Source: an optimization exercise on an open RTL-to-GDS flow (aim: small area, a short achievable clock period and few clock cycles). Production flows keep margins and buffers that such runs may drop.
Function was checked by simulation only, so behaviour that the tests miss may differ from the original.
Not every run is shown, and edits may drop behaviour that the tests do not exercise.

Figure 1. Register map, names as in the netlist (run 1).
Scale bar: 200 um. Other cells in gray.
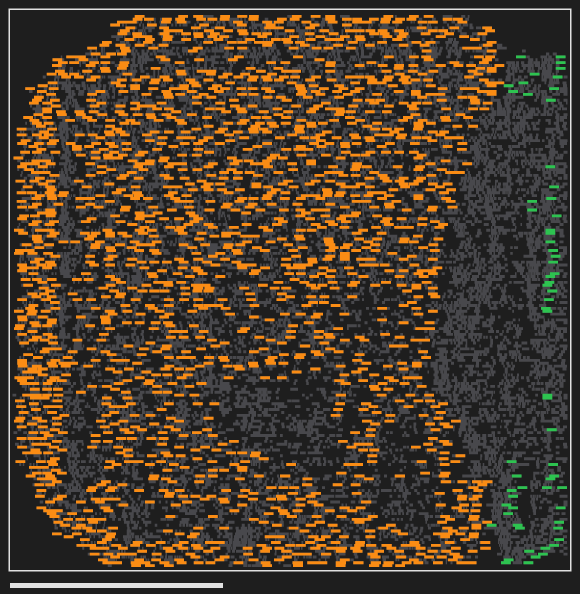
Figure 2. Placement view (run 1).
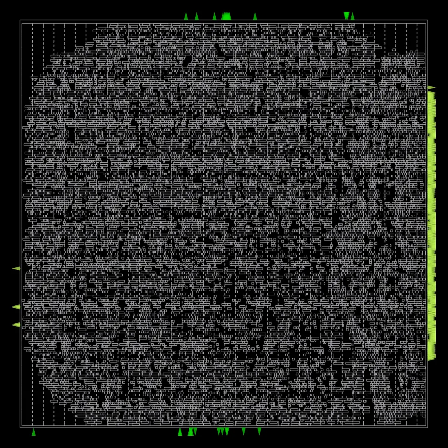
Figure 3. Routing congestion (run 1).
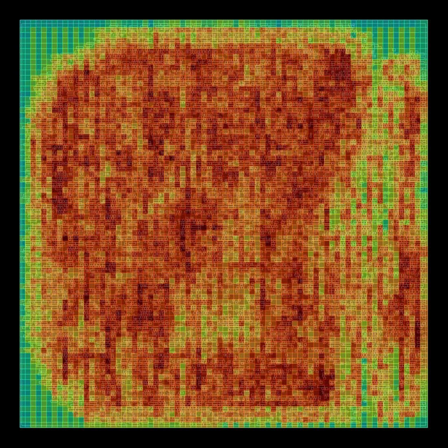
Figure 4. Clock wires, drivers and flops (run 1).
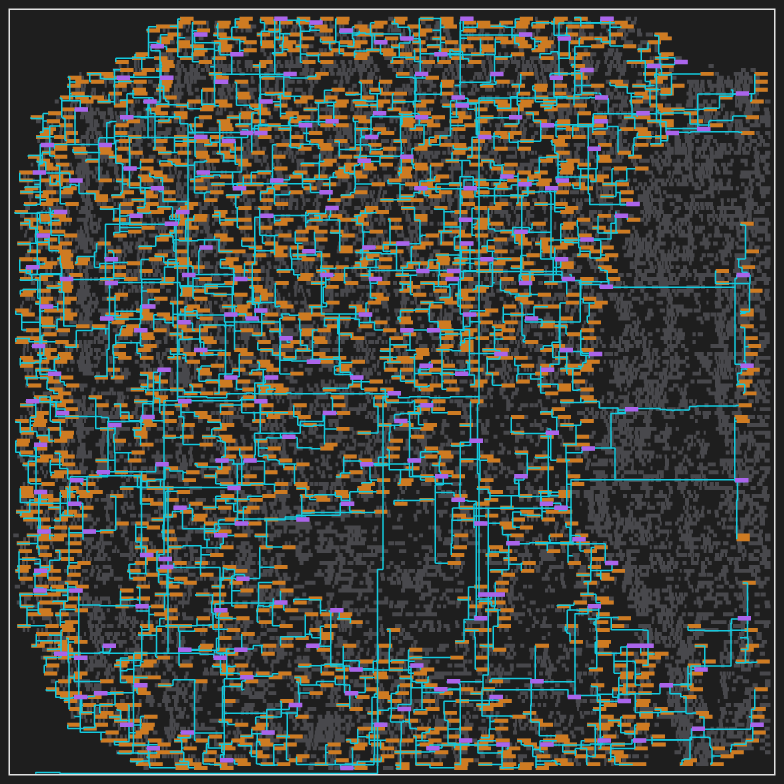
`flow/run.sh`:
```
#!/bin/bash
# synth_recipe.tcl (not shown) runs the flow's synth.tcl, then flattens the netlist and writes it again
# the make line also repeats each setting of config.mk as NAME=value (left out here)
make -C /OpenROAD-flow-scripts/flow DESIGN_CONFIG=/design/flow/config.mk WORK_HOME=/design/flow/orfs CLKGATE_MAP_FILE= SYNTH_SCRIPT=/design/flow/synth_recipe.tcl finish
```
`flow/config.mk`:
```
export PLATFORM = sky130hd
export DESIGN_NAME = RISC_V_Processor
export DESIGN_NICKNAME = RISC_V_Processor
export VERILOG_FILES = /design/flow/design.v
export SDC_FILE = /design/flow/constraint.sdc
export NUM_CORES = 8
export LEC_CHECK = 0
export CAP_MARGIN = 20
export CORE_MARGIN = 2
export CORE_UTILIZATION = 40
export SETUP_SLACK_MARGIN = 0.4
export SLEW_MARGIN = 20
```
`flow/constraint.sdc`:
```
create_clock -name core_clock -period 12.5 [get_ports {clk}]
set_input_delay 2.5000 -clock core_clock [delete_from_list [all_inputs] [get_ports {clk}]]
set_output_delay 2.5000 -clock core_clock [all_outputs]
set_load 0.01 [all_outputs]
```
`flow/design.v`:
```
module Program_Counter(
    input  clk, reset, 
    input  [63:0] PC_In,
    output reg [63:0] PC_Out
);
    always @(posedge clk or posedge reset)
        if (reset == 1'b1)
            PC_Out <= 64'b0;
        else
            PC_Out <= PC_In;
endmodule
module Adder(
    input  [63:0] a,
    input  [63:0] b,
    output [63:0] c
);
    assign c = a + b;
endmodule
module MUX(
    input [63:0] A,
    input [63:0] B,
    output [63:0] O,
    input S
);
assign O = (S==1'b1) ? A: B;
endmodule
module MUX_3_1(
    input [63:0] A,
    input [63:0] B,
    input [63:0] C,
    output [63:0] O,
    input [1:0] S
);
assign O = (S==2'b00) ? A: (S==2'b01) ? B: C;
endmodule
module immediate_generator(
    input [31:0] instruction,
    output wire [63:0] immed_value
);
MUX_3_1 m1(
        .A({{52{instruction[31]}},instruction[31:20]}),
        .B({{52{instruction[31]}},instruction[31:25], instruction[11:7]}),
        .C({{52{instruction[31]}},instruction[31], instruction[7], instruction[30:25], instruction[11:8]}),
        .O(immed_value), .S(instruction[6:5])
    );
endmodule
module instruction_parser (
    input [31: 0] instruction,
    output [ 6: 0] opcode,
    output [11: 7] rd,
    output [14:12] funct3,
    output [19:15] rs1,
    output [24:20] rs2,
    output [31:25] funct7
);
    assign opcode = instruction [ 6: 0];
    assign rd     = instruction [11: 7];
    assign funct3 = instruction [14:12];
    assign rs1    = instruction [19:15];
    assign rs2    = instruction [24:20];
    assign funct7 = instruction [31:25];
endmodule
module registerFile (
    input  [63:0] WriteData,
    input  [4:0]  rs1,
    input  [4:0]  rs2,
    input  [4:0]  rd,
    input  RegWrite,
    input  clk,
    input  reset,
    output reg [63:0] ReadData1,
    output reg [63:0] ReadData2
);
    wire [63:0] registers [31:0];
    assign registers[0] = 64'd0;
    always @(*) begin
        ReadData1 = (reset == 1'b1) ? 64'd0 : registers[rs1];
        ReadData2 = (reset == 1'b1) ? 64'd0 : registers[rs2];
    end
    genvar i;
    generate
        for (i = 1; i < 32; i = i + 1) begin : gen_reg
            reg [63:0] r;
            always @(posedge clk or posedge reset) begin
                if (reset == 1'b1)
                    r <= i;
                else if (RegWrite == 1'b1 && rd == i)
                    r <= WriteData;
            end
            assign registers[i] = r;
        end
    endgenerate
endmodule
module Control_Unit(
    input  [6:0] Opcode,
    output reg Branch, MemRead, MemtoReg, MemWrite, ALUSrc, RegWrite,
    output reg [1:0] ALUOp
);
    always@(*) begin    
      case(Opcode)
        7'b0110011:
        begin                        
          ALUSrc   = 1'b0 ; 
          MemtoReg = 1'b0 ; 
          RegWrite = 1'b1 ; 
          MemRead  = 1'b0 ; 
          MemWrite = 1'b0 ; 
          Branch   = 1'b0 ; 
          ALUOp    = 2'b10;
        end
        7'b0000011:
        begin                        
          ALUSrc   = 1'b1 ; 
          MemtoReg = 1'b1 ; 
          RegWrite = 1'b1 ; 
          MemRead  = 1'b1 ; 
          MemWrite = 1'b0 ; 
          Branch   = 1'b0 ; 
          ALUOp    = 2'b00;
        end
        7'b0100011:
        begin                         
          ALUSrc   = 1'b1 ; 
          MemtoReg = 1'b0 ; 
          RegWrite = 1'b0 ; 
          MemRead  = 1'b0 ; 
          MemWrite = 1'b1 ; 
          Branch   = 1'b0 ; 
          ALUOp    = 2'b00;
        end
        7'b1100011:
        begin                         
          ALUSrc   = 1'b0 ; 
          MemtoReg = 1'b0 ; 
          RegWrite = 1'b0 ; 
          MemRead  = 1'b0 ; 
          MemWrite = 1'b0 ; 
          Branch   = 1'b1 ; 
          ALUOp    = 2'b01;
        end
        7'b0010011: begin          
          ALUSrc = 1'b1; 
          MemtoReg = 1'b0; 
          RegWrite = 1'b1; 
          MemRead = 1'b0; 
          MemWrite = 1'b0; 
          Branch = 1'b0; 
          ALUOp = 2'b00;
        end
        default: begin            
          ALUSrc = 1'b0; 
          MemtoReg = 1'b0; 
          RegWrite = 1'b0; 
          MemRead = 1'b0; 
          MemWrite = 1'b0; 
          Branch = 1'b0; 
          ALUOp = 2'b00;
        end
      endcase
    end
endmodule
module ALU_Control(
    input  [1:0] ALUOp,
    input  [3:0] Funct,
    output reg [3:0] Operation
);
    always @(ALUOp, Funct) begin
        Operation = 4'b0010;
        if(ALUOp == 2'b00)
          Operation = 4'b0010;
        else if(ALUOp == 2'b01)
          Operation = 4'b0110;
        else if(ALUOp == 2'b10) begin
          if      (Funct == 4'b0000)
              Operation = 4'b0010;
          else if (Funct == 4'b1000)
              Operation = 4'b0110;
          else if (Funct == 4'b0111)
              Operation = 4'b0000;
          else if (Funct == 4'b0110)
              Operation = 4'b0001;
        end
    end
endmodule
module ALU_64_bit(
    input  [63:0] A,
    input  [63:0] B,
    input  [ 3:0] Operation, 
    output reg [63:0] O, 
    output reg Zero
);
    always@(*)
        begin
            case (Operation)
                4'd0:     O = A & B; 
                4'd1:     O = A | B; 
                4'd2:     O = A + B; 
                4'd6:     O = A - B; 
                default:  O =~(A|B);
            endcase
            Zero = (O == 64'b0) ? 1'b1 : 1'b0;
        end
endmodule
module RISC_V_Processor(
    input clk, reset,
    output [63:0] Inst_address,
    input  [31:0] Inst_data,
    output [63:0] Mem_Addr,
    output [63:0] Mem_WriteData,
    output        Mem_Write,
    output        Mem_Read,
    input  [63:0] Mem_ReadData
);
    wire [63: 0] PC_Out, ReadData1, ReadData2, WriteData, ALUresult, imm_data, ReadDataMem;
    wire [63: 0] Adder1Out, Adder2Out, MuxBranchOut, MuxALUOut, MuxMemOut;
    wire [31: 0] instruction;
    wire [ 6: 0] Opcode, funct7;
    wire [ 4: 0] rs1, rs2, rd;
    wire [ 3: 0] Funct, Operation;
    wire [ 2: 0] funct3;
    wire [ 1: 0] ALUOp;
    wire Branch, MemRead, MemtoReg, MemWrite, ALUSrc, RegWrite, Zero;
    Program_Counter PC(
            .clk(clk),
            .reset(reset),
            .PC_In(MuxBranchOut),
            .PC_Out(PC_Out)
        );
    immediate_generator Igen(
            .instruction(instruction),
            .immed_value(imm_data)
        );
    Adder add1(
            .a(64'd4),
            .b(PC_Out),
            .c(Adder1Out)
        );
    Adder add2(
            .a(PC_Out),
            .b(imm_data << 1),
            .c(Adder2Out)
        );
    MUX muxBranch(
            .A(Adder2Out),
            .B(Adder1Out),
            .O(MuxBranchOut),
            .S(Branch&Zero)
        );
    assign Inst_address = PC_Out;
    assign instruction  = Inst_data;
    Control_Unit c1(
            .Opcode(Opcode),
            .Branch(Branch), 
            .MemRead(MemRead), 
            .MemtoReg(MemtoReg), 
            .MemWrite(MemWrite), 
            .ALUSrc(ALUSrc), 
            .RegWrite(RegWrite), 
            .ALUOp(ALUOp)
        );
    instruction_parser iParser(
            .instruction(instruction),
            .opcode(Opcode),
            .rd(rd),
            .rs1(rs1),
            .rs2(rs2),
            .funct3(funct3),
            .funct7(funct7)
        );
    registerFile rFile(
            .WriteData(MuxMemOut), 
            .rs1(rs1), 
            .rs2(rs2), 
            .rd(rd), 
            .clk(clk), 
            .reset(reset), 
            .RegWrite(RegWrite), 
            .ReadData1(ReadData1), .ReadData2(ReadData2)
        );
    ALU_Control ac1(
            .ALUOp(ALUOp),
            .Funct({instruction[30], funct3}),
            .Operation(Operation)
        );
    MUX muxALUSrc(
            .B(ReadData2),
            .A(imm_data),
            .O(MuxALUOut),
            .S(ALUSrc)
        );
    ALU_64_bit ALU64(
            .A(ReadData1),
            .B(MuxALUOut), 
            .O(ALUresult), 
            .Zero(Zero), 
            .Operation(Operation)
        );
    assign Mem_Addr      = ALUresult;
    assign Mem_WriteData = ReadData2;
    assign Mem_Write     = MemWrite;
    assign Mem_Read      = MemRead;
    assign ReadDataMem   = Mem_ReadData;
    MUX muxMemory(
            .A(ReadDataMem),
            .B(ALUresult),
            .O(MuxMemOut),
            .S(MemtoReg)
        );
endmodule
```
==> impl_metrics.toml, run 1 <==
[outcome]
status = "no timing/DRC/antenna violations"

[sta]
finalSetupViolCount = 0
rsz0062_at_grt = "true"
hold_viol_final = 0
setup_tns_ns = 0
post-route-period-util_pct = 97.3
slew_violations = 0
skew_ns = 0.108
hold_ws_ns = 0.502
slew_headroom_pct = 14.4
max_freq_ghz = 0.0822
worst_slew_pin_slew_ns = 1.28
worst_slack_ns = 0.333
fin_crit_ns = 12.17

[worst_setup_path]
crit_path_max_incr_delay_ns = 0.53
critPathKind = "primary input to output port"
rr_worst_depth = 39
cp_max_fo = 5
crit_top_cell = "buf_6"
crit_path_start_kind = "primary input"
critPathArrivalTime_ns = 9.67
cp_slowest_cell = "or4_4"
critPathRequiredTime_ns = 10.00
cp-end-kind = "output port"

[synth]
syn-cell-area_um2 = 109000
synth-seq-cells = 2047
synth_top_cell_area_share_pct = 45.0
syn_nets = 12800
yosys.area.top_type = "dfrtp_1"
syn_inst = 12600
async_flop_share_pct = 100
syn_avg_cell_area_um2 = 8.69
synth_cell_type_count = 87
yosysWarningCount = 5
synthFlopType = "dfrtp_1"
yosysSeqAreaShare_pct = 46.9
synth_edf_count = 0
synth_area_leaders = "dfrtp_1 (45%), o21ai_0 (9.6%), a22oi_1 (9.1%), nand2_1 (8.8%), clkbuf_1 (3.6%)"

[floorplan]
boundaryPins = 292
rows = 191
die_w_um = 527
fp.dieH_um = 527
dieArea_um2 = 278000
initial_core_util_pct = 40.3
core_area_um2 = 271000

[routing]
drtPass1Iterations = 13
ant_nets = 0
finalWirelength_mm = 699
drcViolationCount = 0
viasPerCell = 6.99
vias = 120000
drt_iter0_drc = 23000

[global_routing]
overflow = 0
grt_pass1_wl_mm = 945
grt_pass1_vias = 111000
grt_max_degree = 167
antenna_found_initial = 60

[layout]
layout-drive-gt1-share_pct = 17.3
area_growth_pct = 23.6
finalNetCount = 13600

[cts]
cts.htree.levels = 4
root_buffer = "clkbuf_16"
clockBufferDepth = 4
cts_hold_buf = 0
clk_latency_ns = 1.00
clk_pin_slew_ns = 0.06
numCtsBuffers = 229
clkSinkCount = 2047
cts_tree = "yes"

[worst_hold_path]
holdCritPathClass = "flop to flop"
whs_path_depth = 2

[placed_design]
gp_congestion = 1.06
place_hpwl_mm = 461
port_buffers = 290
place_ws_ns = -1.01

[run]
max_cap_violations = 0
Testbench counts for the RTL of run 1, summed over its fixed seeds: cycles 63,650.
## Picture notes: Figure 1
- green: PC.PC_Out (placed flops 63; where a column on the right)
- orange: rFile.gen_reg.r (placed flops 1984; where widely spread)

## Picture notes: Figure 2
sequential share of cell area: 38.0%
n_taps: 3570
FILL cells: 25700
fin util: 49.8%

## Picture notes: Figure 3
met1 usage: 62.8%
routed wire length per instance: 40.7 um
total track usage: 48.8%
met2 usage: 66.5%
grt met3 use: 21.2%

## Picture notes: Figure 4
- orange: flip-flops (count 2047)
- cyan: clock wires (length 29.6 mm)
- purple: cells driving clock nets (count 229)
- routed clock nets: 230

==> run 1: registers in the layout, summed over array words and instances, names as in the netlist <==
signal / count
rFile.gen.r: 1984
PC.PC_Out: 63
==> run 1: layout make-up <==
cell class                 instances  area [um^2]  share of cell area (%)
clock buffer                     324         6730                    4.98
antenna                           40          100                  0.0741
clock inverter                   102         1060                   0.786
inverter                          79          302                   0.223
tap                             3570         4470                    3.31
timing repair buffer            1720        15600                    11.5
multi-input combinational       9272        55600                    41.1
sequential                      2047        51300                    38.0
==> run 1: timing repair <==
action	CTS	global route
endpoints found under the setup margin	37	32
gates cloned	5	0
pin swaps	61	60
resized for setup	194	163
buffers inserted	37	17
==> run 1: synthesized netlist by cell type (13+ instances only) <==
master and count:
nand4_1 204, nand2_1 2555, and2_1 70, nand3b_1 20, a21o_1 82, nor2_1 247
a2111oi_0 148, or3_1 19, nor3_1 121, o21bai_1 14, and4_1 26, and3_1 522
xnor2_1 113, a31oi_1 44, a221oi_1 101, buf_2 13, dfstp_2 80, a22oi_1 1329
buf_1 97, o211ai_1 15, mux2i_1 129, o31ai_1 21, o21ai_0 2093, nand2b_1 38
or4_1 40, xor2_1 109, nand3_1 300, inv_1 78, a21oi_1 256, maj3_1 44
clkbuf_1 1063, a22o_1 96, dfrtp_1 1967, ha_1 137, or2_2 18, o31a_1 19
a222oi_1 40, o21a_1 21, mux2_2 42, nor4_1 71, nor2b_1 29
==> run 1: per-layer routing <==
layer	global-route usage, %	vias to the layer above	routed length [um]
li1	-	47300	-
met1	62.8	58400	259000
met2	66.5	11100	272000
met3	21.2	3116	111000
met4	30.9	22	56700
met5	0	-	150
==> run 1: worst paths after layout <==
| path | start | to | slack, ns |
|---|---|---|---|
| worst max-delay path | Inst_data[22] | Mem_Addr[63] | 0.33 |
| worst min-delay path | rFile.gen_reg[12].r[3] | rFile.gen_reg[12].r[3] | 0.50 |
| worst max register to register | rFile.gen_reg[4].r[19] | PC.PC_Out[21] | 3.57 |
| worst min register to register | rFile.gen_reg[12].r[3] | rFile.gen_reg[12].r[3] | 0.50 |
| max in group asynchronous | reset | rFile.gen_reg[24].r[29] | 5.75 |
| min in group asynchronous | reset | rFile.gen_reg[29].r[7] | 2.44 |
==> run 1: kinds of logic after synthesis <==
group / share of synthesized area, %
AO/OA/AOI/OAI: 25.1
XOR/XNOR: 1.81
adder cells (fa/ha/maj): 2.01
buffers and inverters: 4.38
flip-flops: 46.9
multiplexers: 1.68
other: 0.00343
AND/OR/NAND/NOR: 18.1
==> run 1: placed cells by master, fill, tap and decap left out, types with 58 or more instances in the layout <==
cell / n
nand2_1: 2518
o21ai_0: 2061
dfrtp_1: 1967
a22oi_1: 1325
buf_4: 1247
and3_1: 515
nand3_1: 297
clkdlybuf4s50_1: 268
clkbuf_16: 232
a21oi_1: 226
nand4_1: 204
nor2_1: 198
buf_12: 136
ha_1: 135
xnor2_1: 113
xor2_1: 109
nor3_1: 105
a221oi_1: 94
a22o_1: 94
mux2i_1: 83
a2111oi_0: 82
a21o_1: 82
dfstp_2: 80
inv_1: 76
nor4_1: 58
clkbuf_8: 58
==> run 1: critical path, delay by kind of cell <==
family                     cells  cell delay, ns
adders and majority gates      1            0.36
xor gates and xnor gates       2            0.26
and+or+nand+nor               11            3.02
muxes                          2            0.49
buffers and inverters          7            0.91
AOI/OAI and AO/OA             11            2.10
==> run 1: metrics by stage <==
step	instance area, um^2	std cells
after floorplan	109000	12600
after global placement	125000	16600
after detailed placement	125000	16600
after CTS	134000	17100
after global routing	135000	17100
final	135000	17200
## Run 2: files that changed since run 1, shown whole
==> flow/design.v <==
module registerFile (
    input  [63:0] WriteData,
    input  [4:0]  rs1,
    input  [4:0]  rs2,
    input  [4:0]  rd,
    input  RegWrite,
    input  clk,
    input  reset,
    output [63:0] ReadData1,
    output [63:0] ReadData2
);
    wire [63:0] registers [31:0];
    assign registers[0] = 64'd0;
    assign ReadData1 = registers[rs1];
    assign ReadData2 = registers[rs2];
    genvar i;
    generate
        for (i = 1; i < 32; i = i + 1) begin : gen_reg
            reg [63:0] r;
            always @(posedge clk or posedge reset) begin
                if (reset == 1'b1)
                    r <= i;
                else if (RegWrite == 1'b1 && rd == i)
                    r <= WriteData;
            end
            assign registers[i] = r;
        end
    endgenerate
endmodule
module RISC_V_Processor(
    input clk, reset,
    output [63:0] Inst_address,
    input  [31:0] Inst_data,
    output [63:0] Mem_Addr,
    output [63:0] Mem_WriteData,
    output        Mem_Write,
    output        Mem_Read,
    input  [63:0] Mem_ReadData
);
    localparam OP_ADD = 2'd0, OP_SUB = 2'd1, OP_AND = 2'd2, OP_OR = 2'd3;
    reg [63:0] pc;
    reg        id_valid;
    reg [31:0] id_ir;
    reg [63:0] id_pc;
    reg        ex_regwrite, ex_memread, ex_memwrite, ex_branch;
    reg [1:0]  ex_op;
    reg [4:0]  ex_rd;
    reg [63:0] ex_a, ex_b, ex_s, ex_target;
    reg        ex_fwda, ex_fwdb, ex_fwds;
    reg        mem_regwrite, mem_memread, mem_memwrite;
    reg [4:0]  mem_rd;
    reg [63:0] mem_alu, mem_sd;
    reg        wb_regwrite;
    reg [4:0]  wb_rd;
    reg [63:0] wb_data;
    wire [6:0] opc = id_ir[6:0];
    wire [4:0] rs1 = id_ir[19:15];
    wire [4:0] rs2 = id_ir[24:20];
    wire [4:0] rd  = id_ir[11:7];
    wire is_r    = (opc == 7'b0110011);
    wire is_ld   = (opc == 7'b0000011);
    wire is_sd   = (opc == 7'b0100011);
    wire is_br   = (opc == 7'b1100011);
    wire is_addi = (opc == 7'b0010011);
    wire br_same = (rs1 == rs2);
    wire uses1   = is_r | is_ld | is_sd | is_addi | (is_br & ~br_same);
    wire uses2   = is_r | is_sd | (is_br & ~br_same);
    wire b_reg   = is_r | is_br;
    wire d_regwrite = (is_r | is_ld | is_addi) & (rd != 5'd0);
    wire [3:0] fn = {id_ir[30], id_ir[14:12]};
    wire [1:0] d_op = ~is_r            ? OP_ADD :
                      (fn == 4'b1000)  ? OP_SUB :
                      (fn == 4'b0111)  ? OP_AND :
                      (fn == 4'b0110)  ? OP_OR  : OP_ADD;
    wire [63:0] imm_i = {{52{id_ir[31]}}, id_ir[31:20]};
    wire [63:0] imm_s = {{52{id_ir[31]}}, id_ir[31:25], id_ir[11:7]};
    wire [63:0] imm_b = {{51{id_ir[31]}}, id_ir[31], id_ir[7], id_ir[30:25], id_ir[11:8], 1'b0};
    wire [63:0] id_target = id_pc + imm_b;
    wire stall     = id_valid & ex_memread &
                     ((uses1 & (ex_rd == rs1)) | (uses2 & (ex_rd == rs2)));
    wire id_uncond = id_valid & is_br & br_same;
    wire [63:0] rf1, rf2;
    registerFile rFile(
            .WriteData(wb_data),
            .rs1(rs1),
            .rs2(rs2),
            .rd(wb_rd),
            .clk(clk),
            .reset(reset),
            .RegWrite(wb_regwrite),
            .ReadData1(rf1), .ReadData2(rf2)
        );
    wire mem_hit1 = mem_regwrite & (mem_rd == rs1);
    wire mem_hit2 = mem_regwrite & (mem_rd == rs2);
    wire wb_hit1  = wb_regwrite & (wb_rd == rs1);
    wire wb_hit2  = wb_regwrite & (wb_rd == rs2);
    wire [63:0] rv1_nl = mem_hit1 ? mem_alu : wb_hit1 ? wb_data : rf1;
    wire [63:0] rv2_nl = mem_hit2 ? mem_alu : wb_hit2 ? wb_data : rf2;
    wire ld1 = mem_hit1 & mem_memread;
    wire ld2 = mem_hit2 & mem_memread;
    wire [63:0] rv1   = ld1 ? Mem_ReadData : rv1_nl;
    wire [63:0] rv2   = ld2 ? Mem_ReadData : rv2_nl;
    wire [63:0] b_nl  = b_reg ? rv2_nl : (is_sd ? imm_s : imm_i);
    wire [63:0] b_val = (b_reg & ld2) ? Mem_ReadData : b_nl;
    wire fwd1 = ex_regwrite & ~ex_memread & (ex_rd == rs1);
    wire fwd2 = ex_regwrite & ~ex_memread & (ex_rd == rs2);
    wire [63:0] A = ex_fwda ? mem_alu : ex_a;
    wire [63:0] B = ex_fwdb ? mem_alu : ex_b;
    wire [63:0] S = ex_fwds ? mem_alu : ex_s;
    wire        sub  = (ex_op == OP_SUB);
    wire [63:0] sum  = A + (B ^ {64{sub}}) + {63'd0, sub};
    wire [63:0] result = (ex_op == OP_AND) ? (A & B) :
                         (ex_op == OP_OR)  ? (A | B) : sum;
    wire taken = ex_branch & (A == B);
    assign Inst_address  = pc;
    assign Mem_Addr      = mem_alu;
    assign Mem_WriteData = mem_sd;
    assign Mem_Write     = mem_memwrite;
    assign Mem_Read      = mem_memread;
    always @(posedge clk or posedge reset) begin
        if (reset == 1'b1) begin
            pc           <= 64'd0;
            id_valid     <= 1'b0;
            ex_regwrite  <= 1'b0;
            ex_memread   <= 1'b0;
            ex_memwrite  <= 1'b0;
            ex_branch    <= 1'b0;
            mem_regwrite <= 1'b0;
            mem_memread  <= 1'b0;
            mem_memwrite <= 1'b0;
            wb_regwrite  <= 1'b0;
        end else begin
            if (taken)
                pc <= ex_target;
            else if (!stall)
                pc <= id_uncond ? id_target : pc + 64'd4;
            if (taken | id_uncond)
                id_valid <= 1'b0;
            else if (!stall)
                id_valid <= 1'b1;
            if (taken | stall | ~id_valid) begin
                ex_regwrite <= 1'b0;
                ex_memread  <= 1'b0;
                ex_memwrite <= 1'b0;
                ex_branch   <= 1'b0;
            end else begin
                ex_regwrite <= d_regwrite;
                ex_memread  <= is_ld;
                ex_memwrite <= is_sd;
                ex_branch   <= is_br & ~br_same;
            end
            mem_regwrite <= ex_regwrite;
            mem_memread  <= ex_memread;
            mem_memwrite <= ex_memwrite;
            wb_regwrite  <= mem_regwrite;
        end
    end
    always @(posedge clk) begin
        if (!stall) begin
            id_ir <= Inst_data;
            id_pc <= pc;
        end
        ex_op     <= d_op;
        ex_rd     <= rd;
        ex_a      <= rv1;
        ex_b      <= b_val;
        ex_s      <= rv2;
        ex_target <= id_target;
        ex_fwda   <= fwd1;
        ex_fwdb   <= fwd2 & b_reg;
        ex_fwds   <= fwd2;
        mem_rd    <= ex_rd;
        mem_alu   <= result;
        mem_sd    <= S;
        wb_rd     <= mem_rd;
        wb_data   <= mem_memread ? Mem_ReadData : mem_alu;
    end
endmodule
==> run 2 against run 1 <==
Effect of this change:
- register-to-register slack better by 2.9 ns
- synthesized cell count is 10% lower
- fmax is 100% higher
- cell count fell by 8.0%
- worst setup slack improved by 6.1 ns
- cell area grew 10%
- sequential share of layout area up 4.9 points
- critical path depth down 22
- highest routed layer unchanged
- routed wire length decreased by 8.0%
==> impl_metrics.toml, run 2 <==
[placed_design]
gp_congestion = 0.958
dp.cells = 15200
port_buffers = 291
place_hpwl_mm = 361
place_ws_ns = 6.77

[layout]
multiInputGateArea_um2 = 63300
final_common_cell = "mux2_2"
fill_cells = 29700
finalNetCount = 11500
register_area_um2 = 63900
layout-drive-gt1-share_pct = 27.8
largest_reg_flops = 1984

[synth]
syn_inst = 11300
yosysSeqAreaShare_pct = 48.8
syn_nets = 11600
synth_top_cell_area_share_pct = 37.8
synth_edf_count = 96
synth_area_leaders = "dfrtp_1 (38%), mux2_2 (19%), dfxtp_1 (7.2%), a22oi_1 (3.9%), a221oi_1 (3.9%)"
synth_common_cells = "mux2_2 (2168), dfrtp_1 (1977), clkbuf_1 (879)"
syn_avg_cell_area_um2 = 11.6
yosys.area.top_type = "dfrtp_1"
synth-seq-cells = 2621
yosysWarningCount = 2
synth_cell_type_count = 98
synthFlopType = "dfrtp_1"
async_flop_share_pct = 78.5

[routing]
ant_nets = 0
drcViolationCount = 0
viasPerCell = 7.30
vias = 115000
drtPass1Iterations = 14
finalWirelength_mm = 643

[floorplan]
die_w_um = 576
boundaryPins = 292
dieArea_um2 = 332000
rows = 210
initial_core_util_pct = 40.1
core_area_um2 = 327000
fp.dieH_um = 576

[sta]
worst_slew_pin_slew_ns = 1.30
post-route-period-util_pct = 48.2
hold_ws_ns = 0.363
hold_viol_final = 0
max_freq_ghz = 0.166
setup_tns_ns = 0
fin_crit_ns = 6.02
slew_headroom_pct = 12.3
rsz0062_at_grt = "false"
finalSetupViolCount = 0

[worst_setup_path]
critPathArrivalTime_ns = 6.80
critPathRequiredTime_ns = 13.28
crit_path_max_incr_delay_ns = 0.88
cp_max_fo = 36
critPathKind = "flop to flop"
crit_family = "simple AND/OR/NAND/NOR gates"
crit_path_start_kind = "flop"
critPathBufInv = 2
cp-end-kind = "flop"

[cts]
numCtsBuffers = 287
postCtsSetupRepairBufs = 0
cts_tree = "yes"
clk_pin_slew_ns = 0.06
clkSinkCount = 2621
cts_resized = 0
clockBufferDepth = 4
root_buffer = "clkbuf_16"

[global_routing]
use_met2_pct = 50.8
grt_pass1_vias = 110000
grt_util_all_layers_pct = 37.3
overflow = 0
grt_max_degree = 183
antenna_found_initial = 49
use_met1_pct = 47.0
grt_pass1_wl_mm = 881
grt_use_met3_pct = 15.7

[worst_hold_path]
holdCritPathClass = "flop to flop"

[outcome]
status = "no timing/DRC/antenna violations"

[run]
max_cap_violations = 0
Testbench counts for the RTL of run 2, summed over its fixed seeds: cycles 71,611.
==> run 2: cell types whose count changed after synthesis, sizes merged, moves of 143 or more <==
cell | before | now
a221oi | 101 | 578
inv | 78 | 232
dfxtp | 0 | 468
a22o | 96 | 561
a22oi | 1329 | 680
mux2 | 47 | 2170
o21ai | 2099 | 313
clkbuf | 1063 | 879
nand2 | 2555 | 363
a2111oi | 148 | 5
and3 | 522 | 49
==> run 2: cell type report <==
type                       instances  share of cell area, %
sequential                      2621                   42.9
multi-input combinational       7445                   42.5
clock buffer                     436                   5.78
timing repair buffer             587                   3.82
tap                             4346                   3.65
clock inverter                    72                  0.651
inverter                         232                  0.591
antenna                           46                 0.0773
==> run 2: final timing paths <==
check	start	to	cells past startpoint	slack [ns]
worst max-delay path	ex_fwdb	pc[58]	12	6.48
worst min-delay path	ex_memwrite	mem_memwrite	0	0.36
worst max register to register	ex_fwdb	pc[58]	12	6.48
worst min register to register	ex_memwrite	mem_memwrite	0	0.36
max in group asynchronous	reset	rFile.gen_reg[30].r[61]	5	7.62
min in group asynchronous	reset	rFile.gen_reg[28].r[9]	2	2.04
==> run 2: worst register-to-register path, delay by kind of cell (launching register included) <==
kind / cells / cell delay, ns
fa+ha+maj: 1 / 0.30
mux: 1 / 0.50
flops: 1 / 0.88
compound gates: 3 / 0.67
buf+inv: 2 / 1.05
simple gates: 5 / 2.50
==> run 2: cells by family (layout without fill, tap and decap cells) <==
family / after synthesis / count (layout) / synth area share (%)
buf+inv: 1230 / 1327 / 3.57
mux: 2359 / 2359 / 20.2
flops: 2621 / 2621 / 48.8
xor+xnor: 241 / 241 / 1.73
fa+ha+maj: 257 / 257 / 2.46
other cells: 0 / 46 / 0
simple gates: 1569 / 1569 / 5.82
compound gates: 3019 / 3019 / 17.5
==> run 2: routing by layer <==
| metal | wire length (um) | share of wire (%) |
|---|---|---|
| met1 | 232000 | 36 |
| met4 | 59700 | 9.3 |
| met5 | 275 | 0.043 |
| met3 | 98400 | 15 |
| met2 | 253000 | 39 |
==> run 2: stage by stage <==
stage / utilization (%) / cell area [um^2]
3_5_place_dp: 42.6 / 139000
3_3_place_gp: 42.5 / 139000
6_report: 45.6 / 149000
5_1_grt: 45.5 / 149000
2_1_floorplan: - / 131000
4_1_cts: 45.5 / 149000
Figure 5. Placement view (run 2).
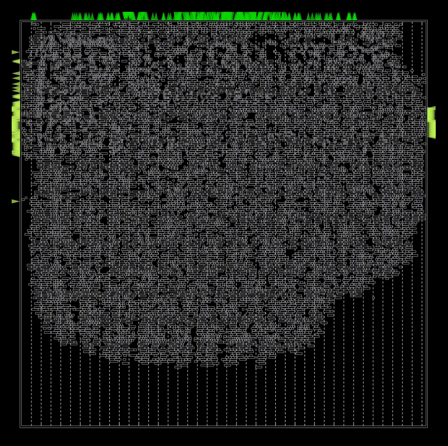
n_taps: 4346
sequential share of cell area: 42.9%
Finished Layout Cells: 15800
FFs & Latches: 2621

Figure 6. Clock wires, drivers and flops (run 2).
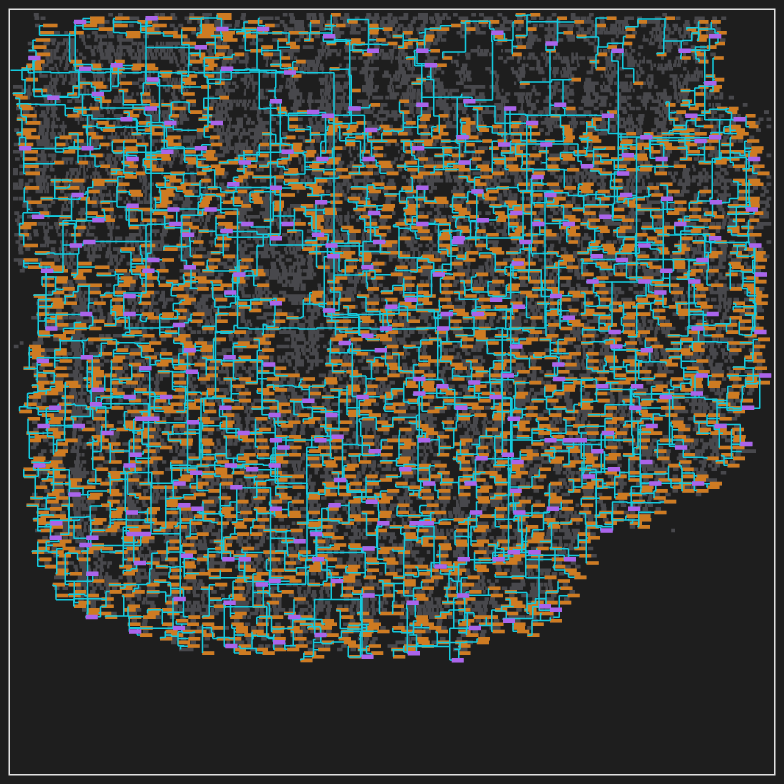
Setup Skew: 0.0736 ns
Worst-Skew Late Latency: 0.94 ns

Figure 7. Placed cells, one color a class (run 2).
Fill, decap, tap and diode cells in gray.
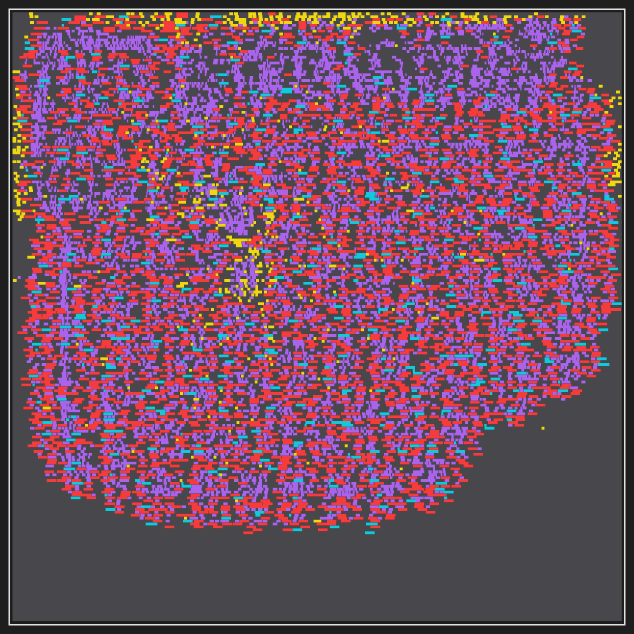
- yellow: other buffers and delay cells (cells 587; share of their area 4.0%)
- cyan: clock drivers and dummy loads (cells 508; share of their area 6.7%)
- purple: all other logic (cells 7677; share of their area 45%)
- red: flip-flops (cells 2621; share of their area 45%)

--- run 3 (changed files replaced; the others as in run 2) ---
removed: flow/run.sh
==> flow/design.v <==
module Adder #(parameter W = 64) (
    input  [W-1:0] a,
    input  [W-1:0] b,
    input          ci,
    output [W-1:0] c,
    output         co
);
    localparam L = (W <= 2) ? 1 : (W <= 4) ? 2 : (W <= 8) ? 3 : (W <= 16) ? 4 :
                   (W <= 32) ? 5 : (W <= 64) ? 6 : 7;
    wire [W-1:0] p0 = a ^ b;
    wire [W-1:0] g0 = a & b;
    wire [W-1:0] g [0:L];
    wire [W-1:0] p [0:L];
    assign g[0] = {g0[W-1:1], g0[0] | (p0[0] & ci)};
    assign p[0] = p0;
    genvar k, i;
    generate
        for (k = 0; k < L; k = k + 1) begin : lvl
            for (i = 0; i < W; i = i + 1) begin : col
                if (i >= (1 << k)) begin : merge
                    assign g[k+1][i] = g[k][i] | (p[k][i] & g[k][i - (1 << k)]);
                    assign p[k+1][i] = p[k][i] & p[k][i - (1 << k)];
                end else begin : pass
                    assign g[k+1][i] = g[k][i];
                    assign p[k+1][i] = p[k][i];
                end
            end
        end
    endgenerate
    assign c  = p0 ^ {g[L][W-2:0], ci};
    assign co = g[L][W-1];
endmodule
module registerFile (
    input  [63:0] WriteData,
    input  [4:0]  rs1,
    input  [4:0]  rs2,
    input  [4:0]  rd,
    input  RegWrite,
    input  clk,
    input  reset,
    output [63:0] ReadData1,
    output [63:0] ReadData2
);
    wire [63:0] regs [1:31];
    wire [31:1] w;
    wire [31:0] dec1 = 32'd1 << rs1;
    wire [31:0] dec2 = 32'd1 << rs2;
    wire [31:1] sel1 = dec1[31:1] & w;
    wire [31:1] sel2 = dec2[31:1] & w;
    wire        dflt1 = ~|sel1;
    wire        dflt2 = ~|sel2;
    reg  [63:0] rd1, rd2;
    integer k;
    always @(*) begin
        rd1 = {59'd0, rs1 & {5{dflt1}}};
        rd2 = {59'd0, rs2 & {5{dflt2}}};
        for (k = 1; k < 32; k = k + 1) begin
            rd1 = rd1 | (regs[k] & {64{sel1[k]}});
            rd2 = rd2 | (regs[k] & {64{sel2[k]}});
        end
    end
    assign ReadData1 = rd1;
    assign ReadData2 = rd2;
    genvar i;
    generate
        for (i = 1; i < 32; i = i + 1) begin : gen_reg
            reg [63:0] r;
            reg        wr;
            always @(posedge clk or posedge reset) begin
                if (reset == 1'b1)
                    wr <= 1'b0;
                else if (RegWrite == 1'b1 && rd == i)
                    wr <= 1'b1;
            end
            always @(posedge clk) begin
                if (RegWrite == 1'b1 && rd == i)
                    r <= WriteData;
            end
            assign regs[i] = r;
            assign w[i]    = wr;
        end
    endgenerate
endmodule
module RISC_V_Processor(
    input clk, reset,
    output [63:0] Inst_address,
    input  [31:0] Inst_data,
    output [63:0] Mem_Addr,
    output [63:0] Mem_WriteData,
    output        Mem_Write,
    output        Mem_Read,
    input  [63:0] Mem_ReadData
);
    localparam OP_ADD = 2'd0, OP_SUB = 2'd1, OP_AND = 2'd2, OP_OR = 2'd3;
    reg [63:0] pc;
    reg        id_valid;
    reg        id_jumped;        
    reg [31:0] id_ir;
    reg [13:0] id_tlo;           
    reg [50:0] id_pchi;          
    reg        ex_regwrite, ex_memread, ex_memwrite, ex_branch;
    reg        ex_sub, ex_and, ex_or;
    reg [4:0]  ex_rd;
    reg [63:0] ex_a, ex_b, ex_s, ex_target;
    reg        ex_fwds_ld;
    reg        mem_regwrite, mem_memread, mem_memwrite;
    reg [4:0]  mem_rd;
    reg [63:0] mem_alu, mem_sd;
    wire [31:0] fi     = Inst_data;
    wire        f_unc  = (fi[6:0] == 7'b1100011) & (fi[19:15] == fi[24:20]);
    wire [12:0] f_imm  = {fi[31], fi[7], fi[30:25], fi[11:8], 1'b0};
    wire [13:0] f_lo   = {1'b0, pc[12:0]} + {1'b0, f_imm};
    wire [63:0] pc4    = pc + 64'd4;
    wire [6:0] opc = id_ir[6:0];
    wire [4:0] rs1 = id_ir[19:15];
    wire [4:0] rs2 = id_ir[24:20];
    wire [4:0] rd  = id_ir[11:7];
    wire is_r    = (opc == 7'b0110011);
    wire is_ld   = (opc == 7'b0000011);
    wire is_sd   = (opc == 7'b0100011);
    wire is_br   = (opc == 7'b1100011);
    wire is_addi = (opc == 7'b0010011);
    wire br_same = (rs1 == rs2);
    wire uses1   = is_r | is_ld | is_sd | is_addi | (is_br & ~br_same);
    wire uses2   = is_r | (is_br & ~br_same);
    wire b_reg   = is_r | is_br;
    wire d_regwrite = (is_r | is_ld | is_addi) & (rd != 5'd0);
    wire [3:0] fn = {id_ir[30], id_ir[14:12]};
    wire [1:0] d_op = ~is_r            ? OP_ADD :
                      (fn == 4'b1000)  ? OP_SUB :
                      (fn == 4'b0111)  ? OP_AND :
                      (fn == 4'b0110)  ? OP_OR  : OP_ADD;
    wire [63:0] imm_i = {{52{id_ir[31]}}, id_ir[31:20]};
    wire [63:0] imm_s = {{52{id_ir[31]}}, id_ir[31:25], id_ir[11:7]};
    wire        t_carry = id_tlo[13];
    wire        t_sign  = id_ir[31];
    wire [50:0] t_hi    = id_pchi + {{50{t_sign & ~t_carry}}, t_sign ^ t_carry};
    wire [63:0] id_target = {t_hi, id_tlo[12:0]};
    wire        id_fix  = id_valid & id_jumped & (t_sign ^ t_carry);
    wire stall     = id_valid & ex_memread &
                     ((uses1 & (ex_rd == rs1)) | (uses2 & (ex_rd == rs2)));
    wire [63:0] rf1, rf2;
    wire [63:0] mem_wd = mem_memread ? Mem_ReadData : mem_alu;
    registerFile rFile(
            .WriteData(mem_wd),
            .rs1(rs1),
            .rs2(rs2),
            .rd(mem_rd),
            .clk(clk),
            .reset(reset),
            .RegWrite(mem_regwrite),
            .ReadData1(rf1), .ReadData2(rf2)
        );
    wire mem_hit1 = mem_regwrite & (mem_rd == rs1);
    wire mem_hit2 = mem_regwrite & (mem_rd == rs2);
    wire [63:0] rv1_nl = mem_hit1 ? mem_alu : rf1;
    wire [63:0] rv2_nl = mem_hit2 ? mem_alu : rf2;
    wire ld1 = mem_hit1 & mem_memread;
    wire ld2 = mem_hit2 & mem_memread;
    wire [63:0] rv1   = ld1 ? Mem_ReadData : rv1_nl;
    wire [63:0] rv2   = ld2 ? Mem_ReadData : rv2_nl;
    wire [63:0] b_nl  = b_reg ? rv2_nl : (is_sd ? imm_s : imm_i);
    wire [63:0] b_val = (b_reg & ld2) ? Mem_ReadData : b_nl;
    wire fwd1 = ex_regwrite & ~ex_memread & (ex_rd == rs1);
    wire fwd2 = ex_regwrite & ~ex_memread & (ex_rd == rs2);
    wire [63:0] A = ex_a;
    wire [63:0] B = ex_b;
    wire [63:0] S = ex_fwds_ld ? Mem_ReadData : ex_s;
    wire [63:0] sum;
    wire        sum_co;
    Adder #(.W(64)) add_alu(.a(A), .b(B ^ {64{ex_sub}}), .ci(ex_sub),
                            .c(sum), .co(sum_co));
    wire [63:0] result = ex_and ? (A & B) :
                         ex_or  ? (A | B) : sum;
    wire taken = ex_branch & (A == B);
    assign Inst_address  = pc;
    assign Mem_Addr      = mem_alu;
    assign Mem_WriteData = mem_sd;
    assign Mem_Write     = mem_memwrite;
    assign Mem_Read      = mem_memread;
    wire jump = ~taken & ~id_fix & ~stall & f_unc;
    always @(posedge clk or posedge reset) begin
        if (reset == 1'b1) begin
            pc           <= 64'd0;
            id_valid     <= 1'b0;
            ex_regwrite  <= 1'b0;
            ex_memread   <= 1'b0;
            ex_memwrite  <= 1'b0;
            ex_branch    <= 1'b0;
            mem_regwrite <= 1'b0;
            mem_memread  <= 1'b0;
            mem_memwrite <= 1'b0;
        end else begin
            if (jump)
                pc <= {pc[63:13], f_lo[12:0]};
            else
                pc <= taken ? ex_target : id_fix ? id_target : stall ? pc : pc4;
            if (taken | id_fix)
                id_valid <= 1'b0;
            else if (!stall)
                id_valid <= 1'b1;
            if (taken | stall | ~id_valid) begin
                ex_regwrite <= 1'b0;
                ex_memread  <= 1'b0;
                ex_memwrite <= 1'b0;
                ex_branch   <= 1'b0;
            end else begin
                ex_regwrite <= d_regwrite;
                ex_memread  <= is_ld;
                ex_memwrite <= is_sd;
                ex_branch   <= is_br & ~br_same;
            end
            mem_regwrite <= ex_regwrite;
            mem_memread  <= ex_memread;
            mem_memwrite <= ex_memwrite;
        end
    end
    always @(posedge clk) begin
        if (!stall) begin
            id_ir     <= Inst_data;
            id_tlo    <= f_lo;
            id_pchi   <= pc[63:13];
            id_jumped <= f_unc;
        end
        ex_sub    <= (d_op == OP_SUB);
        ex_and    <= (d_op == OP_AND);
        ex_or     <= (d_op == OP_OR);
        ex_rd     <= rd;
        ex_a      <= fwd1 ? result : rv1;
        ex_b      <= (fwd2 & b_reg) ? result : b_val;
        ex_s      <= fwd2 ? result : rv2;
        ex_target <= id_target;
        ex_fwds_ld <= ex_regwrite & ex_memread & (ex_rd == rs2);
        mem_rd    <= ex_rd;
        mem_alu   <= result;
        mem_sd    <= S;
    end
endmodule
==> flow/flow/run.sh <==
#!/bin/bash
# The standard ORFS flow, unchanged, asked to repair setup timing
# toward a tighter target than the constraint (a larger setup margin).
set -o pipefail
bash standard.sh SETUP_SLACK_MARGIN=8.6 finish > standard.log 2>&1
==> flow/standard.sh <==
#!/bin/bash
# synth_recipe.tcl (not shown) runs the flow's synth.tcl, then flattens the netlist and writes it again
# the make line also repeats each setting of config.mk as NAME=value (left out here)
make -C /OpenROAD-flow-scripts/flow DESIGN_CONFIG=/design/flow/config.mk WORK_HOME=/design/flow/orfs CLKGATE_MAP_FILE= SYNTH_SCRIPT=/design/flow/synth_recipe.tcl "${@:-finish}"
==> run 3 against run 2 <==
Effect of this change:
- now fails the layout checks on antenna rules
- sequential share of layout area up 9.8 points
- first-iteration DRC count up 11%
- largest cell class unchanged
==> impl_metrics.toml, run 3 <==
[placed_design]
place_hpwl_mm = 351
place_ws_ns = 7.07
gp_congestion = 1.02
port_buffers = 291
place_area_um2 = 123000

[worst_setup_path]
crit_path_max_incr_delay_ns = 1.02
endpoint = "rFile.gen_reg[17].r[46]"
critPathRequiredTime_ns = 13.03
ff2ff_setup_slack_ns = 7.88
cp-end-kind = "flop"
crit_family = "buffers and inverters"
critPathKind = "flop to flop"
crit_path_start_kind = "flop"
cp.depth = 4
r2r_start = "mem_regwrite"
cp_max_fo = 30
crit_start = "mem_regwrite"
regToRegEndpoint = "rFile.gen_reg[17].r[46]"
critPathArrivalTime_ns = 5.15
critPathBufInv = 2
rr_worst_depth = 4

[routing]
viasPerCell = 7.85
drtPass1Iterations = 15
wire_per_inst_um = 47.3
finalWirelength_mm = 639
ant_nets = 1
drcViolationCount = 0
vias = 106000

[sta]
finalSetupViolCount = 0
skew_ns = 0.0522
max_freq_ghz = 0.216
rsz0062_at_grt = "true"
hold_viol_final = 0
post-route-period-util_pct = 37.0
slew_headroom_pct = 11.5
worst_slew_pin_slew_ns = 1.33
setup_tns_ns = 0
fin_crit_ns = 4.62

[outcome]
failed_checks = "antenna rules"
status = "complete, but fails checks"

[floorplan]
initial_core_util_pct = 40.1
fp.dieH_um = 541
boundaryPins = 292
die_w_um = 541
dieArea_um2 = 292000

[synth]
yosysWarningCount = 3
synth_edf_count = 2082
yosys.area.top_type = "edfxtp_1"
synth_area_leaders = "edfxtp_1 (54%), dfxtp_1 (6.9%), a22oi_1 (5.9%), a221oi_1 (3.5%), a22o_1 (3.4%)"
syn_avg_cell_area_um2 = 13.0
synth_cell_type_count = 95
yosysSeqAreaShare_pct = 63.4
synthFlopType = "edfxtp_1"
syn_nets = 9212
async_flop_share_pct = 3.99
syn_inst = 8857
synth_top_cell_area_share_pct = 54.3
synth_common_cells = "edfxtp_1 (2082), a22oi_1 (902), clkbuf_1 (468)"
synth-seq-cells = 2583

[cts]
cts_tree = "yes"
root_buffer = "clkbuf_16"
clk_latency_ns = 0.94
clockBufferDepth = 4
clkSinkCount = 2583
clk_pin_slew_ns = 0.07
numCtsBuffers = 277

[global_routing]
grt_pass1_vias = 96100
grt_max_degree = 90
overflow = 0
grt_util_all_layers_pct = 41.6
grt_pass1_wl_mm = 836
antenna_found_initial = 60

[layout]
final_common_cell = "edfxtp_1"
largest_reg_flops = 1984
area_growth_pct = 20.8
finalNetCount = 9772
layout-drive-gt1-share_pct = 21.3

[run]
max_cap_violations = 0

[worst_hold_path]
holdCritPathClass = "flop to flop"
Testbench counts for the RTL of run 3, summed over its fixed seeds: cycles 66,592.
==> run 3: cell count changes in the layout (fill, tap and decap cells not counted), moves of 109 or more <==
cell | previous run | this run
edfxtp_1 | 96 | 2082
dfrtp_1 | 1976 | 42
a22oi_1 | 680 | 901
a22o_1 | 561 | 452
dfxtp_1 | 447 | 317
buf_4 | 253 | 459
clkdlybuf4s50_1 | 291 | 86
mux2_2 | 2168 | 112
o21ai_0 | 293 | 117
nand3_1 | 373 | 236
a221oi_1 | 576 | 453
buf_6 | 0 | 205
mux2i_1 | 175 | 22
nand4_1 | 166 | 315
==> run 3: layout make-up <==
| class | instances | area [um^2] | area share (%) |
|---|---|---|---|
| inverter | 234 | 893 | 0.642 |
| antenna | 97 | 243 | 0.174 |
| clock buffer | 354 | 7660 | 5.50 |
| sequential | 2583 | 73400 | 52.7 |
| clock inverter | 136 | 1410 | 1.01 |
| tap | 3781 | 4730 | 3.40 |
| timing repair buffer | 906 | 8610 | 6.19 |
| multi-input combinational | 5415 | 42200 | 30.4 |
==> run 3: layer usage <==
metal / vias to the layer above / GRT usage, % / wire length [um]
li1: 37400 / - / -
met1: 51300 / 51.3 / 210000
met2: 13300 / 55.0 / 240000
met3: 4030 / 21.1 / 120000
met4: 56 / 30.7 / 66800
met5: - / 2.63 / 1850
==> run 3: stage by stage <==
stage,std cells,util [%],hold WS (ns)
after global placement,12500,42.8,0.344
after CTS,13300,47.4,0.353
after detailed placement,12500,42.8,0.343
after floorplan,8857,-,0.331
final,13500,48.5,0.346
after global routing,13400,48.4,0.359
==> run 3: cells by family (layout without fill, tap and decap cells) <==
group | Yosys count | in the layout | synth area share [%]
compound gates | 3056 | 3056 | 20.0
xor+xnor | 252 | 252 | 1.92
fa+ha+maj | 257 | 257 | 2.81
buf+inv | 889 | 1630 | 3.04
flops | 2583 | 2583 | 63.4
mux | 142 | 143 | 1.36
other cells | 0 | 97 | 0
simple gates | 1678 | 1707 | 7.43
==> run 3: worst min path at each step <==
| stage | start | to | slack, ns | cells past startpoint |
|---|---|---|---|---|
| after CTS | id_tlo[12] | ex_target[12] | 0.35 | 0 |
| final | id_tlo[12] | ex_target[12] | 0.35 | 0 |
| after floorplan | ex_memwrite | mem_memwrite | 0.33 | 0 |
| after detailed placement | ex_memwrite | mem_memwrite | 0.34 | 0 |
| after global placement | ex_memwrite | mem_memwrite | 0.34 | 0 |
| after global routing | id_tlo[12] | ex_target[12] | 0.36 | 0 |
==> run 3: worst reg2reg max path, stage by stage, from the launching register on <==
cell	delay, ns
dfrtp_1	1.02
nand3_1	0.59
nor2_4	0.67
buf_4	1.01
buf_4	0.93
==> run 3: what timing repair did <==
| action | in CTS | in global routing |
|---|---|---|
| pin swaps | 106 | 133 |
| cloned | 32 | 6 |
| buffers inserted | 243 | 113 |
| hold buffers | 0 | 0 |
| gates resized for setup | 1467 | 365 |
| setup endpoints to repair | 757 | 535 |
| hold endpoints to repair | 0 | 0 |
Figure 8. Placed cells, one color a class (run 3).
Fill, decap, tap and diode cells in gray.
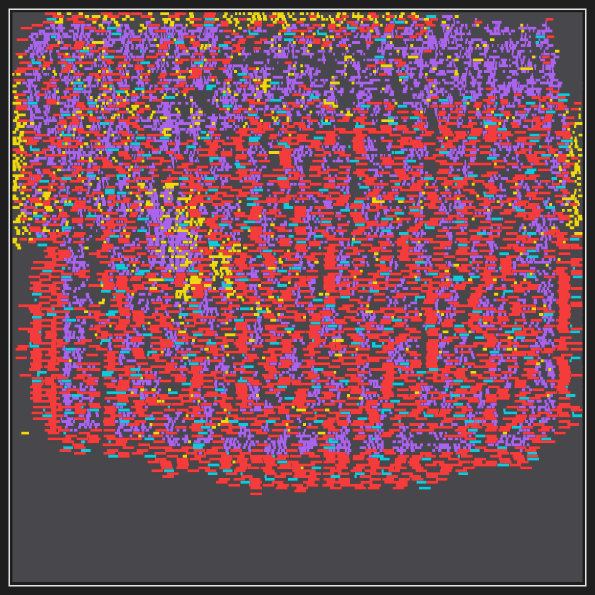
sequential share of cell area: 52.7%
# rows: 197
Finished Cell Area: 139000 um^2
core area: 287000 um^2

Figure 9. Register map, names as in the netlist (run 3).
Scale bar: 200 um. Other sequential cells in the stronger gray, the rest of the logic in the fainter gray.
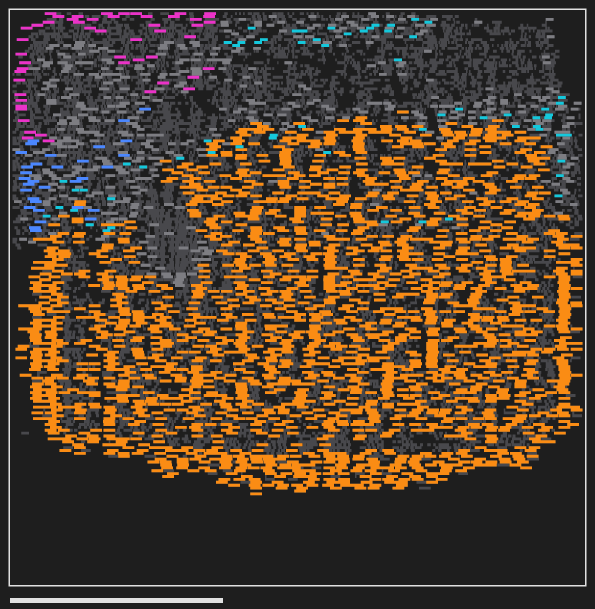
- blue: id_ir (placed flops 32)
- cyan: ex_s (placed flops 64)
- orange: rFile.gen_reg.r (placed flops 1984)
- magenta: id_pchi (placed flops 51; where upper left)

Figure 10. Placement view (run 3).
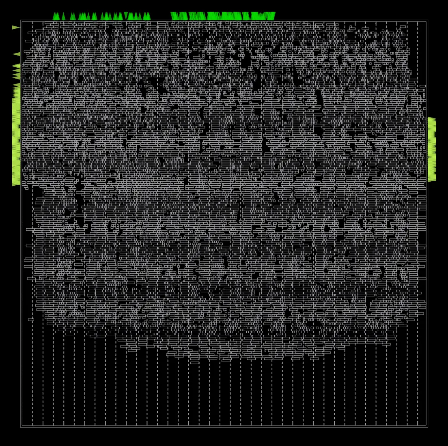
FFs & Latches: 2583
n_taps: 3781
FILL cells: 24700

==> run 4: changes to the inputs <==
--- a/flow/design.v
+++ b/flow/design.v
@@ -35,6 +35,7 @@
     input  [4:0]  rs1,
     input  [4:0]  rs2,
-    input  [4:0]  rd,
-    input  RegWrite,
+    input  [31:0] dec1,        
+    input  [31:0] dec2,
+    input  [31:1] we,          
     input  clk,
     input  reset,
@@ -44,6 +45,4 @@
     wire [63:0] regs [1:31];
     wire [31:1] w;
-    wire [31:0] dec1 = 32'd1 << rs1;
-    wire [31:0] dec2 = 32'd1 << rs2;
     wire [31:1] sel1 = dec1[31:1] & w;
     wire [31:1] sel2 = dec2[31:1] & w;
@@ -70,9 +69,9 @@
                 if (reset == 1'b1)
                     wr <= 1'b0;
-                else if (RegWrite == 1'b1 && rd == i)
+                else if (we[i] == 1'b1)
                     wr <= 1'b1;
             end
             always @(posedge clk) begin
-                if (RegWrite == 1'b1 && rd == i)
+                if (we[i] == 1'b1)
                     r <= WriteData;
             end
@@ -97,7 +96,9 @@
     reg        id_jumped;        
     reg [31:0] id_ir;
+    reg [31:0] id_dec1, id_dec2;  
+    reg        id_mhit1, id_mhit2;  
     reg [13:0] id_tlo;           
     reg [50:0] id_pchi;          
-    reg        ex_regwrite, ex_memread, ex_memwrite, ex_branch;
+    reg        ex_regwrite, ex_memread, ex_memwrite, ex_branch, ex_uncond;
     reg        ex_sub, ex_and, ex_or;
     reg [4:0]  ex_rd;
@@ -105,4 +106,6 @@
     reg        ex_fwds_ld;
     reg        mem_regwrite, mem_memread, mem_memwrite;
+    reg        mem_ldwb;         
+    reg [31:1] mem_we;           
     reg [4:0]  mem_rd;
     reg [63:0] mem_alu, mem_sd;
@@ -137,25 +140,26 @@
     wire [50:0] t_hi    = id_pchi + {{50{t_sign & ~t_carry}}, t_sign ^ t_carry};
     wire [63:0] id_target = {t_hi, id_tlo[12:0]};
-    wire        id_fix  = id_valid & id_jumped & (t_sign ^ t_carry);
+    wire        id_cross = id_jumped & (t_sign ^ t_carry);
     wire stall     = id_valid & ex_memread &
                      ((uses1 & (ex_rd == rs1)) | (uses2 & (ex_rd == rs2)));
     wire [63:0] rf1, rf2;
-    wire [63:0] mem_wd = mem_memread ? Mem_ReadData : mem_alu;
+    wire [63:0] mem_wd = mem_ldwb ? Mem_ReadData : mem_alu;
     registerFile rFile(
             .WriteData(mem_wd),
             .rs1(rs1),
             .rs2(rs2),
-            .rd(mem_rd),
+            .dec1(id_dec1),
+            .dec2(id_dec2),
+            .we(mem_we),
             .clk(clk),
             .reset(reset),
-            .RegWrite(mem_regwrite),
             .ReadData1(rf1), .ReadData2(rf2)
         );
-    wire mem_hit1 = mem_regwrite & (mem_rd == rs1);
-    wire mem_hit2 = mem_regwrite & (mem_rd == rs2);
+    wire mem_hit1 = id_mhit1;
+    wire mem_hit2 = id_mhit2;
     wire [63:0] rv1_nl = mem_hit1 ? mem_alu : rf1;
     wire [63:0] rv2_nl = mem_hit2 ? mem_alu : rf2;
-    wire ld1 = mem_hit1 & mem_memread;
-    wire ld2 = mem_hit2 & mem_memread;
+    wire ld1 = mem_hit1 & mem_ldwb;
+    wire ld2 = mem_hit2 & mem_ldwb;
     wire [63:0] rv1   = ld1 ? Mem_ReadData : rv1_nl;
     wire [63:0] rv2   = ld2 ? Mem_ReadData : rv2_nl;
@@ -173,5 +177,6 @@
     wire [63:0] result = ex_and ? (A & B) :
                          ex_or  ? (A | B) : sum;
-    wire taken = ex_branch & (A == B);
+    wire taken = ex_branch & (ex_uncond | (A == B));
+    wire [31:0] ex_wdec = 32'd1 << ex_rd;
     assign Inst_address  = pc;
     assign Mem_Addr      = mem_alu;
@@ -179,5 +184,5 @@
     assign Mem_Write     = mem_memwrite;
     assign Mem_Read      = mem_memread;
-    wire jump = ~taken & ~id_fix & ~stall & f_unc;
+    wire jump = ~taken & ~stall & f_unc;
     always @(posedge clk or posedge reset) begin
         if (reset == 1'b1) begin
@@ -191,10 +196,12 @@
             mem_memread  <= 1'b0;
             mem_memwrite <= 1'b0;
+            mem_ldwb     <= 1'b0;
+            mem_we       <= 31'd0;
         end else begin
             if (jump)
                 pc <= {pc[63:13], f_lo[12:0]};
             else
-                pc <= taken ? ex_target : id_fix ? id_target : stall ? pc : pc4;
-            if (taken | id_fix)
+                pc <= taken ? ex_target : stall ? pc : pc4;
+            if (taken)
                 id_valid <= 1'b0;
             else if (!stall)
@@ -209,9 +216,11 @@
                 ex_memread  <= is_ld;
                 ex_memwrite <= is_sd;
-                ex_branch   <= is_br & ~br_same;
+                ex_branch   <= is_br & (~br_same | id_cross);
             end
             mem_regwrite <= ex_regwrite;
             mem_memread  <= ex_memread;
             mem_memwrite <= ex_memwrite;
+            mem_ldwb     <= ex_memread & ex_regwrite;
+            mem_we       <= ex_regwrite ? ex_wdec[31:1] : 31'd0;
         end
     end
@@ -219,8 +228,12 @@
         if (!stall) begin
             id_ir     <= Inst_data;
+            id_dec1   <= 32'd1 << Inst_data[19:15];
+            id_dec2   <= 32'd1 << Inst_data[24:20];
             id_tlo    <= f_lo;
             id_pchi   <= pc[63:13];
             id_jumped <= f_unc;
         end
+        id_mhit1  <= ex_regwrite & (ex_rd == (stall ? rs1 : Inst_data[19:15]));
+        id_mhit2  <= ex_regwrite & (ex_rd == (stall ? rs2 : Inst_data[24:20]));
         ex_sub    <= (d_op == OP_SUB);
         ex_and    <= (d_op == OP_AND);
@@ -231,4 +244,5 @@
         ex_s      <= fwd2 ? result : rv2;
         ex_target <= id_target;
+        ex_uncond <= br_same;
         ex_fwds_ld <= ex_regwrite & ex_memread & (ex_rd == rs2);
         mem_rd    <= ex_rd;
==> flow/flow/run.sh (replaced) <==
#!/bin/bash
# The standard ORFS flow (standard.sh), unchanged, with these settings:
#  - setup repair aims for a larger slack than the constraint needs
#    (SETUP_SLACK_MARGIN), so the achieved clock period is shorter;
#  - buf_2 as the port buffer cell;
#  - a denser core (CORE_UTILIZATION 60), for shorter wires;
#  - larger clock-tree sink clusters (fewer clock buffers);
#  - more antenna repair rounds after detailed routing, if needed.
# ORFS writes each step's full log under orfs/logs; make's output goes to
# standard.log here.
set -o pipefail
bash standard.sh SETUP_SLACK_MARGIN=8.6 CORE_UTILIZATION=60 \
  BUFFER_PORTS_ARGS="-buffer_cell sky130_fd_sc_hd__buf_2" \
  CTS_CLUSTER_SIZE=25 CTS_CLUSTER_DIAMETER=80 \
  MAX_REPAIR_ANTENNAS_ITER_DRT=8 \
  finish > standard.log 2>&1
==> run 4 against run 3 <==
Effect of this change:
- the run now finishes clean
- via count fell by 5.2%
- synthesized cell count rose by 1.5%
- register-to-register slack improved by 0.48 ns
- utilization rose by 19 points
- hold slack got worse by 0.0061 ns
- first-iteration DRC count fell by 7.2%
- critical path type unchanged
==> impl_metrics.toml, run 4 <==
[global_routing]
grt_util_all_layers_pct = 54.9
overflow = 0
antenna_found_initial = 60
grt_pass1_vias = 92600

[layout]
multiInputGateArea_um2 = 40500
finalNetCount = 9559
largest_reg_flops = 1984

[sta]
hold_viol_final = 0
post-route-period-util_pct = 33.1
finalSetupViolCount = 0
worst_slew_pin_slew_ns = 1.42
setup_tns_ns = 0

[synth]
synth_top_family_by_area = "compound AO/OA/AOI/OAI gates"
synthFlopType = "edfxtp_1"
synth_mux_area_share_pct = 0.873
async_flop_share_pct = 5.01
synth_adder_area_share_pct = 2.75
synthSimpleGateAreaFrac_pct = 7.66
syn_inst = 8994
yosysWarningCount = 3
syn_nets = 9349

[routing]
finalWirelength_mm = 562
ant_nets = 0
wire_per_inst_um = 47.1

[cts]
numCtsBuffers = 139
cts_hold_buf = 0
root_buffer = "clkbuf_16"

[floorplan]
fp.dieH_um = 447
die_w_um = 447
dieArea_um2 = 200000

[outcome]
status = "no timing/DRC/antenna violations"

[worst_setup_path]
critPathKind = "flop to flop"
cp-end-kind = "flop"
Testbench counts for the RTL of run 4, summed over its fixed seeds: cycles 66,592.
## run 4: cell types whose count changed in the layout (fill, tap and decap cells not counted), sizes merged, moves of 100 or more
cell	previous run	this run
clkbuf	357	166
a22oi	902	751
a221oi	459	596
a22o	452	586
a222oi	128	0
nand2	286	401
a21oi	422	529
and3	129	29
## run 4: critical path: stages, from the launching register on
cell      delay, ns
dfrtp_1        0.42
and2_4         0.41
buf_4          0.52
buf_4          0.41
a22o_1         0.23
a221oi_1       0.21
nand3_1        0.18
nor4_2         0.84
a21oi_1        0.08
a21oi_1        0.47
o21ai_0        0.15
## run 4: cell type report
type                    count  share of cell area, %
multi-input cells        5442                   31.0
inverters                 237                  0.706
clock buffers             165                   2.90
diodes                     41                 0.0785
repair inverters            1                0.00670
flip-flops and latches   2674                   58.1
well taps                2624                   2.51
repair buffers            709                   4.19
clock inverters            52                  0.498
## run 4: metal layers
layer	routed length [um]	GRT usage (%)	part of all wire, %
met5	798	0.855	0.14
met3	106000	25.2	19
met2	218000	74.0	39
met4	64800	46.0	12
met1	172000	66.7	31
## run 4: through the flow
stage,setup WS (ns),cell area (um^2),instances,hold slack (ns)
finish,8.36,131000,11900,0.340
global placement,6.97,123000,11500,0.324
floorplan,8.12,118000,8994,0.323
global route,8.40,131000,11900,0.354
CTS,8.51,129000,11900,0.340
detailed placement,6.89,123000,11500,0.327
## run 4: repair_timing
action,4_1_cts,5_1_grt
gates cloned,5,2
resized for setup,295,156
endpoints found under the setup margin,481,238
buffers inserted,101,35
pin swaps,30,48
## run 4: worst max-delay path by stage
stage	start	to	slack, ns	cells past startpoint
finish	rFile.gen_reg[27].wr	ex_a[42]	8.36	10
global route	ex_sub	ex_b[47]	8.40	15
CTS	pc[40]	Inst_address[40]	8.51	1
detailed placement	Inst_data[20]	pc[62]	6.89	9
global placement	Inst_data[20]	pc[62]	6.97	9
floorplan	Inst_data[8]	pc[11]	8.12	13
## run 4: cell families after synthesis
family / count (synthesis)
compound gates: 3109
xor+xnor: 227
fa+ha+maj: 257
buf+inv: 881
flops: 2674
mux: 94
simple gates: 1752
Figure 11. Routing congestion (run 4).
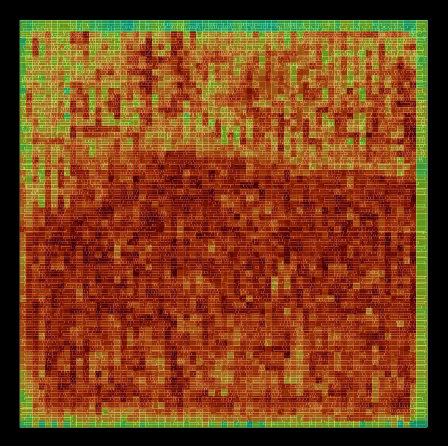
met1 usage: 66.7%
fin util: 67.1%
grt met3 use: 25.2%

Figure 12. Clock wires, drivers and flops (run 4).
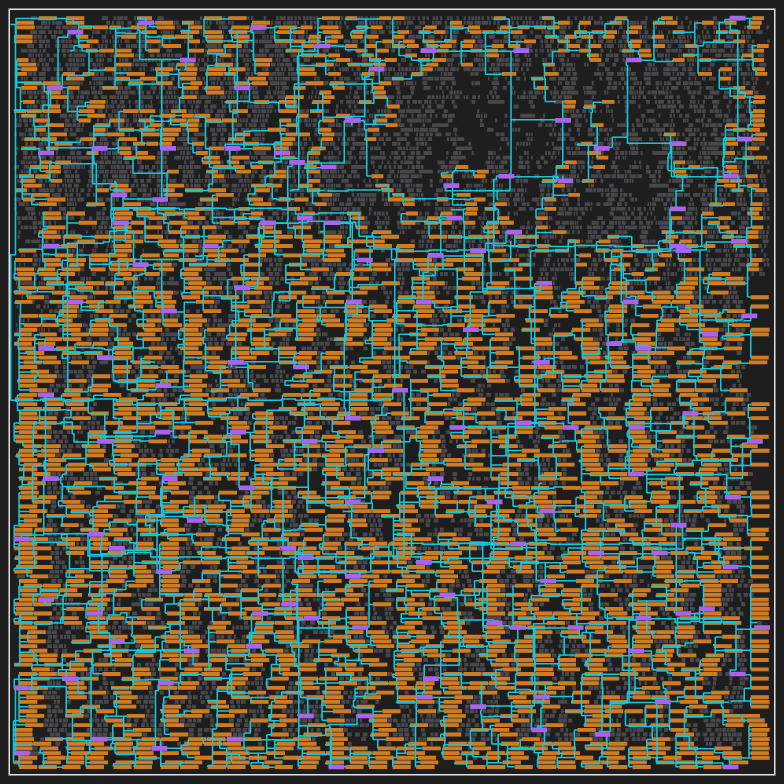
- purple: cells driving clock nets (count 139)
- cyan: clock wires (length 27.6 mm)
- orange: flip-flops (count 2674)
- routed clock nets: 140

Figure 13. Routed metal, one color a layer (run 4).
Only two layers are drawn.
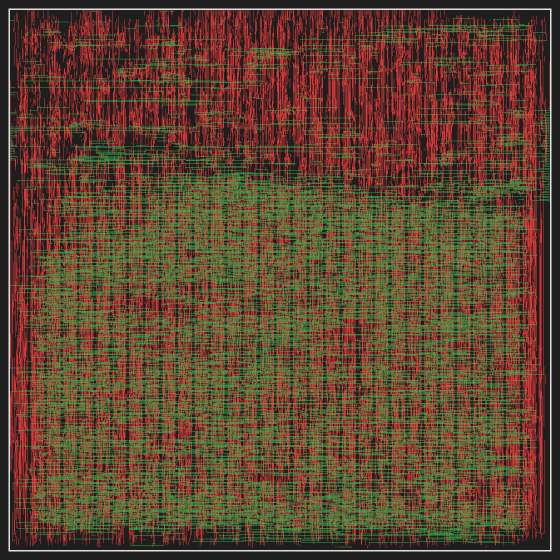
- red: met2 (wire length 218 mm)
- green: met3 (wire length 106 mm)

==> run 5: changes to the inputs <==
--- a/flow/design.v
+++ b/flow/design.v
@@ -35,18 +35,18 @@
     input  [4:0]  rs1,
     input  [4:0]  rs2,
-    input  [31:0] dec1,        
-    input  [31:0] dec2,
+    input  [31:1] sel1,        
+    input  [31:1] sel2,
+    input         dflt1,       
+    input         dflt2,
     input  [31:1] we,          
     input  clk,
     input  reset,
     output [63:0] ReadData1,
-    output [63:0] ReadData2
+    output [63:0] ReadData2,
+    output [31:1] written
 );
     wire [63:0] regs [1:31];
     wire [31:1] w;
-    wire [31:1] sel1 = dec1[31:1] & w;
-    wire [31:1] sel2 = dec2[31:1] & w;
-    wire        dflt1 = ~|sel1;
-    wire        dflt2 = ~|sel2;
+    assign written = w;
     reg  [63:0] rd1, rd2;
     integer k;
@@ -96,5 +96,6 @@
     reg        id_jumped;        
     reg [31:0] id_ir;
-    reg [31:0] id_dec1, id_dec2;  
+    reg [31:1] id_sel1, id_sel2;  
+    reg        id_dflt1, id_dflt2;  
     reg        id_mhit1, id_mhit2;  
     reg [13:0] id_tlo;           
@@ -144,4 +145,11 @@
                      ((uses1 & (ex_rd == rs1)) | (uses2 & (ex_rd == rs2)));
     wire [63:0] rf1, rf2;
+    wire [31:1] rf_written;
+    wire [4:0]  n_rs1  = stall ? rs1 : Inst_data[19:15];
+    wire [4:0]  n_rs2  = stall ? rs2 : Inst_data[24:20];
+    wire [31:0] n_dec1 = 32'd1 << n_rs1;
+    wire [31:0] n_dec2 = 32'd1 << n_rs2;
+    wire [31:1] n_sel1 = n_dec1[31:1] & (rf_written | mem_we);
+    wire [31:1] n_sel2 = n_dec2[31:1] & (rf_written | mem_we);
     wire [63:0] mem_wd = mem_ldwb ? Mem_ReadData : mem_alu;
     registerFile rFile(
@@ -149,6 +157,9 @@
             .rs1(rs1),
             .rs2(rs2),
-            .dec1(id_dec1),
-            .dec2(id_dec2),
+            .sel1(id_sel1),
+            .sel2(id_sel2),
+            .dflt1(id_dflt1),
+            .dflt2(id_dflt2),
+            .written(rf_written),
             .we(mem_we),
             .clk(clk),
@@ -228,10 +239,12 @@
         if (!stall) begin
             id_ir     <= Inst_data;
-            id_dec1   <= 32'd1 << Inst_data[19:15];
-            id_dec2   <= 32'd1 << Inst_data[24:20];
             id_tlo    <= f_lo;
             id_pchi   <= pc[63:13];
             id_jumped <= f_unc;
         end
+        id_sel1   <= n_sel1;
+        id_sel2   <= n_sel2;
+        id_dflt1  <= ~|n_sel1;
+        id_dflt2  <= ~|n_sel2;
         id_mhit1  <= ex_regwrite & (ex_rd == (stall ? rs1 : Inst_data[19:15]));
         id_mhit2  <= ex_regwrite & (ex_rd == (stall ? rs2 : Inst_data[24:20]));
==> run 5 against run 4 <==
Effect of this change:
- cell area fell by 0.50%
- hold slack improved by 0.0060 ns
- critical endpoint is now ex_b[54]
- via count rose by 1.6%
==> impl_metrics.toml, run 5 <==
[cts]
clockBufferDepth = 3
root_buffer = "clkbuf_16"
numCtsBuffers = 143
clk_pin_slew_ns = 0.10

[worst_setup_path]
crit_path_start_kind = "flop"
crit_path_max_incr_delay_ns = 1.03
critPathKind = "flop to flop"
crit_family = "compound AO/OA/AOI/OAI gates"
cp_slowest_cell = "nor3_2"
critPathRequiredTime_ns = 13.21
crit_chain = "buf_4, buf_4, a22o_1, a221oi_1, nand4_1, nor3_2, a21oi_1, a2111oi_0, a211oi_1"
crit_top_cell = "buf_4"
critPathBufInv = 2
cp-end-kind = "flop"

[sta]
finalSetupViolCount = 0
skew_ns = 0.0466
rsz0062_at_grt = "true"
worst_slew_pin_slew_ns = 1.39
setup_tns_ns = 0
hold_viol_final = 0
slew_violations = 0
worst_slack_ns = 8.30
post-route-period-util_pct = 33.6
max_freq_ghz = 0.238

[global_routing]
antenna_found_initial = 41
grt_pass1_vias = 93000
grt_util_all_layers_pct = 55.0
grt.busiest_layer = "met2"
use_met1_pct = 68.8
use_met2_pct = 72.6
overflow = 0
grt_use_met3_pct = 25.4

[floorplan]
fp.dieH_um = 447
boundaryPins = 292
die_w_um = 447
dieArea_um2 = 200000

[synth]
yosysWarningCount = 3
synth_common_cells = "edfxtp_1 (2082), a22oi_1 (1073), a21oi_1 (594)"
syn_nets = 9560
async_flop_share_pct = 5.01
synthFlopType = "edfxtp_1"
synth-seq-cells = 2676
yosysSeqAreaShare_pct = 63.8
syn_inst = 9205

[routing]
drtPass1Iterations = 13
wire_per_inst_um = 46.6
ant_nets = 0
finalWirelength_mm = 564

[layout]
final_common_cell = "edfxtp_1"
multiInputGateArea_um2 = 40300
register_area_um2 = 75600
layout-drive-gt1-share_pct = 14.8
finalNetCount = 9717
largest_reg_flops = 1984

[placed_design]
port_buffers = 291
place_ws_ns = 7.54

[outcome]
status = "no timing/DRC/antenna violations"

[worst_hold_path]
holdCritPathClass = "flop to flop"
Testbench counts for the RTL of run 5, summed over its fixed seeds: cycles 66,592.
==> run 5: cell types whose count changed after synthesis, sizes merged, moves of 32 or more <==
cell    previous run  this run
a21oi            529       597
a221oi           596       426
a22o             586       424
a22oi            751      1074
and2              91        21
dfxtp            396       460
edfxtp          2144      2082
nand3            234       283
nor4              64       111
or2               38         6
==> run 5: final timing paths <==
kind / startpoint / end / depth (start not counted) / slack (ns)
hold / removal: id_tlo[1] / ex_target[1] / 0 / 0.35
max in group asynchronous: reset / mem_we[28] / 4 / 9.01
setup reg to reg: id_sel2[31] / ex_b[54] / 9 / 8.30
hold reg to reg: id_tlo[1] / ex_target[1] / 0 / 0.35
setup / recovery: id_sel2[31] / ex_b[54] / 9 / 8.30
min in group asynchronous: reset / mem_memread / 2 / 1.75
==> run 5: per-stage QoR <==
| step | util [%] | std cells | hold WS [ns] | area [um^2] |
|---|---|---|---|---|
| 5_1_grt | 66.7 | 12100 | 0.348 | 130000 |
| 3_5_place_dp | 63.0 | 11700 | 0.327 | 123000 |
| 4_1_cts | 66.3 | 12000 | 0.342 | 129000 |
| 3_3_place_gp | 63.0 | 11700 | 0.325 | 123000 |
| 6_report | 66.7 | 12100 | 0.346 | 130000 |
| 2_1_floorplan | - | 9205 | 0.323 | 118000 |
==> run 5: layout make-up <==
class	instances	area share [%]
flip-flops and latches	2676	58.2
multi-input cells	5607	31.0
repair buffers	687	4.01
clock buffers	182	3.09
well taps	2624	2.52
inverters	247	0.722
clock inverters	56	0.471
diodes	38	0.0731
==> run 5: what timing repair did <==
item                       4_1_cts  5_1_grt
buffers inserted                94       24
hold buffers                     0        0
setup endpoints to repair      366      306
cloned                           0        3
resized for setup              261       96
pin swaps                        6       25
==> run 5: cells by family after synthesis <==
logic type,after synthesis,share of synthesized area [%]
AOI/OAI and AO/OA,3247,20.1
DFF,2676,63.8
and+or+nand+nor,1786,7.78
buffers and inverters,923,3.01
adders and majority gates,257,2.75
xor gates and xnor gates,214,1.59
muxes,102,0.942
==> run 5: routing by layer <==
metal | up-vias | part of all wire (%) | wire length (um)
li1 | 37200 | - | -
met5 | - | 0.066 | 373
met3 | 3498 | 19 | 108000
met2 | 12500 | 39 | 217000
met4 | 40 | 11 | 61600
met1 | 48800 | 31 | 177000
Figure 14. Placed cells, one color a class (run 5).
Fill, decap, tap and diode cells in gray.
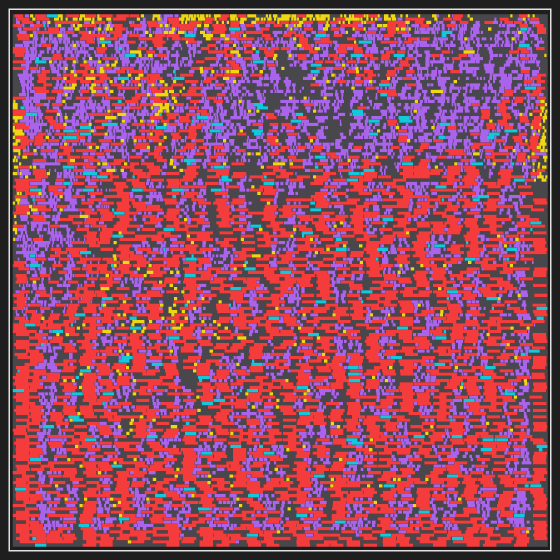
- cyan: clock drivers and dummy loads (cells 238; share of their area 3.7%)
- red: flip-flops (cells 2676; share of their area 60%)
- yellow: other buffers and delay cells (cells 687; share of their area 4.1%)
- purple: all other logic (cells 5854; share of their area 33%)

Figure 15. Placement view (run 5).
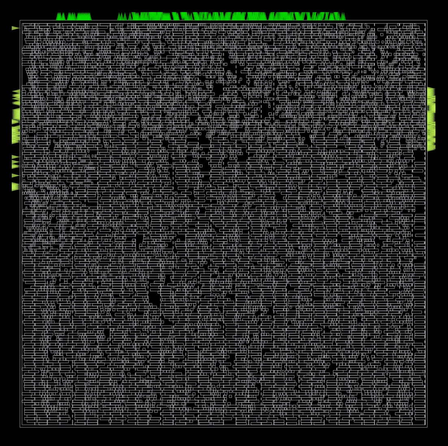
n_taps: 2624
FFs & Latches: 2676
core area: 195000 um^2
fin util: 66.7%
FILL cells: 14300

Figure 16. Clock wires, drivers and flops (run 5).
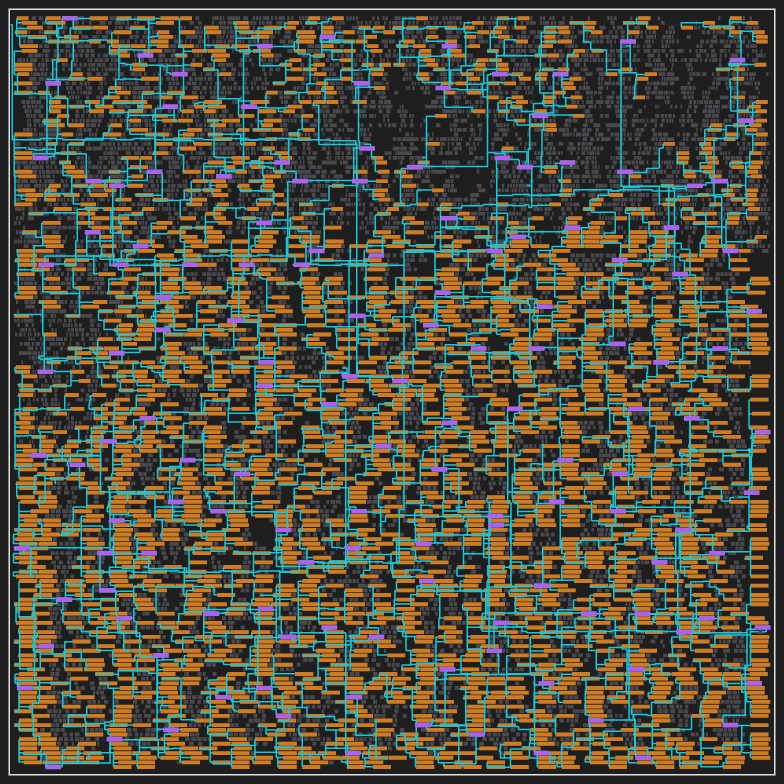
- cyan: clock wires (length 27.6 mm)
- purple: cells driving clock nets (count 143)
- orange: flip-flops (count 2676)
- flops lie: widely spread

==> run 6: changes to the inputs <==
--- a/flow/flow/run.sh
+++ b/flow/flow/run.sh
@@ -10,5 +10,5 @@
 # standard.log here.
 set -o pipefail
-bash standard.sh SETUP_SLACK_MARGIN=8.6 CORE_UTILIZATION=60 \
+bash standard.sh SETUP_SLACK_MARGIN=8.8 CORE_UTILIZATION=60 \
   BUFFER_PORTS_ARGS="-buffer_cell sky130_fd_sc_hd__buf_2" \
   CTS_CLUSTER_SIZE=25 CTS_CLUSTER_DIAMETER=80 \
==> run 6 against run 5 <==
Effect of this change:
- global-route usage increased by 0.17 points
- register-to-register slack improved by 0.17 ns
- clock skew increased by 0.010 ns
- via count up 1.3%
- fmax up 4.3%
- critical path depth shrank 1
- synthesized area stayed put
- synthesized cell count stayed put
- critical endpoint is now ex_a[49]
==> impl_metrics.toml, run 6 <==
[routing]
ant_nets = 0
finalWirelength_mm = 570
wire_per_inst_um = 46.5
drtPass1Iterations = 14
drcViolationCount = 0

[worst_setup_path]
crit_path_start_kind = "flop"
cp_max_fo = 25
crit_family = "simple AND/OR/NAND/NOR gates"
critPathRequiredTime_ns = 13.21
cp_slowest_cell = "nor4_2"
r2r_start = "id_sel1[18]"
critPathBufInv = 2
crit_start = "id_sel1[18]"
cp-end-kind = "flop"
crit_chain = "buf_4, buf_4, a22oi_1, nand4_1, nor4_2, a21oi_1, a211oi_1, a21oi_2"
critPathKind = "flop to flop"
crit_path_max_incr_delay_ns = 1.08
crit_top_cell = "buf_4"

[cts]
root_buffer = "clkbuf_16"
clk_pin_slew_ns = 0.10
numCtsBuffers = 139
clockBufferDepth = 3
clkSinkCount = 2676
cts_tree = "yes"
cts.htree.levels = 4
cts_hold_buf = 0

[run]
max_cap_violations = 0

[global_routing]
overflow = 0
grt_max_degree = 128
antenna_found_initial = 45
grt_pass1_vias = 94100
grt_util_all_layers_pct = 55.2

[floorplan]
boundaryPins = 292
fp.dieH_um = 447
initial_core_util_pct = 60.3
die_w_um = 447
dieArea_um2 = 200000
core_area_um2 = 195000

[outcome]
status = "no timing/DRC/antenna violations"

[placed_design]
dp.cells = 11700
gp_congestion = 1.04
place_area_um2 = 123000
port_buffers = 291

[worst_hold_path]
holdCritPathClass = "flop to flop"
hp-start = "id_tlo[1]"

[layout]
final_common_cell = "edfxtp_1"
layout-drive-gt1-share_pct = 18.4
largest_reg_flops = 1984
fin_area_um2 = 133000
final_cell_mix = "edfxtp_1 (2082), a22oi_1 (1071), a21oi_1 (530)"
finalNetCount = 9850

[sta]
max_freq_ghz = 0.249
slew_violations = 0
rsz0062_at_grt = "true"
hold_ws_ns = 0.347
skew_ns = 0.0567
hold_viol_final = 0
slew_headroom_pct = 5.84
finalSetupViolCount = 0
worst_slew_pin_slew_ns = 1.40
setup_tns_ns = 0
post-route-period-util_pct = 32.2

[synth]
yosysSeqAreaShare_pct = 63.8
yosysMostFrequentCell = "edfxtp_1"
synth_common_cells = "edfxtp_1 (2082), a22oi_1 (1073), a21oi_1 (594)"
synth-seq-cells = 2676
syn_inst = 9205
syn_nets = 9560
synth_cell_type_count = 103
async_flop_share_pct = 5.01
yosysWarningCount = 3
synthFlopType = "edfxtp_1"
## run 6: cell counts after synthesis
No cell type changed its count.
## run 6: cells by family (layout without fill, tap and decap cells)
logic type                 Yosys count  after routing  share of synthesized area [%]
other                                0             46                              0
adders and majority gates          257            257                           2.75
AOI/OAI and AO/OA                 3247           3249                           20.1
and+or+nand+nor                   1786           1786                           7.78
buffers and inverters              923           1293                           3.01
DFF                               2676           2676                           63.8
muxes                              102            102                          0.942
xor gates and xnor gates           214            214                           1.59
## run 6: cell type report
type | count | area (um^2)
clock inverters | 51 | 551
fillers | 13900 | 62100
well taps | 2624 | 3280
clock buffers | 172 | 3860
repair buffers | 821 | 6810
flip-flops and latches | 2676 | 75700
multi-input cells | 5608 | 41600
diodes | 46 | 115
repair inverters | 2 | 12.5
inverters | 247 | 943
## run 6: repair_timing
action,4_1_cts,5_1_grt
pin swaps,70,152
gates resized for setup,489,287
buffers inserted,163,78
cloned,6,1
endpoints found under the setup margin,599,483
## run 6: through the flow
step           setup WS (ns)  utilization [%]
5_1_grt                 8.46             68.1
3_5_place_dp            6.91             63.1
4_1_cts                 8.48             67.1
3_3_place_gp            6.70             63.1
6_report                8.48             68.1
2_1_floorplan           8.04                -
## run 6: final timing paths
check / end / slack, ns / cells past startpoint
min: ex_target[1] / 0.35 / 0
min in group asynchronous: mem_memread / 1.92 / 3
max reg2reg: ex_a[49] / 8.48 / 8
max in group asynchronous: pc[11] / 9.31 / 4
min reg2reg: ex_target[1] / 0.35 / 0
max: ex_a[49] / 8.48 / 8
## run 6: metal layers
| layer | share of wire, % | wire length, um | global-route usage, % | vias up |
|---|---|---|---|---|
| met1 | 31 | 178000 | 68.4 | 49300 |
| met3 | 19 | 109000 | 26.4 | 3686 |
| met2 | 39 | 220000 | 73.2 | 12900 |
| met5 | 0.077 | 440 | 0.195 | - |
| met4 | 11 | 62300 | 44.0 | 37 |
| li1 | - | - | - | 37500 |
Figure 17. Clock wires, drivers and flops (run 6).
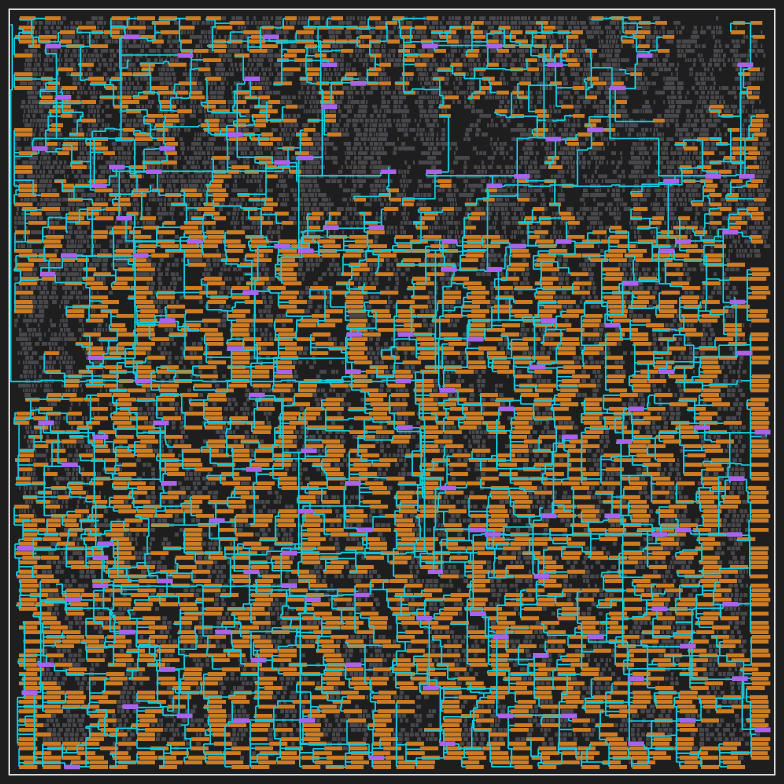
- cyan: clock wires (length 27.2 mm)
- orange: flip-flops (count 2676)
- purple: cells driving clock nets (count 139)
- routed clock nets: 140
- flops lie: widely spread

Figure 18. Placement view (run 6).
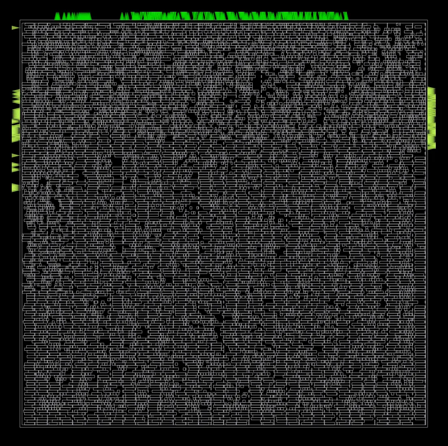
sequential share of cell area: 57.0%
fin util: 68.1%
FILL cells: 13900
# rows: 162
Finished Layout Cells: 12200

Figure 19. Routed metal, one color a layer (run 6).
Only two layers are drawn.
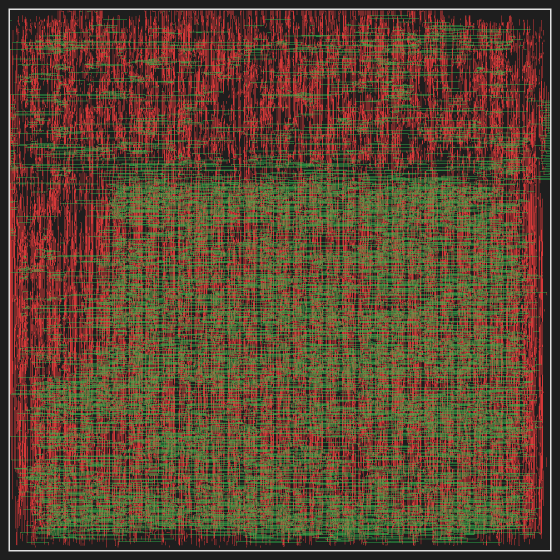
- green: met3 (wire length 109 mm)
- red: met2 (wire length 220 mm)

==> run 7: changes to the inputs <==
==> flow/flow/run.sh (replaced) <==
#!/bin/bash
# The standard ORFS flow (standard.sh), unchanged, with these settings:
#  - setup repair aims for a larger slack than the constraint needs
#    (SETUP_SLACK_MARGIN), so the achieved clock period is shorter;
#  - buf_1 as the port buffer cell;
#  - a denser core (CORE_UTILIZATION 65), for shorter wires;
#  - larger clock-tree sink clusters (fewer clock buffers);
#  - more antenna repair rounds after detailed routing, if needed.
# ORFS writes each step's full log under orfs/logs; make's output goes to
# standard.log here.
set -o pipefail
bash standard.sh SETUP_SLACK_MARGIN=8.8 CORE_UTILIZATION=65 \
  BUFFER_PORTS_ARGS="-buffer_cell sky130_fd_sc_hd__buf_1" \
  CTS_CLUSTER_SIZE=25 CTS_CLUSTER_DIAMETER=80 \
  MAX_REPAIR_ANTENNAS_ITER_DRT=8 \
  finish > standard.log 2>&1
==> run 7 against run 6 <==
Effect of this change:
- still clean
- cell count fell by 2.0%
- hold slack got worse by 0.0012 ns
==> impl_metrics.toml, run 7 <==
[placed_design]
port_buffers = 291
place_area_um2 = 122000

[routing]
drtPass1Iterations = 13
wire_per_inst_um = 46.7
drcViolationCount = 0

[worst_setup_path]
critPathRequiredTime_ns = 13.23
regToRegEndpoint = "ex_a[34]"
crit_path_start_kind = "flop"
rr_worst_depth = 9
ff2ff_setup_slack_ns = 8.47
cp_max_fo = 30
critPathKind = "flop to flop"

[worst_hold_path]
holdPathEnd = "ex_target[11]"
whs_path_depth = 0
hp-start = "id_tlo[11]"

[sta]
skew_ns = 0.0367
rsz0062_at_grt = "true"
max_freq_ghz = 0.248
post-route-period-util_pct = 32.2
slew_headroom_pct = 9.97
hold_viol_final = 0
finalSetupViolCount = 0
worst_slew_pin_slew_ns = 1.34
setup_tns_ns = 0
slew_violations = 0

[layout]
fin_area_um2 = 133000
finalNetCount = 9819
layout-drive-gt1-share_pct = 17.1

[floorplan]
initial_core_util_pct = 65.2
die_w_um = 429
fp.dieH_um = 429
core_area_um2 = 180000
rows = 156
dieArea_um2 = 184000

[run]
max_cap_violations = 0

[cts]
numCtsBuffers = 140
cts_tree = "yes"
clk_pin_slew_ns = 0.10
cts.htree.levels = 4

[synth]
syn_nets = 9560
synth_cell_type_count = 103
syn_inst = 9205
async_flop_share_pct = 5.01
yosysSeqAreaShare_pct = 63.8

[global_routing]
grt_pass1_vias = 94900
overflow = 0

[outcome]
status = "no timing/DRC/antenna violations"
==> run 7: cell counts after synthesis <==
No cell type changed its count.
==> run 7: cells by family (layout without fill, tap and decap cells) <==
group / Yosys count / in the layout / synth area share, %
XOR/XNOR: 214 / 214 / 1.59
buffers and inverters: 923 / 1273 / 3.01
AO/OA/AOI/OAI: 3247 / 3251 / 20.1
flip-flops: 2676 / 2676 / 63.8
adder cells (fa/ha/maj): 257 / 257 / 2.75
AND/OR/NAND/NOR: 1786 / 1786 / 7.78
other: 0 / 70 / 0
multiplexers: 102 / 102 / 0.942
==> run 7: final cells by class <==
| cell class | instances | area (um^2) |
|---|---|---|
| antenna | 70 | 175 |
| fill | 11800 | 47800 |
| multi-input combinational | 5610 | 41700 |
| timing repair buffer | 789 | 6550 |
| inverter | 247 | 943 |
| clock buffer | 182 | 3900 |
| clock inverter | 55 | 597 |
| sequential | 2676 | 75700 |
| tap | 2370 | 2970 |
==> run 7: layer usage <==
layer / share of wire [%] / track usage (%) / vias to the layer above
li1: - / - / 37500
met1: 29 / 68.8 / 49000
met2: 38 / 77.1 / 13700
met3: 20 / 31.5 / 4516
met4: 13 / 52.0 / 47
met5: 0.14 / 2.06 / -
==> run 7: worst max path at each step <==
stage	startpoint	end	slack, ns	depth (start not counted)
floorplan	Inst_data[8]	pc[11]	8.04	13
global placement	ex_sub	ex_b[63]	7.30	13
detailed placement	ex_sub	ex_b[63]	7.22	13
CTS	mem_memread	Mem_Read	8.50	1
global route	Inst_data[8]	pc[11]	8.46	14
finish	id_sel1[8]	ex_a[34]	8.47	9
==> run 7: per-stage QoR <==
stage                     std cells  hold WS (ns)  setup WS [ns]  utilization [%]
after global routing          11900         0.357           8.46             73.4
after CTS                     11800         0.348           8.50             72.0
after floorplan                9205         0.323           8.04                -
after global placement        11400         0.324           7.30             67.8
after detailed placement      11500         0.331           7.22             67.8
final                         12000         0.346           8.47             73.5
==> run 7: timing repair <==
action	4_1_cts	5_1_grt
endpoints found under the setup margin	512	349
setup buffers	133	91
pin swaps	46	90
hold buffers	0	0
resized for setup	647	303
gates cloned	5	3
==> run 7: critical path, cell delays in order (launching register included) <==
cell and delay, ns:
dfxtp_4 0.49, buf_4 0.50, buf_4 0.51, a22o_1 0.33
a221oi_1 0.20, nand3_1 0.12, nor4_1 0.97, a21oi_1 0.33
a21oi_1 0.21, o21ai_0 0.09
Figure 20. Register map, names as in the netlist (run 7).
Scale bar: 100 um. Other sequential cells in the stronger gray, the rest of the logic in the fainter gray.
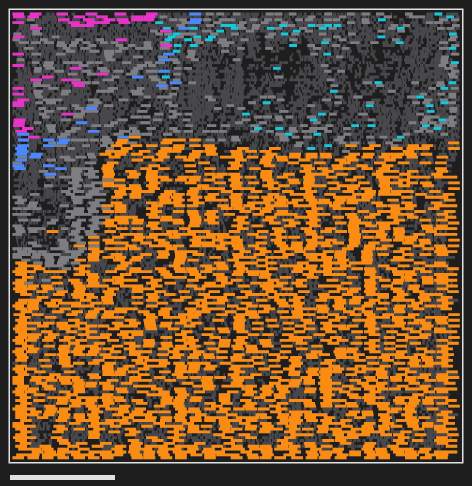
- cyan: ex_s (placed flops 64)
- blue: id_ir (placed flops 32)
- magenta: id_pchi (placed flops 51)
- orange: rFile.gen_reg.r (placed flops 1984)

Figure 21. Routed metal, one color a layer (run 7).
Only two layers are drawn.
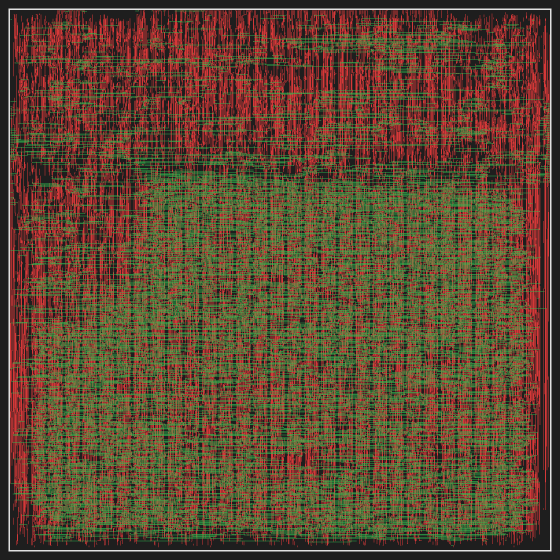
- red: met2 (wire length 214 mm)
- green: met3 (wire length 112 mm)

Figure 22. Clock wires, drivers and flops (run 7).
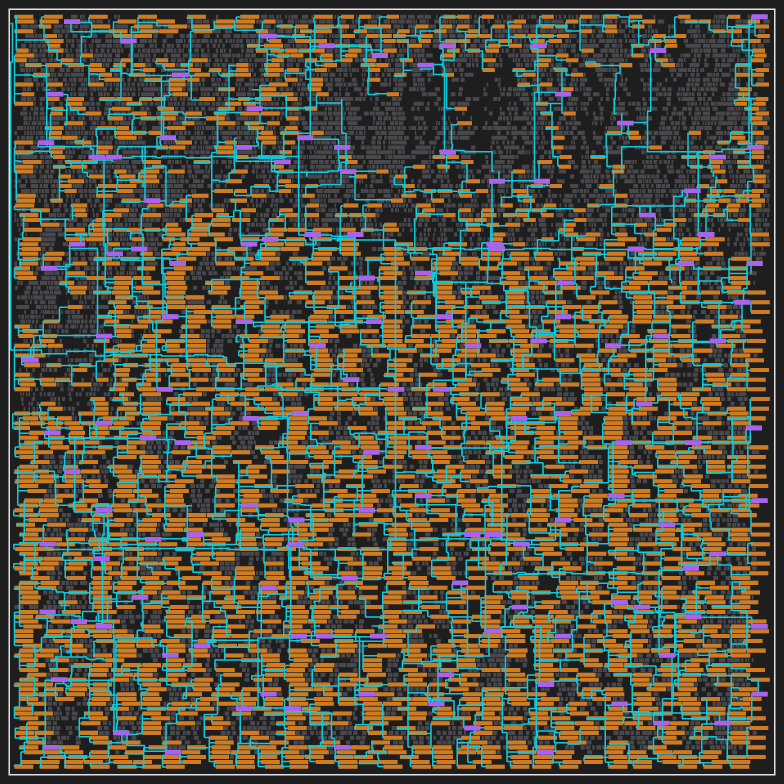
- cyan: clock wires (length 26.9 mm)
- orange: flip-flops (count 2676)
- purple: cells driving clock nets (count 140)
- flops lie: widely spread

==> run 8: changes to the inputs <==
--- a/flow/design.v
+++ b/flow/design.v
@@ -104,5 +104,7 @@
     reg        ex_sub, ex_and, ex_or;
     reg [4:0]  ex_rd;
-    reg [63:0] ex_a, ex_b, ex_s, ex_target;
+    reg [63:0] ex_a, ex_b, ex_target;    
+    reg [11:0] ex_imm;                     
+    reg        ex_useimm;                  
     reg        ex_fwds_ld;
     reg        mem_regwrite, mem_memread, mem_memwrite;
@@ -135,6 +137,5 @@
                       (fn == 4'b0111)  ? OP_AND :
                       (fn == 4'b0110)  ? OP_OR  : OP_ADD;
-    wire [63:0] imm_i = {{52{id_ir[31]}}, id_ir[31:20]};
-    wire [63:0] imm_s = {{52{id_ir[31]}}, id_ir[31:25], id_ir[11:7]};
+    wire [11:0] imm12 = is_sd ? {id_ir[31:25], id_ir[11:7]} : id_ir[31:20];
     wire        t_carry = id_tlo[13];
     wire        t_sign  = id_ir[31];
@@ -175,11 +176,9 @@
     wire [63:0] rv1   = ld1 ? Mem_ReadData : rv1_nl;
     wire [63:0] rv2   = ld2 ? Mem_ReadData : rv2_nl;
-    wire [63:0] b_nl  = b_reg ? rv2_nl : (is_sd ? imm_s : imm_i);
-    wire [63:0] b_val = (b_reg & ld2) ? Mem_ReadData : b_nl;
     wire fwd1 = ex_regwrite & ~ex_memread & (ex_rd == rs1);
     wire fwd2 = ex_regwrite & ~ex_memread & (ex_rd == rs2);
     wire [63:0] A = ex_a;
-    wire [63:0] B = ex_b;
-    wire [63:0] S = ex_fwds_ld ? Mem_ReadData : ex_s;
+    wire [63:0] B = ex_useimm ? {{52{ex_imm[11]}}, ex_imm} : ex_b;
+    wire [63:0] S = ex_fwds_ld ? Mem_ReadData : ex_b;
     wire [63:0] sum;
     wire        sum_co;
@@ -254,6 +253,7 @@
         ex_rd     <= rd;
         ex_a      <= fwd1 ? result : rv1;
-        ex_b      <= (fwd2 & b_reg) ? result : b_val;
-        ex_s      <= fwd2 ? result : rv2;
+        ex_b      <= fwd2 ? result : rv2;
+        ex_imm    <= imm12;
+        ex_useimm <= ~b_reg;
         ex_target <= id_target;
         ex_uncond <= br_same;
==> flow/flow/run.sh (replaced) <==
#!/bin/bash
# The standard ORFS flow (standard.sh), unchanged, with these settings:
#  - setup repair aims for a larger slack than the constraint needs
#    (SETUP_SLACK_MARGIN), so the achieved clock period is shorter;
#  - buf_2 as the port buffer cell;
#  - a denser core (CORE_UTILIZATION 60), for shorter wires;
#  - larger clock-tree sink clusters (fewer clock buffers);
#  - more antenna repair rounds after detailed routing, if needed.
# ORFS writes each step's full log under orfs/logs; make's output goes to
# standard.log here.
set -o pipefail
bash standard.sh SETUP_SLACK_MARGIN=8.8 CORE_UTILIZATION=60 \
  BUFFER_PORTS_ARGS="-buffer_cell sky130_fd_sc_hd__buf_2" \
  CTS_CLUSTER_SIZE=25 CTS_CLUSTER_DIAMETER=80 \
  MAX_REPAIR_ANTENNAS_ITER_DRT=8 \
  finish > standard.log 2>&1
==> run 8 against run 7 <==
Effect of this change:
- count of clock-buffer cells in the layout down 7
- critical path depth is 1 lower
- sequential share of layout area is 1.3 points lower
- fmax shrank 2.3%
- die area grew 6.7%
- via count is 2.1% lower
- clock skew increased by 0.018 ns
- register-to-register slack lost 0.09 ns
- flip-flop and latch count shrank 51
- critical endpoint is now ex_b[47]
- highest routed layer unchanged
==> impl_metrics.toml, run 8 <==
[worst_setup_path]
crit_path_max_incr_delay_ns = 0.93
critPathArrivalTime_ns = 4.82
endpoint = "ex_b[47]"
critPathRequiredTime_ns = 13.20
cp-end-kind = "flop"
cp_max_fo = 24
ff2ff_setup_slack_ns = 8.38
crit_chain = "buf_4, a22o_1, a221oi_1, nand4_1, nor3_2, a21oi_1, a211oi_1, a221oi_2"
cp_slowest_cell = "a211oi_1"
crit_path_start_kind = "flop"
critPathKind = "flop to flop"
r2r_start = "id_sel2[21]"
cp.depth = 8
critPathBufInv = 1
regToRegEndpoint = "ex_b[47]"
crit_family = "compound AO/OA/AOI/OAI gates"
crit_start = "id_sel2[21]"
rr_worst_depth = 8

[global_routing]
grt_pass1_vias = 94000
grt_max_degree = 90
overflow = 0
grt_pass1_wl_mm = 756
antenna_found_initial = 54

[floorplan]
die_w_um = 444
boundaryPins = 292
core_area_um2 = 192000
dieArea_um2 = 197000
initial_core_util_pct = 60.3
rows = 161
fp.dieH_um = 444

[layout]
fin_area_um2 = 134000
finalNetCount = 9795
regMostFlops = "rFile.gen.r"
final_common_cell = "edfxtp_1"
fill_cells = 13200
final_cell_mix = "edfxtp_1 (2082), a22oi_1 (1233), a21oi_1 (531)"
utilization_pct = 69.6
largest_reg_flops = 1984
layout-drive-gt1-share_pct = 21.3
area_growth_pct = 15.5

[placed_design]
port_buffers = 291
place_hpwl_mm = 318
place_area_um2 = 121000
gp_congestion = 1.01

[sta]
max_freq_ghz = 0.243
rsz0062_at_grt = "true"
slew_violations = 0
slew_headroom_pct = 9.60
hold_viol_final = 0
hold_ws_ns = 0.340
finalSetupViolCount = 0
setup_tns_ns = 0
worst_slew_pin_slew_ns = 1.36
fin_crit_ns = 4.12
post-route-period-util_pct = 33.0

[outcome]
status = "no timing/DRC/antenna violations"

[routing]
ant_nets = 0
drtPass1Iterations = 14
drcViolationCount = 0
viasPerCell = 8.47
drt_iter0_drc = 24600

[synth]
synth_common_cells = "edfxtp_1 (2082), a22oi_1 (1233), a21oi_1 (652)"
yosysSeqAreaShare_pct = 63.9
syn_inst = 9062
synth_edf_count = 2082
yosys.area.top_type = "edfxtp_1"
syn_avg_cell_area_um2 = 12.8
yosysMostFrequentCell = "edfxtp_1"
yosysWarningCount = 3
synth-seq-cells = 2625
syn_nets = 9417
synthFlopType = "edfxtp_1"
synth_area_leaders = "edfxtp_1 (54%), a22oi_1 (8.0%), dfxtp_1 (7.1%), dfrtp_1 (2.9%), a21oi_1 (2.8%)"
synth_cell_type_count = 96
async_flop_share_pct = 5.10
syn-cell-area_um2 = 116000
synth_top_cell_area_share_pct = 53.9

[cts]
clk_pin_slew_ns = 0.10
root_buffer = "clkbuf_16"
clk_latency_ns = 0.89
cts.htree.levels = 4
cts_tree = "yes"
clkSinkCount = 2625
numCtsBuffers = 136

[worst_hold_path]
whs_path_depth = 0
holdCritPathClass = "flop to flop"

[run]
max_cap_violations = 0
Testbench counts for the RTL of run 8, summed over its fixed seeds: cycles 66,592.
[run 8: what timing repair did]
item	in CTS	in global routing
setup endpoints to repair	501	415
resized for setup	736	329
pin swaps	102	170
buffers inserted	201	112
gates cloned	19	8
hold buffers	0	0
[run 8: layer usage]
layer	track usage, %	up-vias	share of wire (%)
met3	26.2	3978	19
met4	48.5	56	12
met5	0.635	-	0.080
met1	67.2	48800	30
met2	74.7	12600	39
li1	-	37100	-
[run 8: cells by family after synthesis]
family	synth area share, %
AO/OA/AOI/OAI	19.7
flip-flops	63.9
AND/OR/NAND/NOR	7.57
buffers and inverters	3.09
adder cells (fa/ha/maj)	2.79
XOR/XNOR	1.77
multiplexers	1.24
[run 8: per-stage QoR]
| step | worst slack, ns | std cells |
|---|---|---|
| 6_report | 8.38 | 12100 |
| 5_1_grt | 8.35 | 12100 |
| 4_1_cts | 8.50 | 11900 |
| 3_5_place_dp | 6.98 | 11500 |
| 3_3_place_gp | 6.62 | 11500 |
| 2_1_floorplan | 8.08 | 9062 |
[run 8: worst reg2reg max path, cell delays in order, from the launching register on]
cell      delay [ns]
dfxtp_4         0.62
buf_4           0.52
a22o_1          0.34
a221oi_1        0.27
nand4_1         0.19
nor3_2          0.88
a21oi_1         0.17
a211oi_1        0.93
a221oi_2        0.04
[run 8: final cells by class]
type | instances | area (um^2) | share of cell area [%]
flip-flops and latches | 2625 | 74700 | 55.8
multi-input cells | 5496 | 42500 | 31.7
repair buffers | 902 | 8000 | 5.98
clock buffers | 175 | 3790 | 2.83
well taps | 2526 | 3160 | 2.36
inverters | 279 | 1060 | 0.794
clock inverters | 50 | 549 | 0.410
diodes | 46 | 115 | 0.0860
[run 8: how the worst min path moves through the flow]
stage	startpoint	to	slack, ns
2_1_floorplan	id_ir[25]	ex_imm[5]	0.32
6_report	id_tlo[8]	ex_target[8]	0.34
5_1_grt	id_tlo[11]	ex_target[11]	0.35
3_5_place_dp	id_tlo[6]	ex_target[6]	0.33
4_1_cts	id_tlo[5]	ex_target[5]	0.35
3_3_place_gp	id_tlo[7]	ex_target[7]	0.32
Figure 23. Clock wires, drivers and flops (run 8).
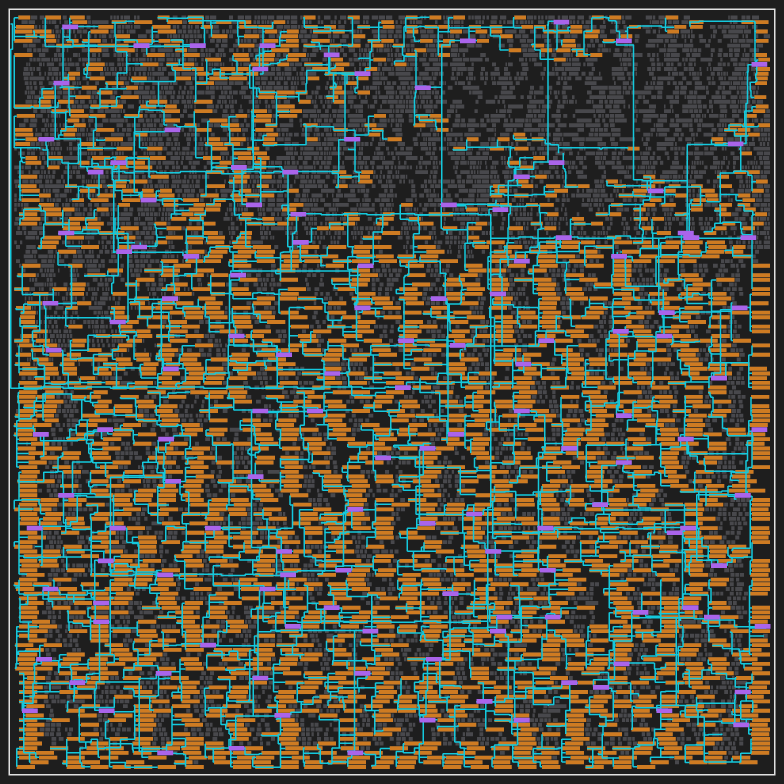
Setup Skew: 0.0546 ns

Figure 24. Routing congestion (run 8).
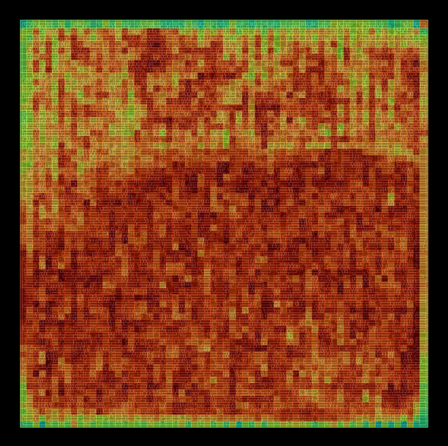
most used routing layer: met2
grt met3 use: 26.2%
met2 usage: 74.7%
met1 usage: 67.2%

Figure 25. Routed metal, one color a layer (run 8).
Only two layers are drawn.
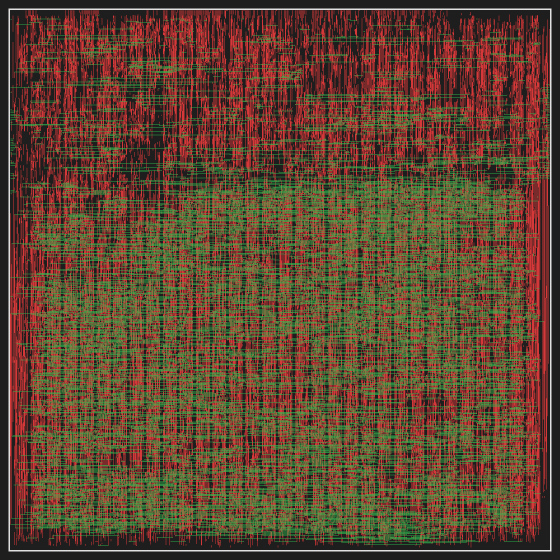
routed via count: 103000
wirelength, routed: 568 mm
total track usage: 55.8%
routed wire length per instance: 46.9 um

[separate check: timing with driven ports]
In the flow no input, the clock included, has a driving cell. The finished layouts below were timed again as built, in two steps.
Step 1: set_driving_cell puts a clkbuf_16 on clk and a buf_2 on each other input, an assumption about the parent block.
Step 2 moves the port delays by t, midway between the first and last clock arrival at a register: inputs arrive t later, outputs are due t later. That takes back most of the time a late clock gives input paths.
Three values: no drivers, after step 1, after step 2; two values: the first two.
run	t, ns	setup WS [ns]	worst slew at a driven data input, ns
run 1	1.044	0.333 / 0.276 / 0.276	0.13
run 2	0.997	6.479 / 6.479 / 6.479	0.20
run 3	1.018	7.878 / 7.878 / 7.526	0.10
run 4	0.958	8.360 / 8.360 / 7.767	0.08
run 5	0.964	8.304 / 8.304 / 7.651	0.09
run 6	0.968	8.477 / 8.418 / 7.691	0.08
run 7	0.962	8.474 / 8.423 / 7.629	0.08
run 8	0.959	8.380 / 8.380 / 7.846	0.11
The setup slack of run 7, which loses most, moves by -0.051 ns with the drivers and by -0.845 ns with both steps.
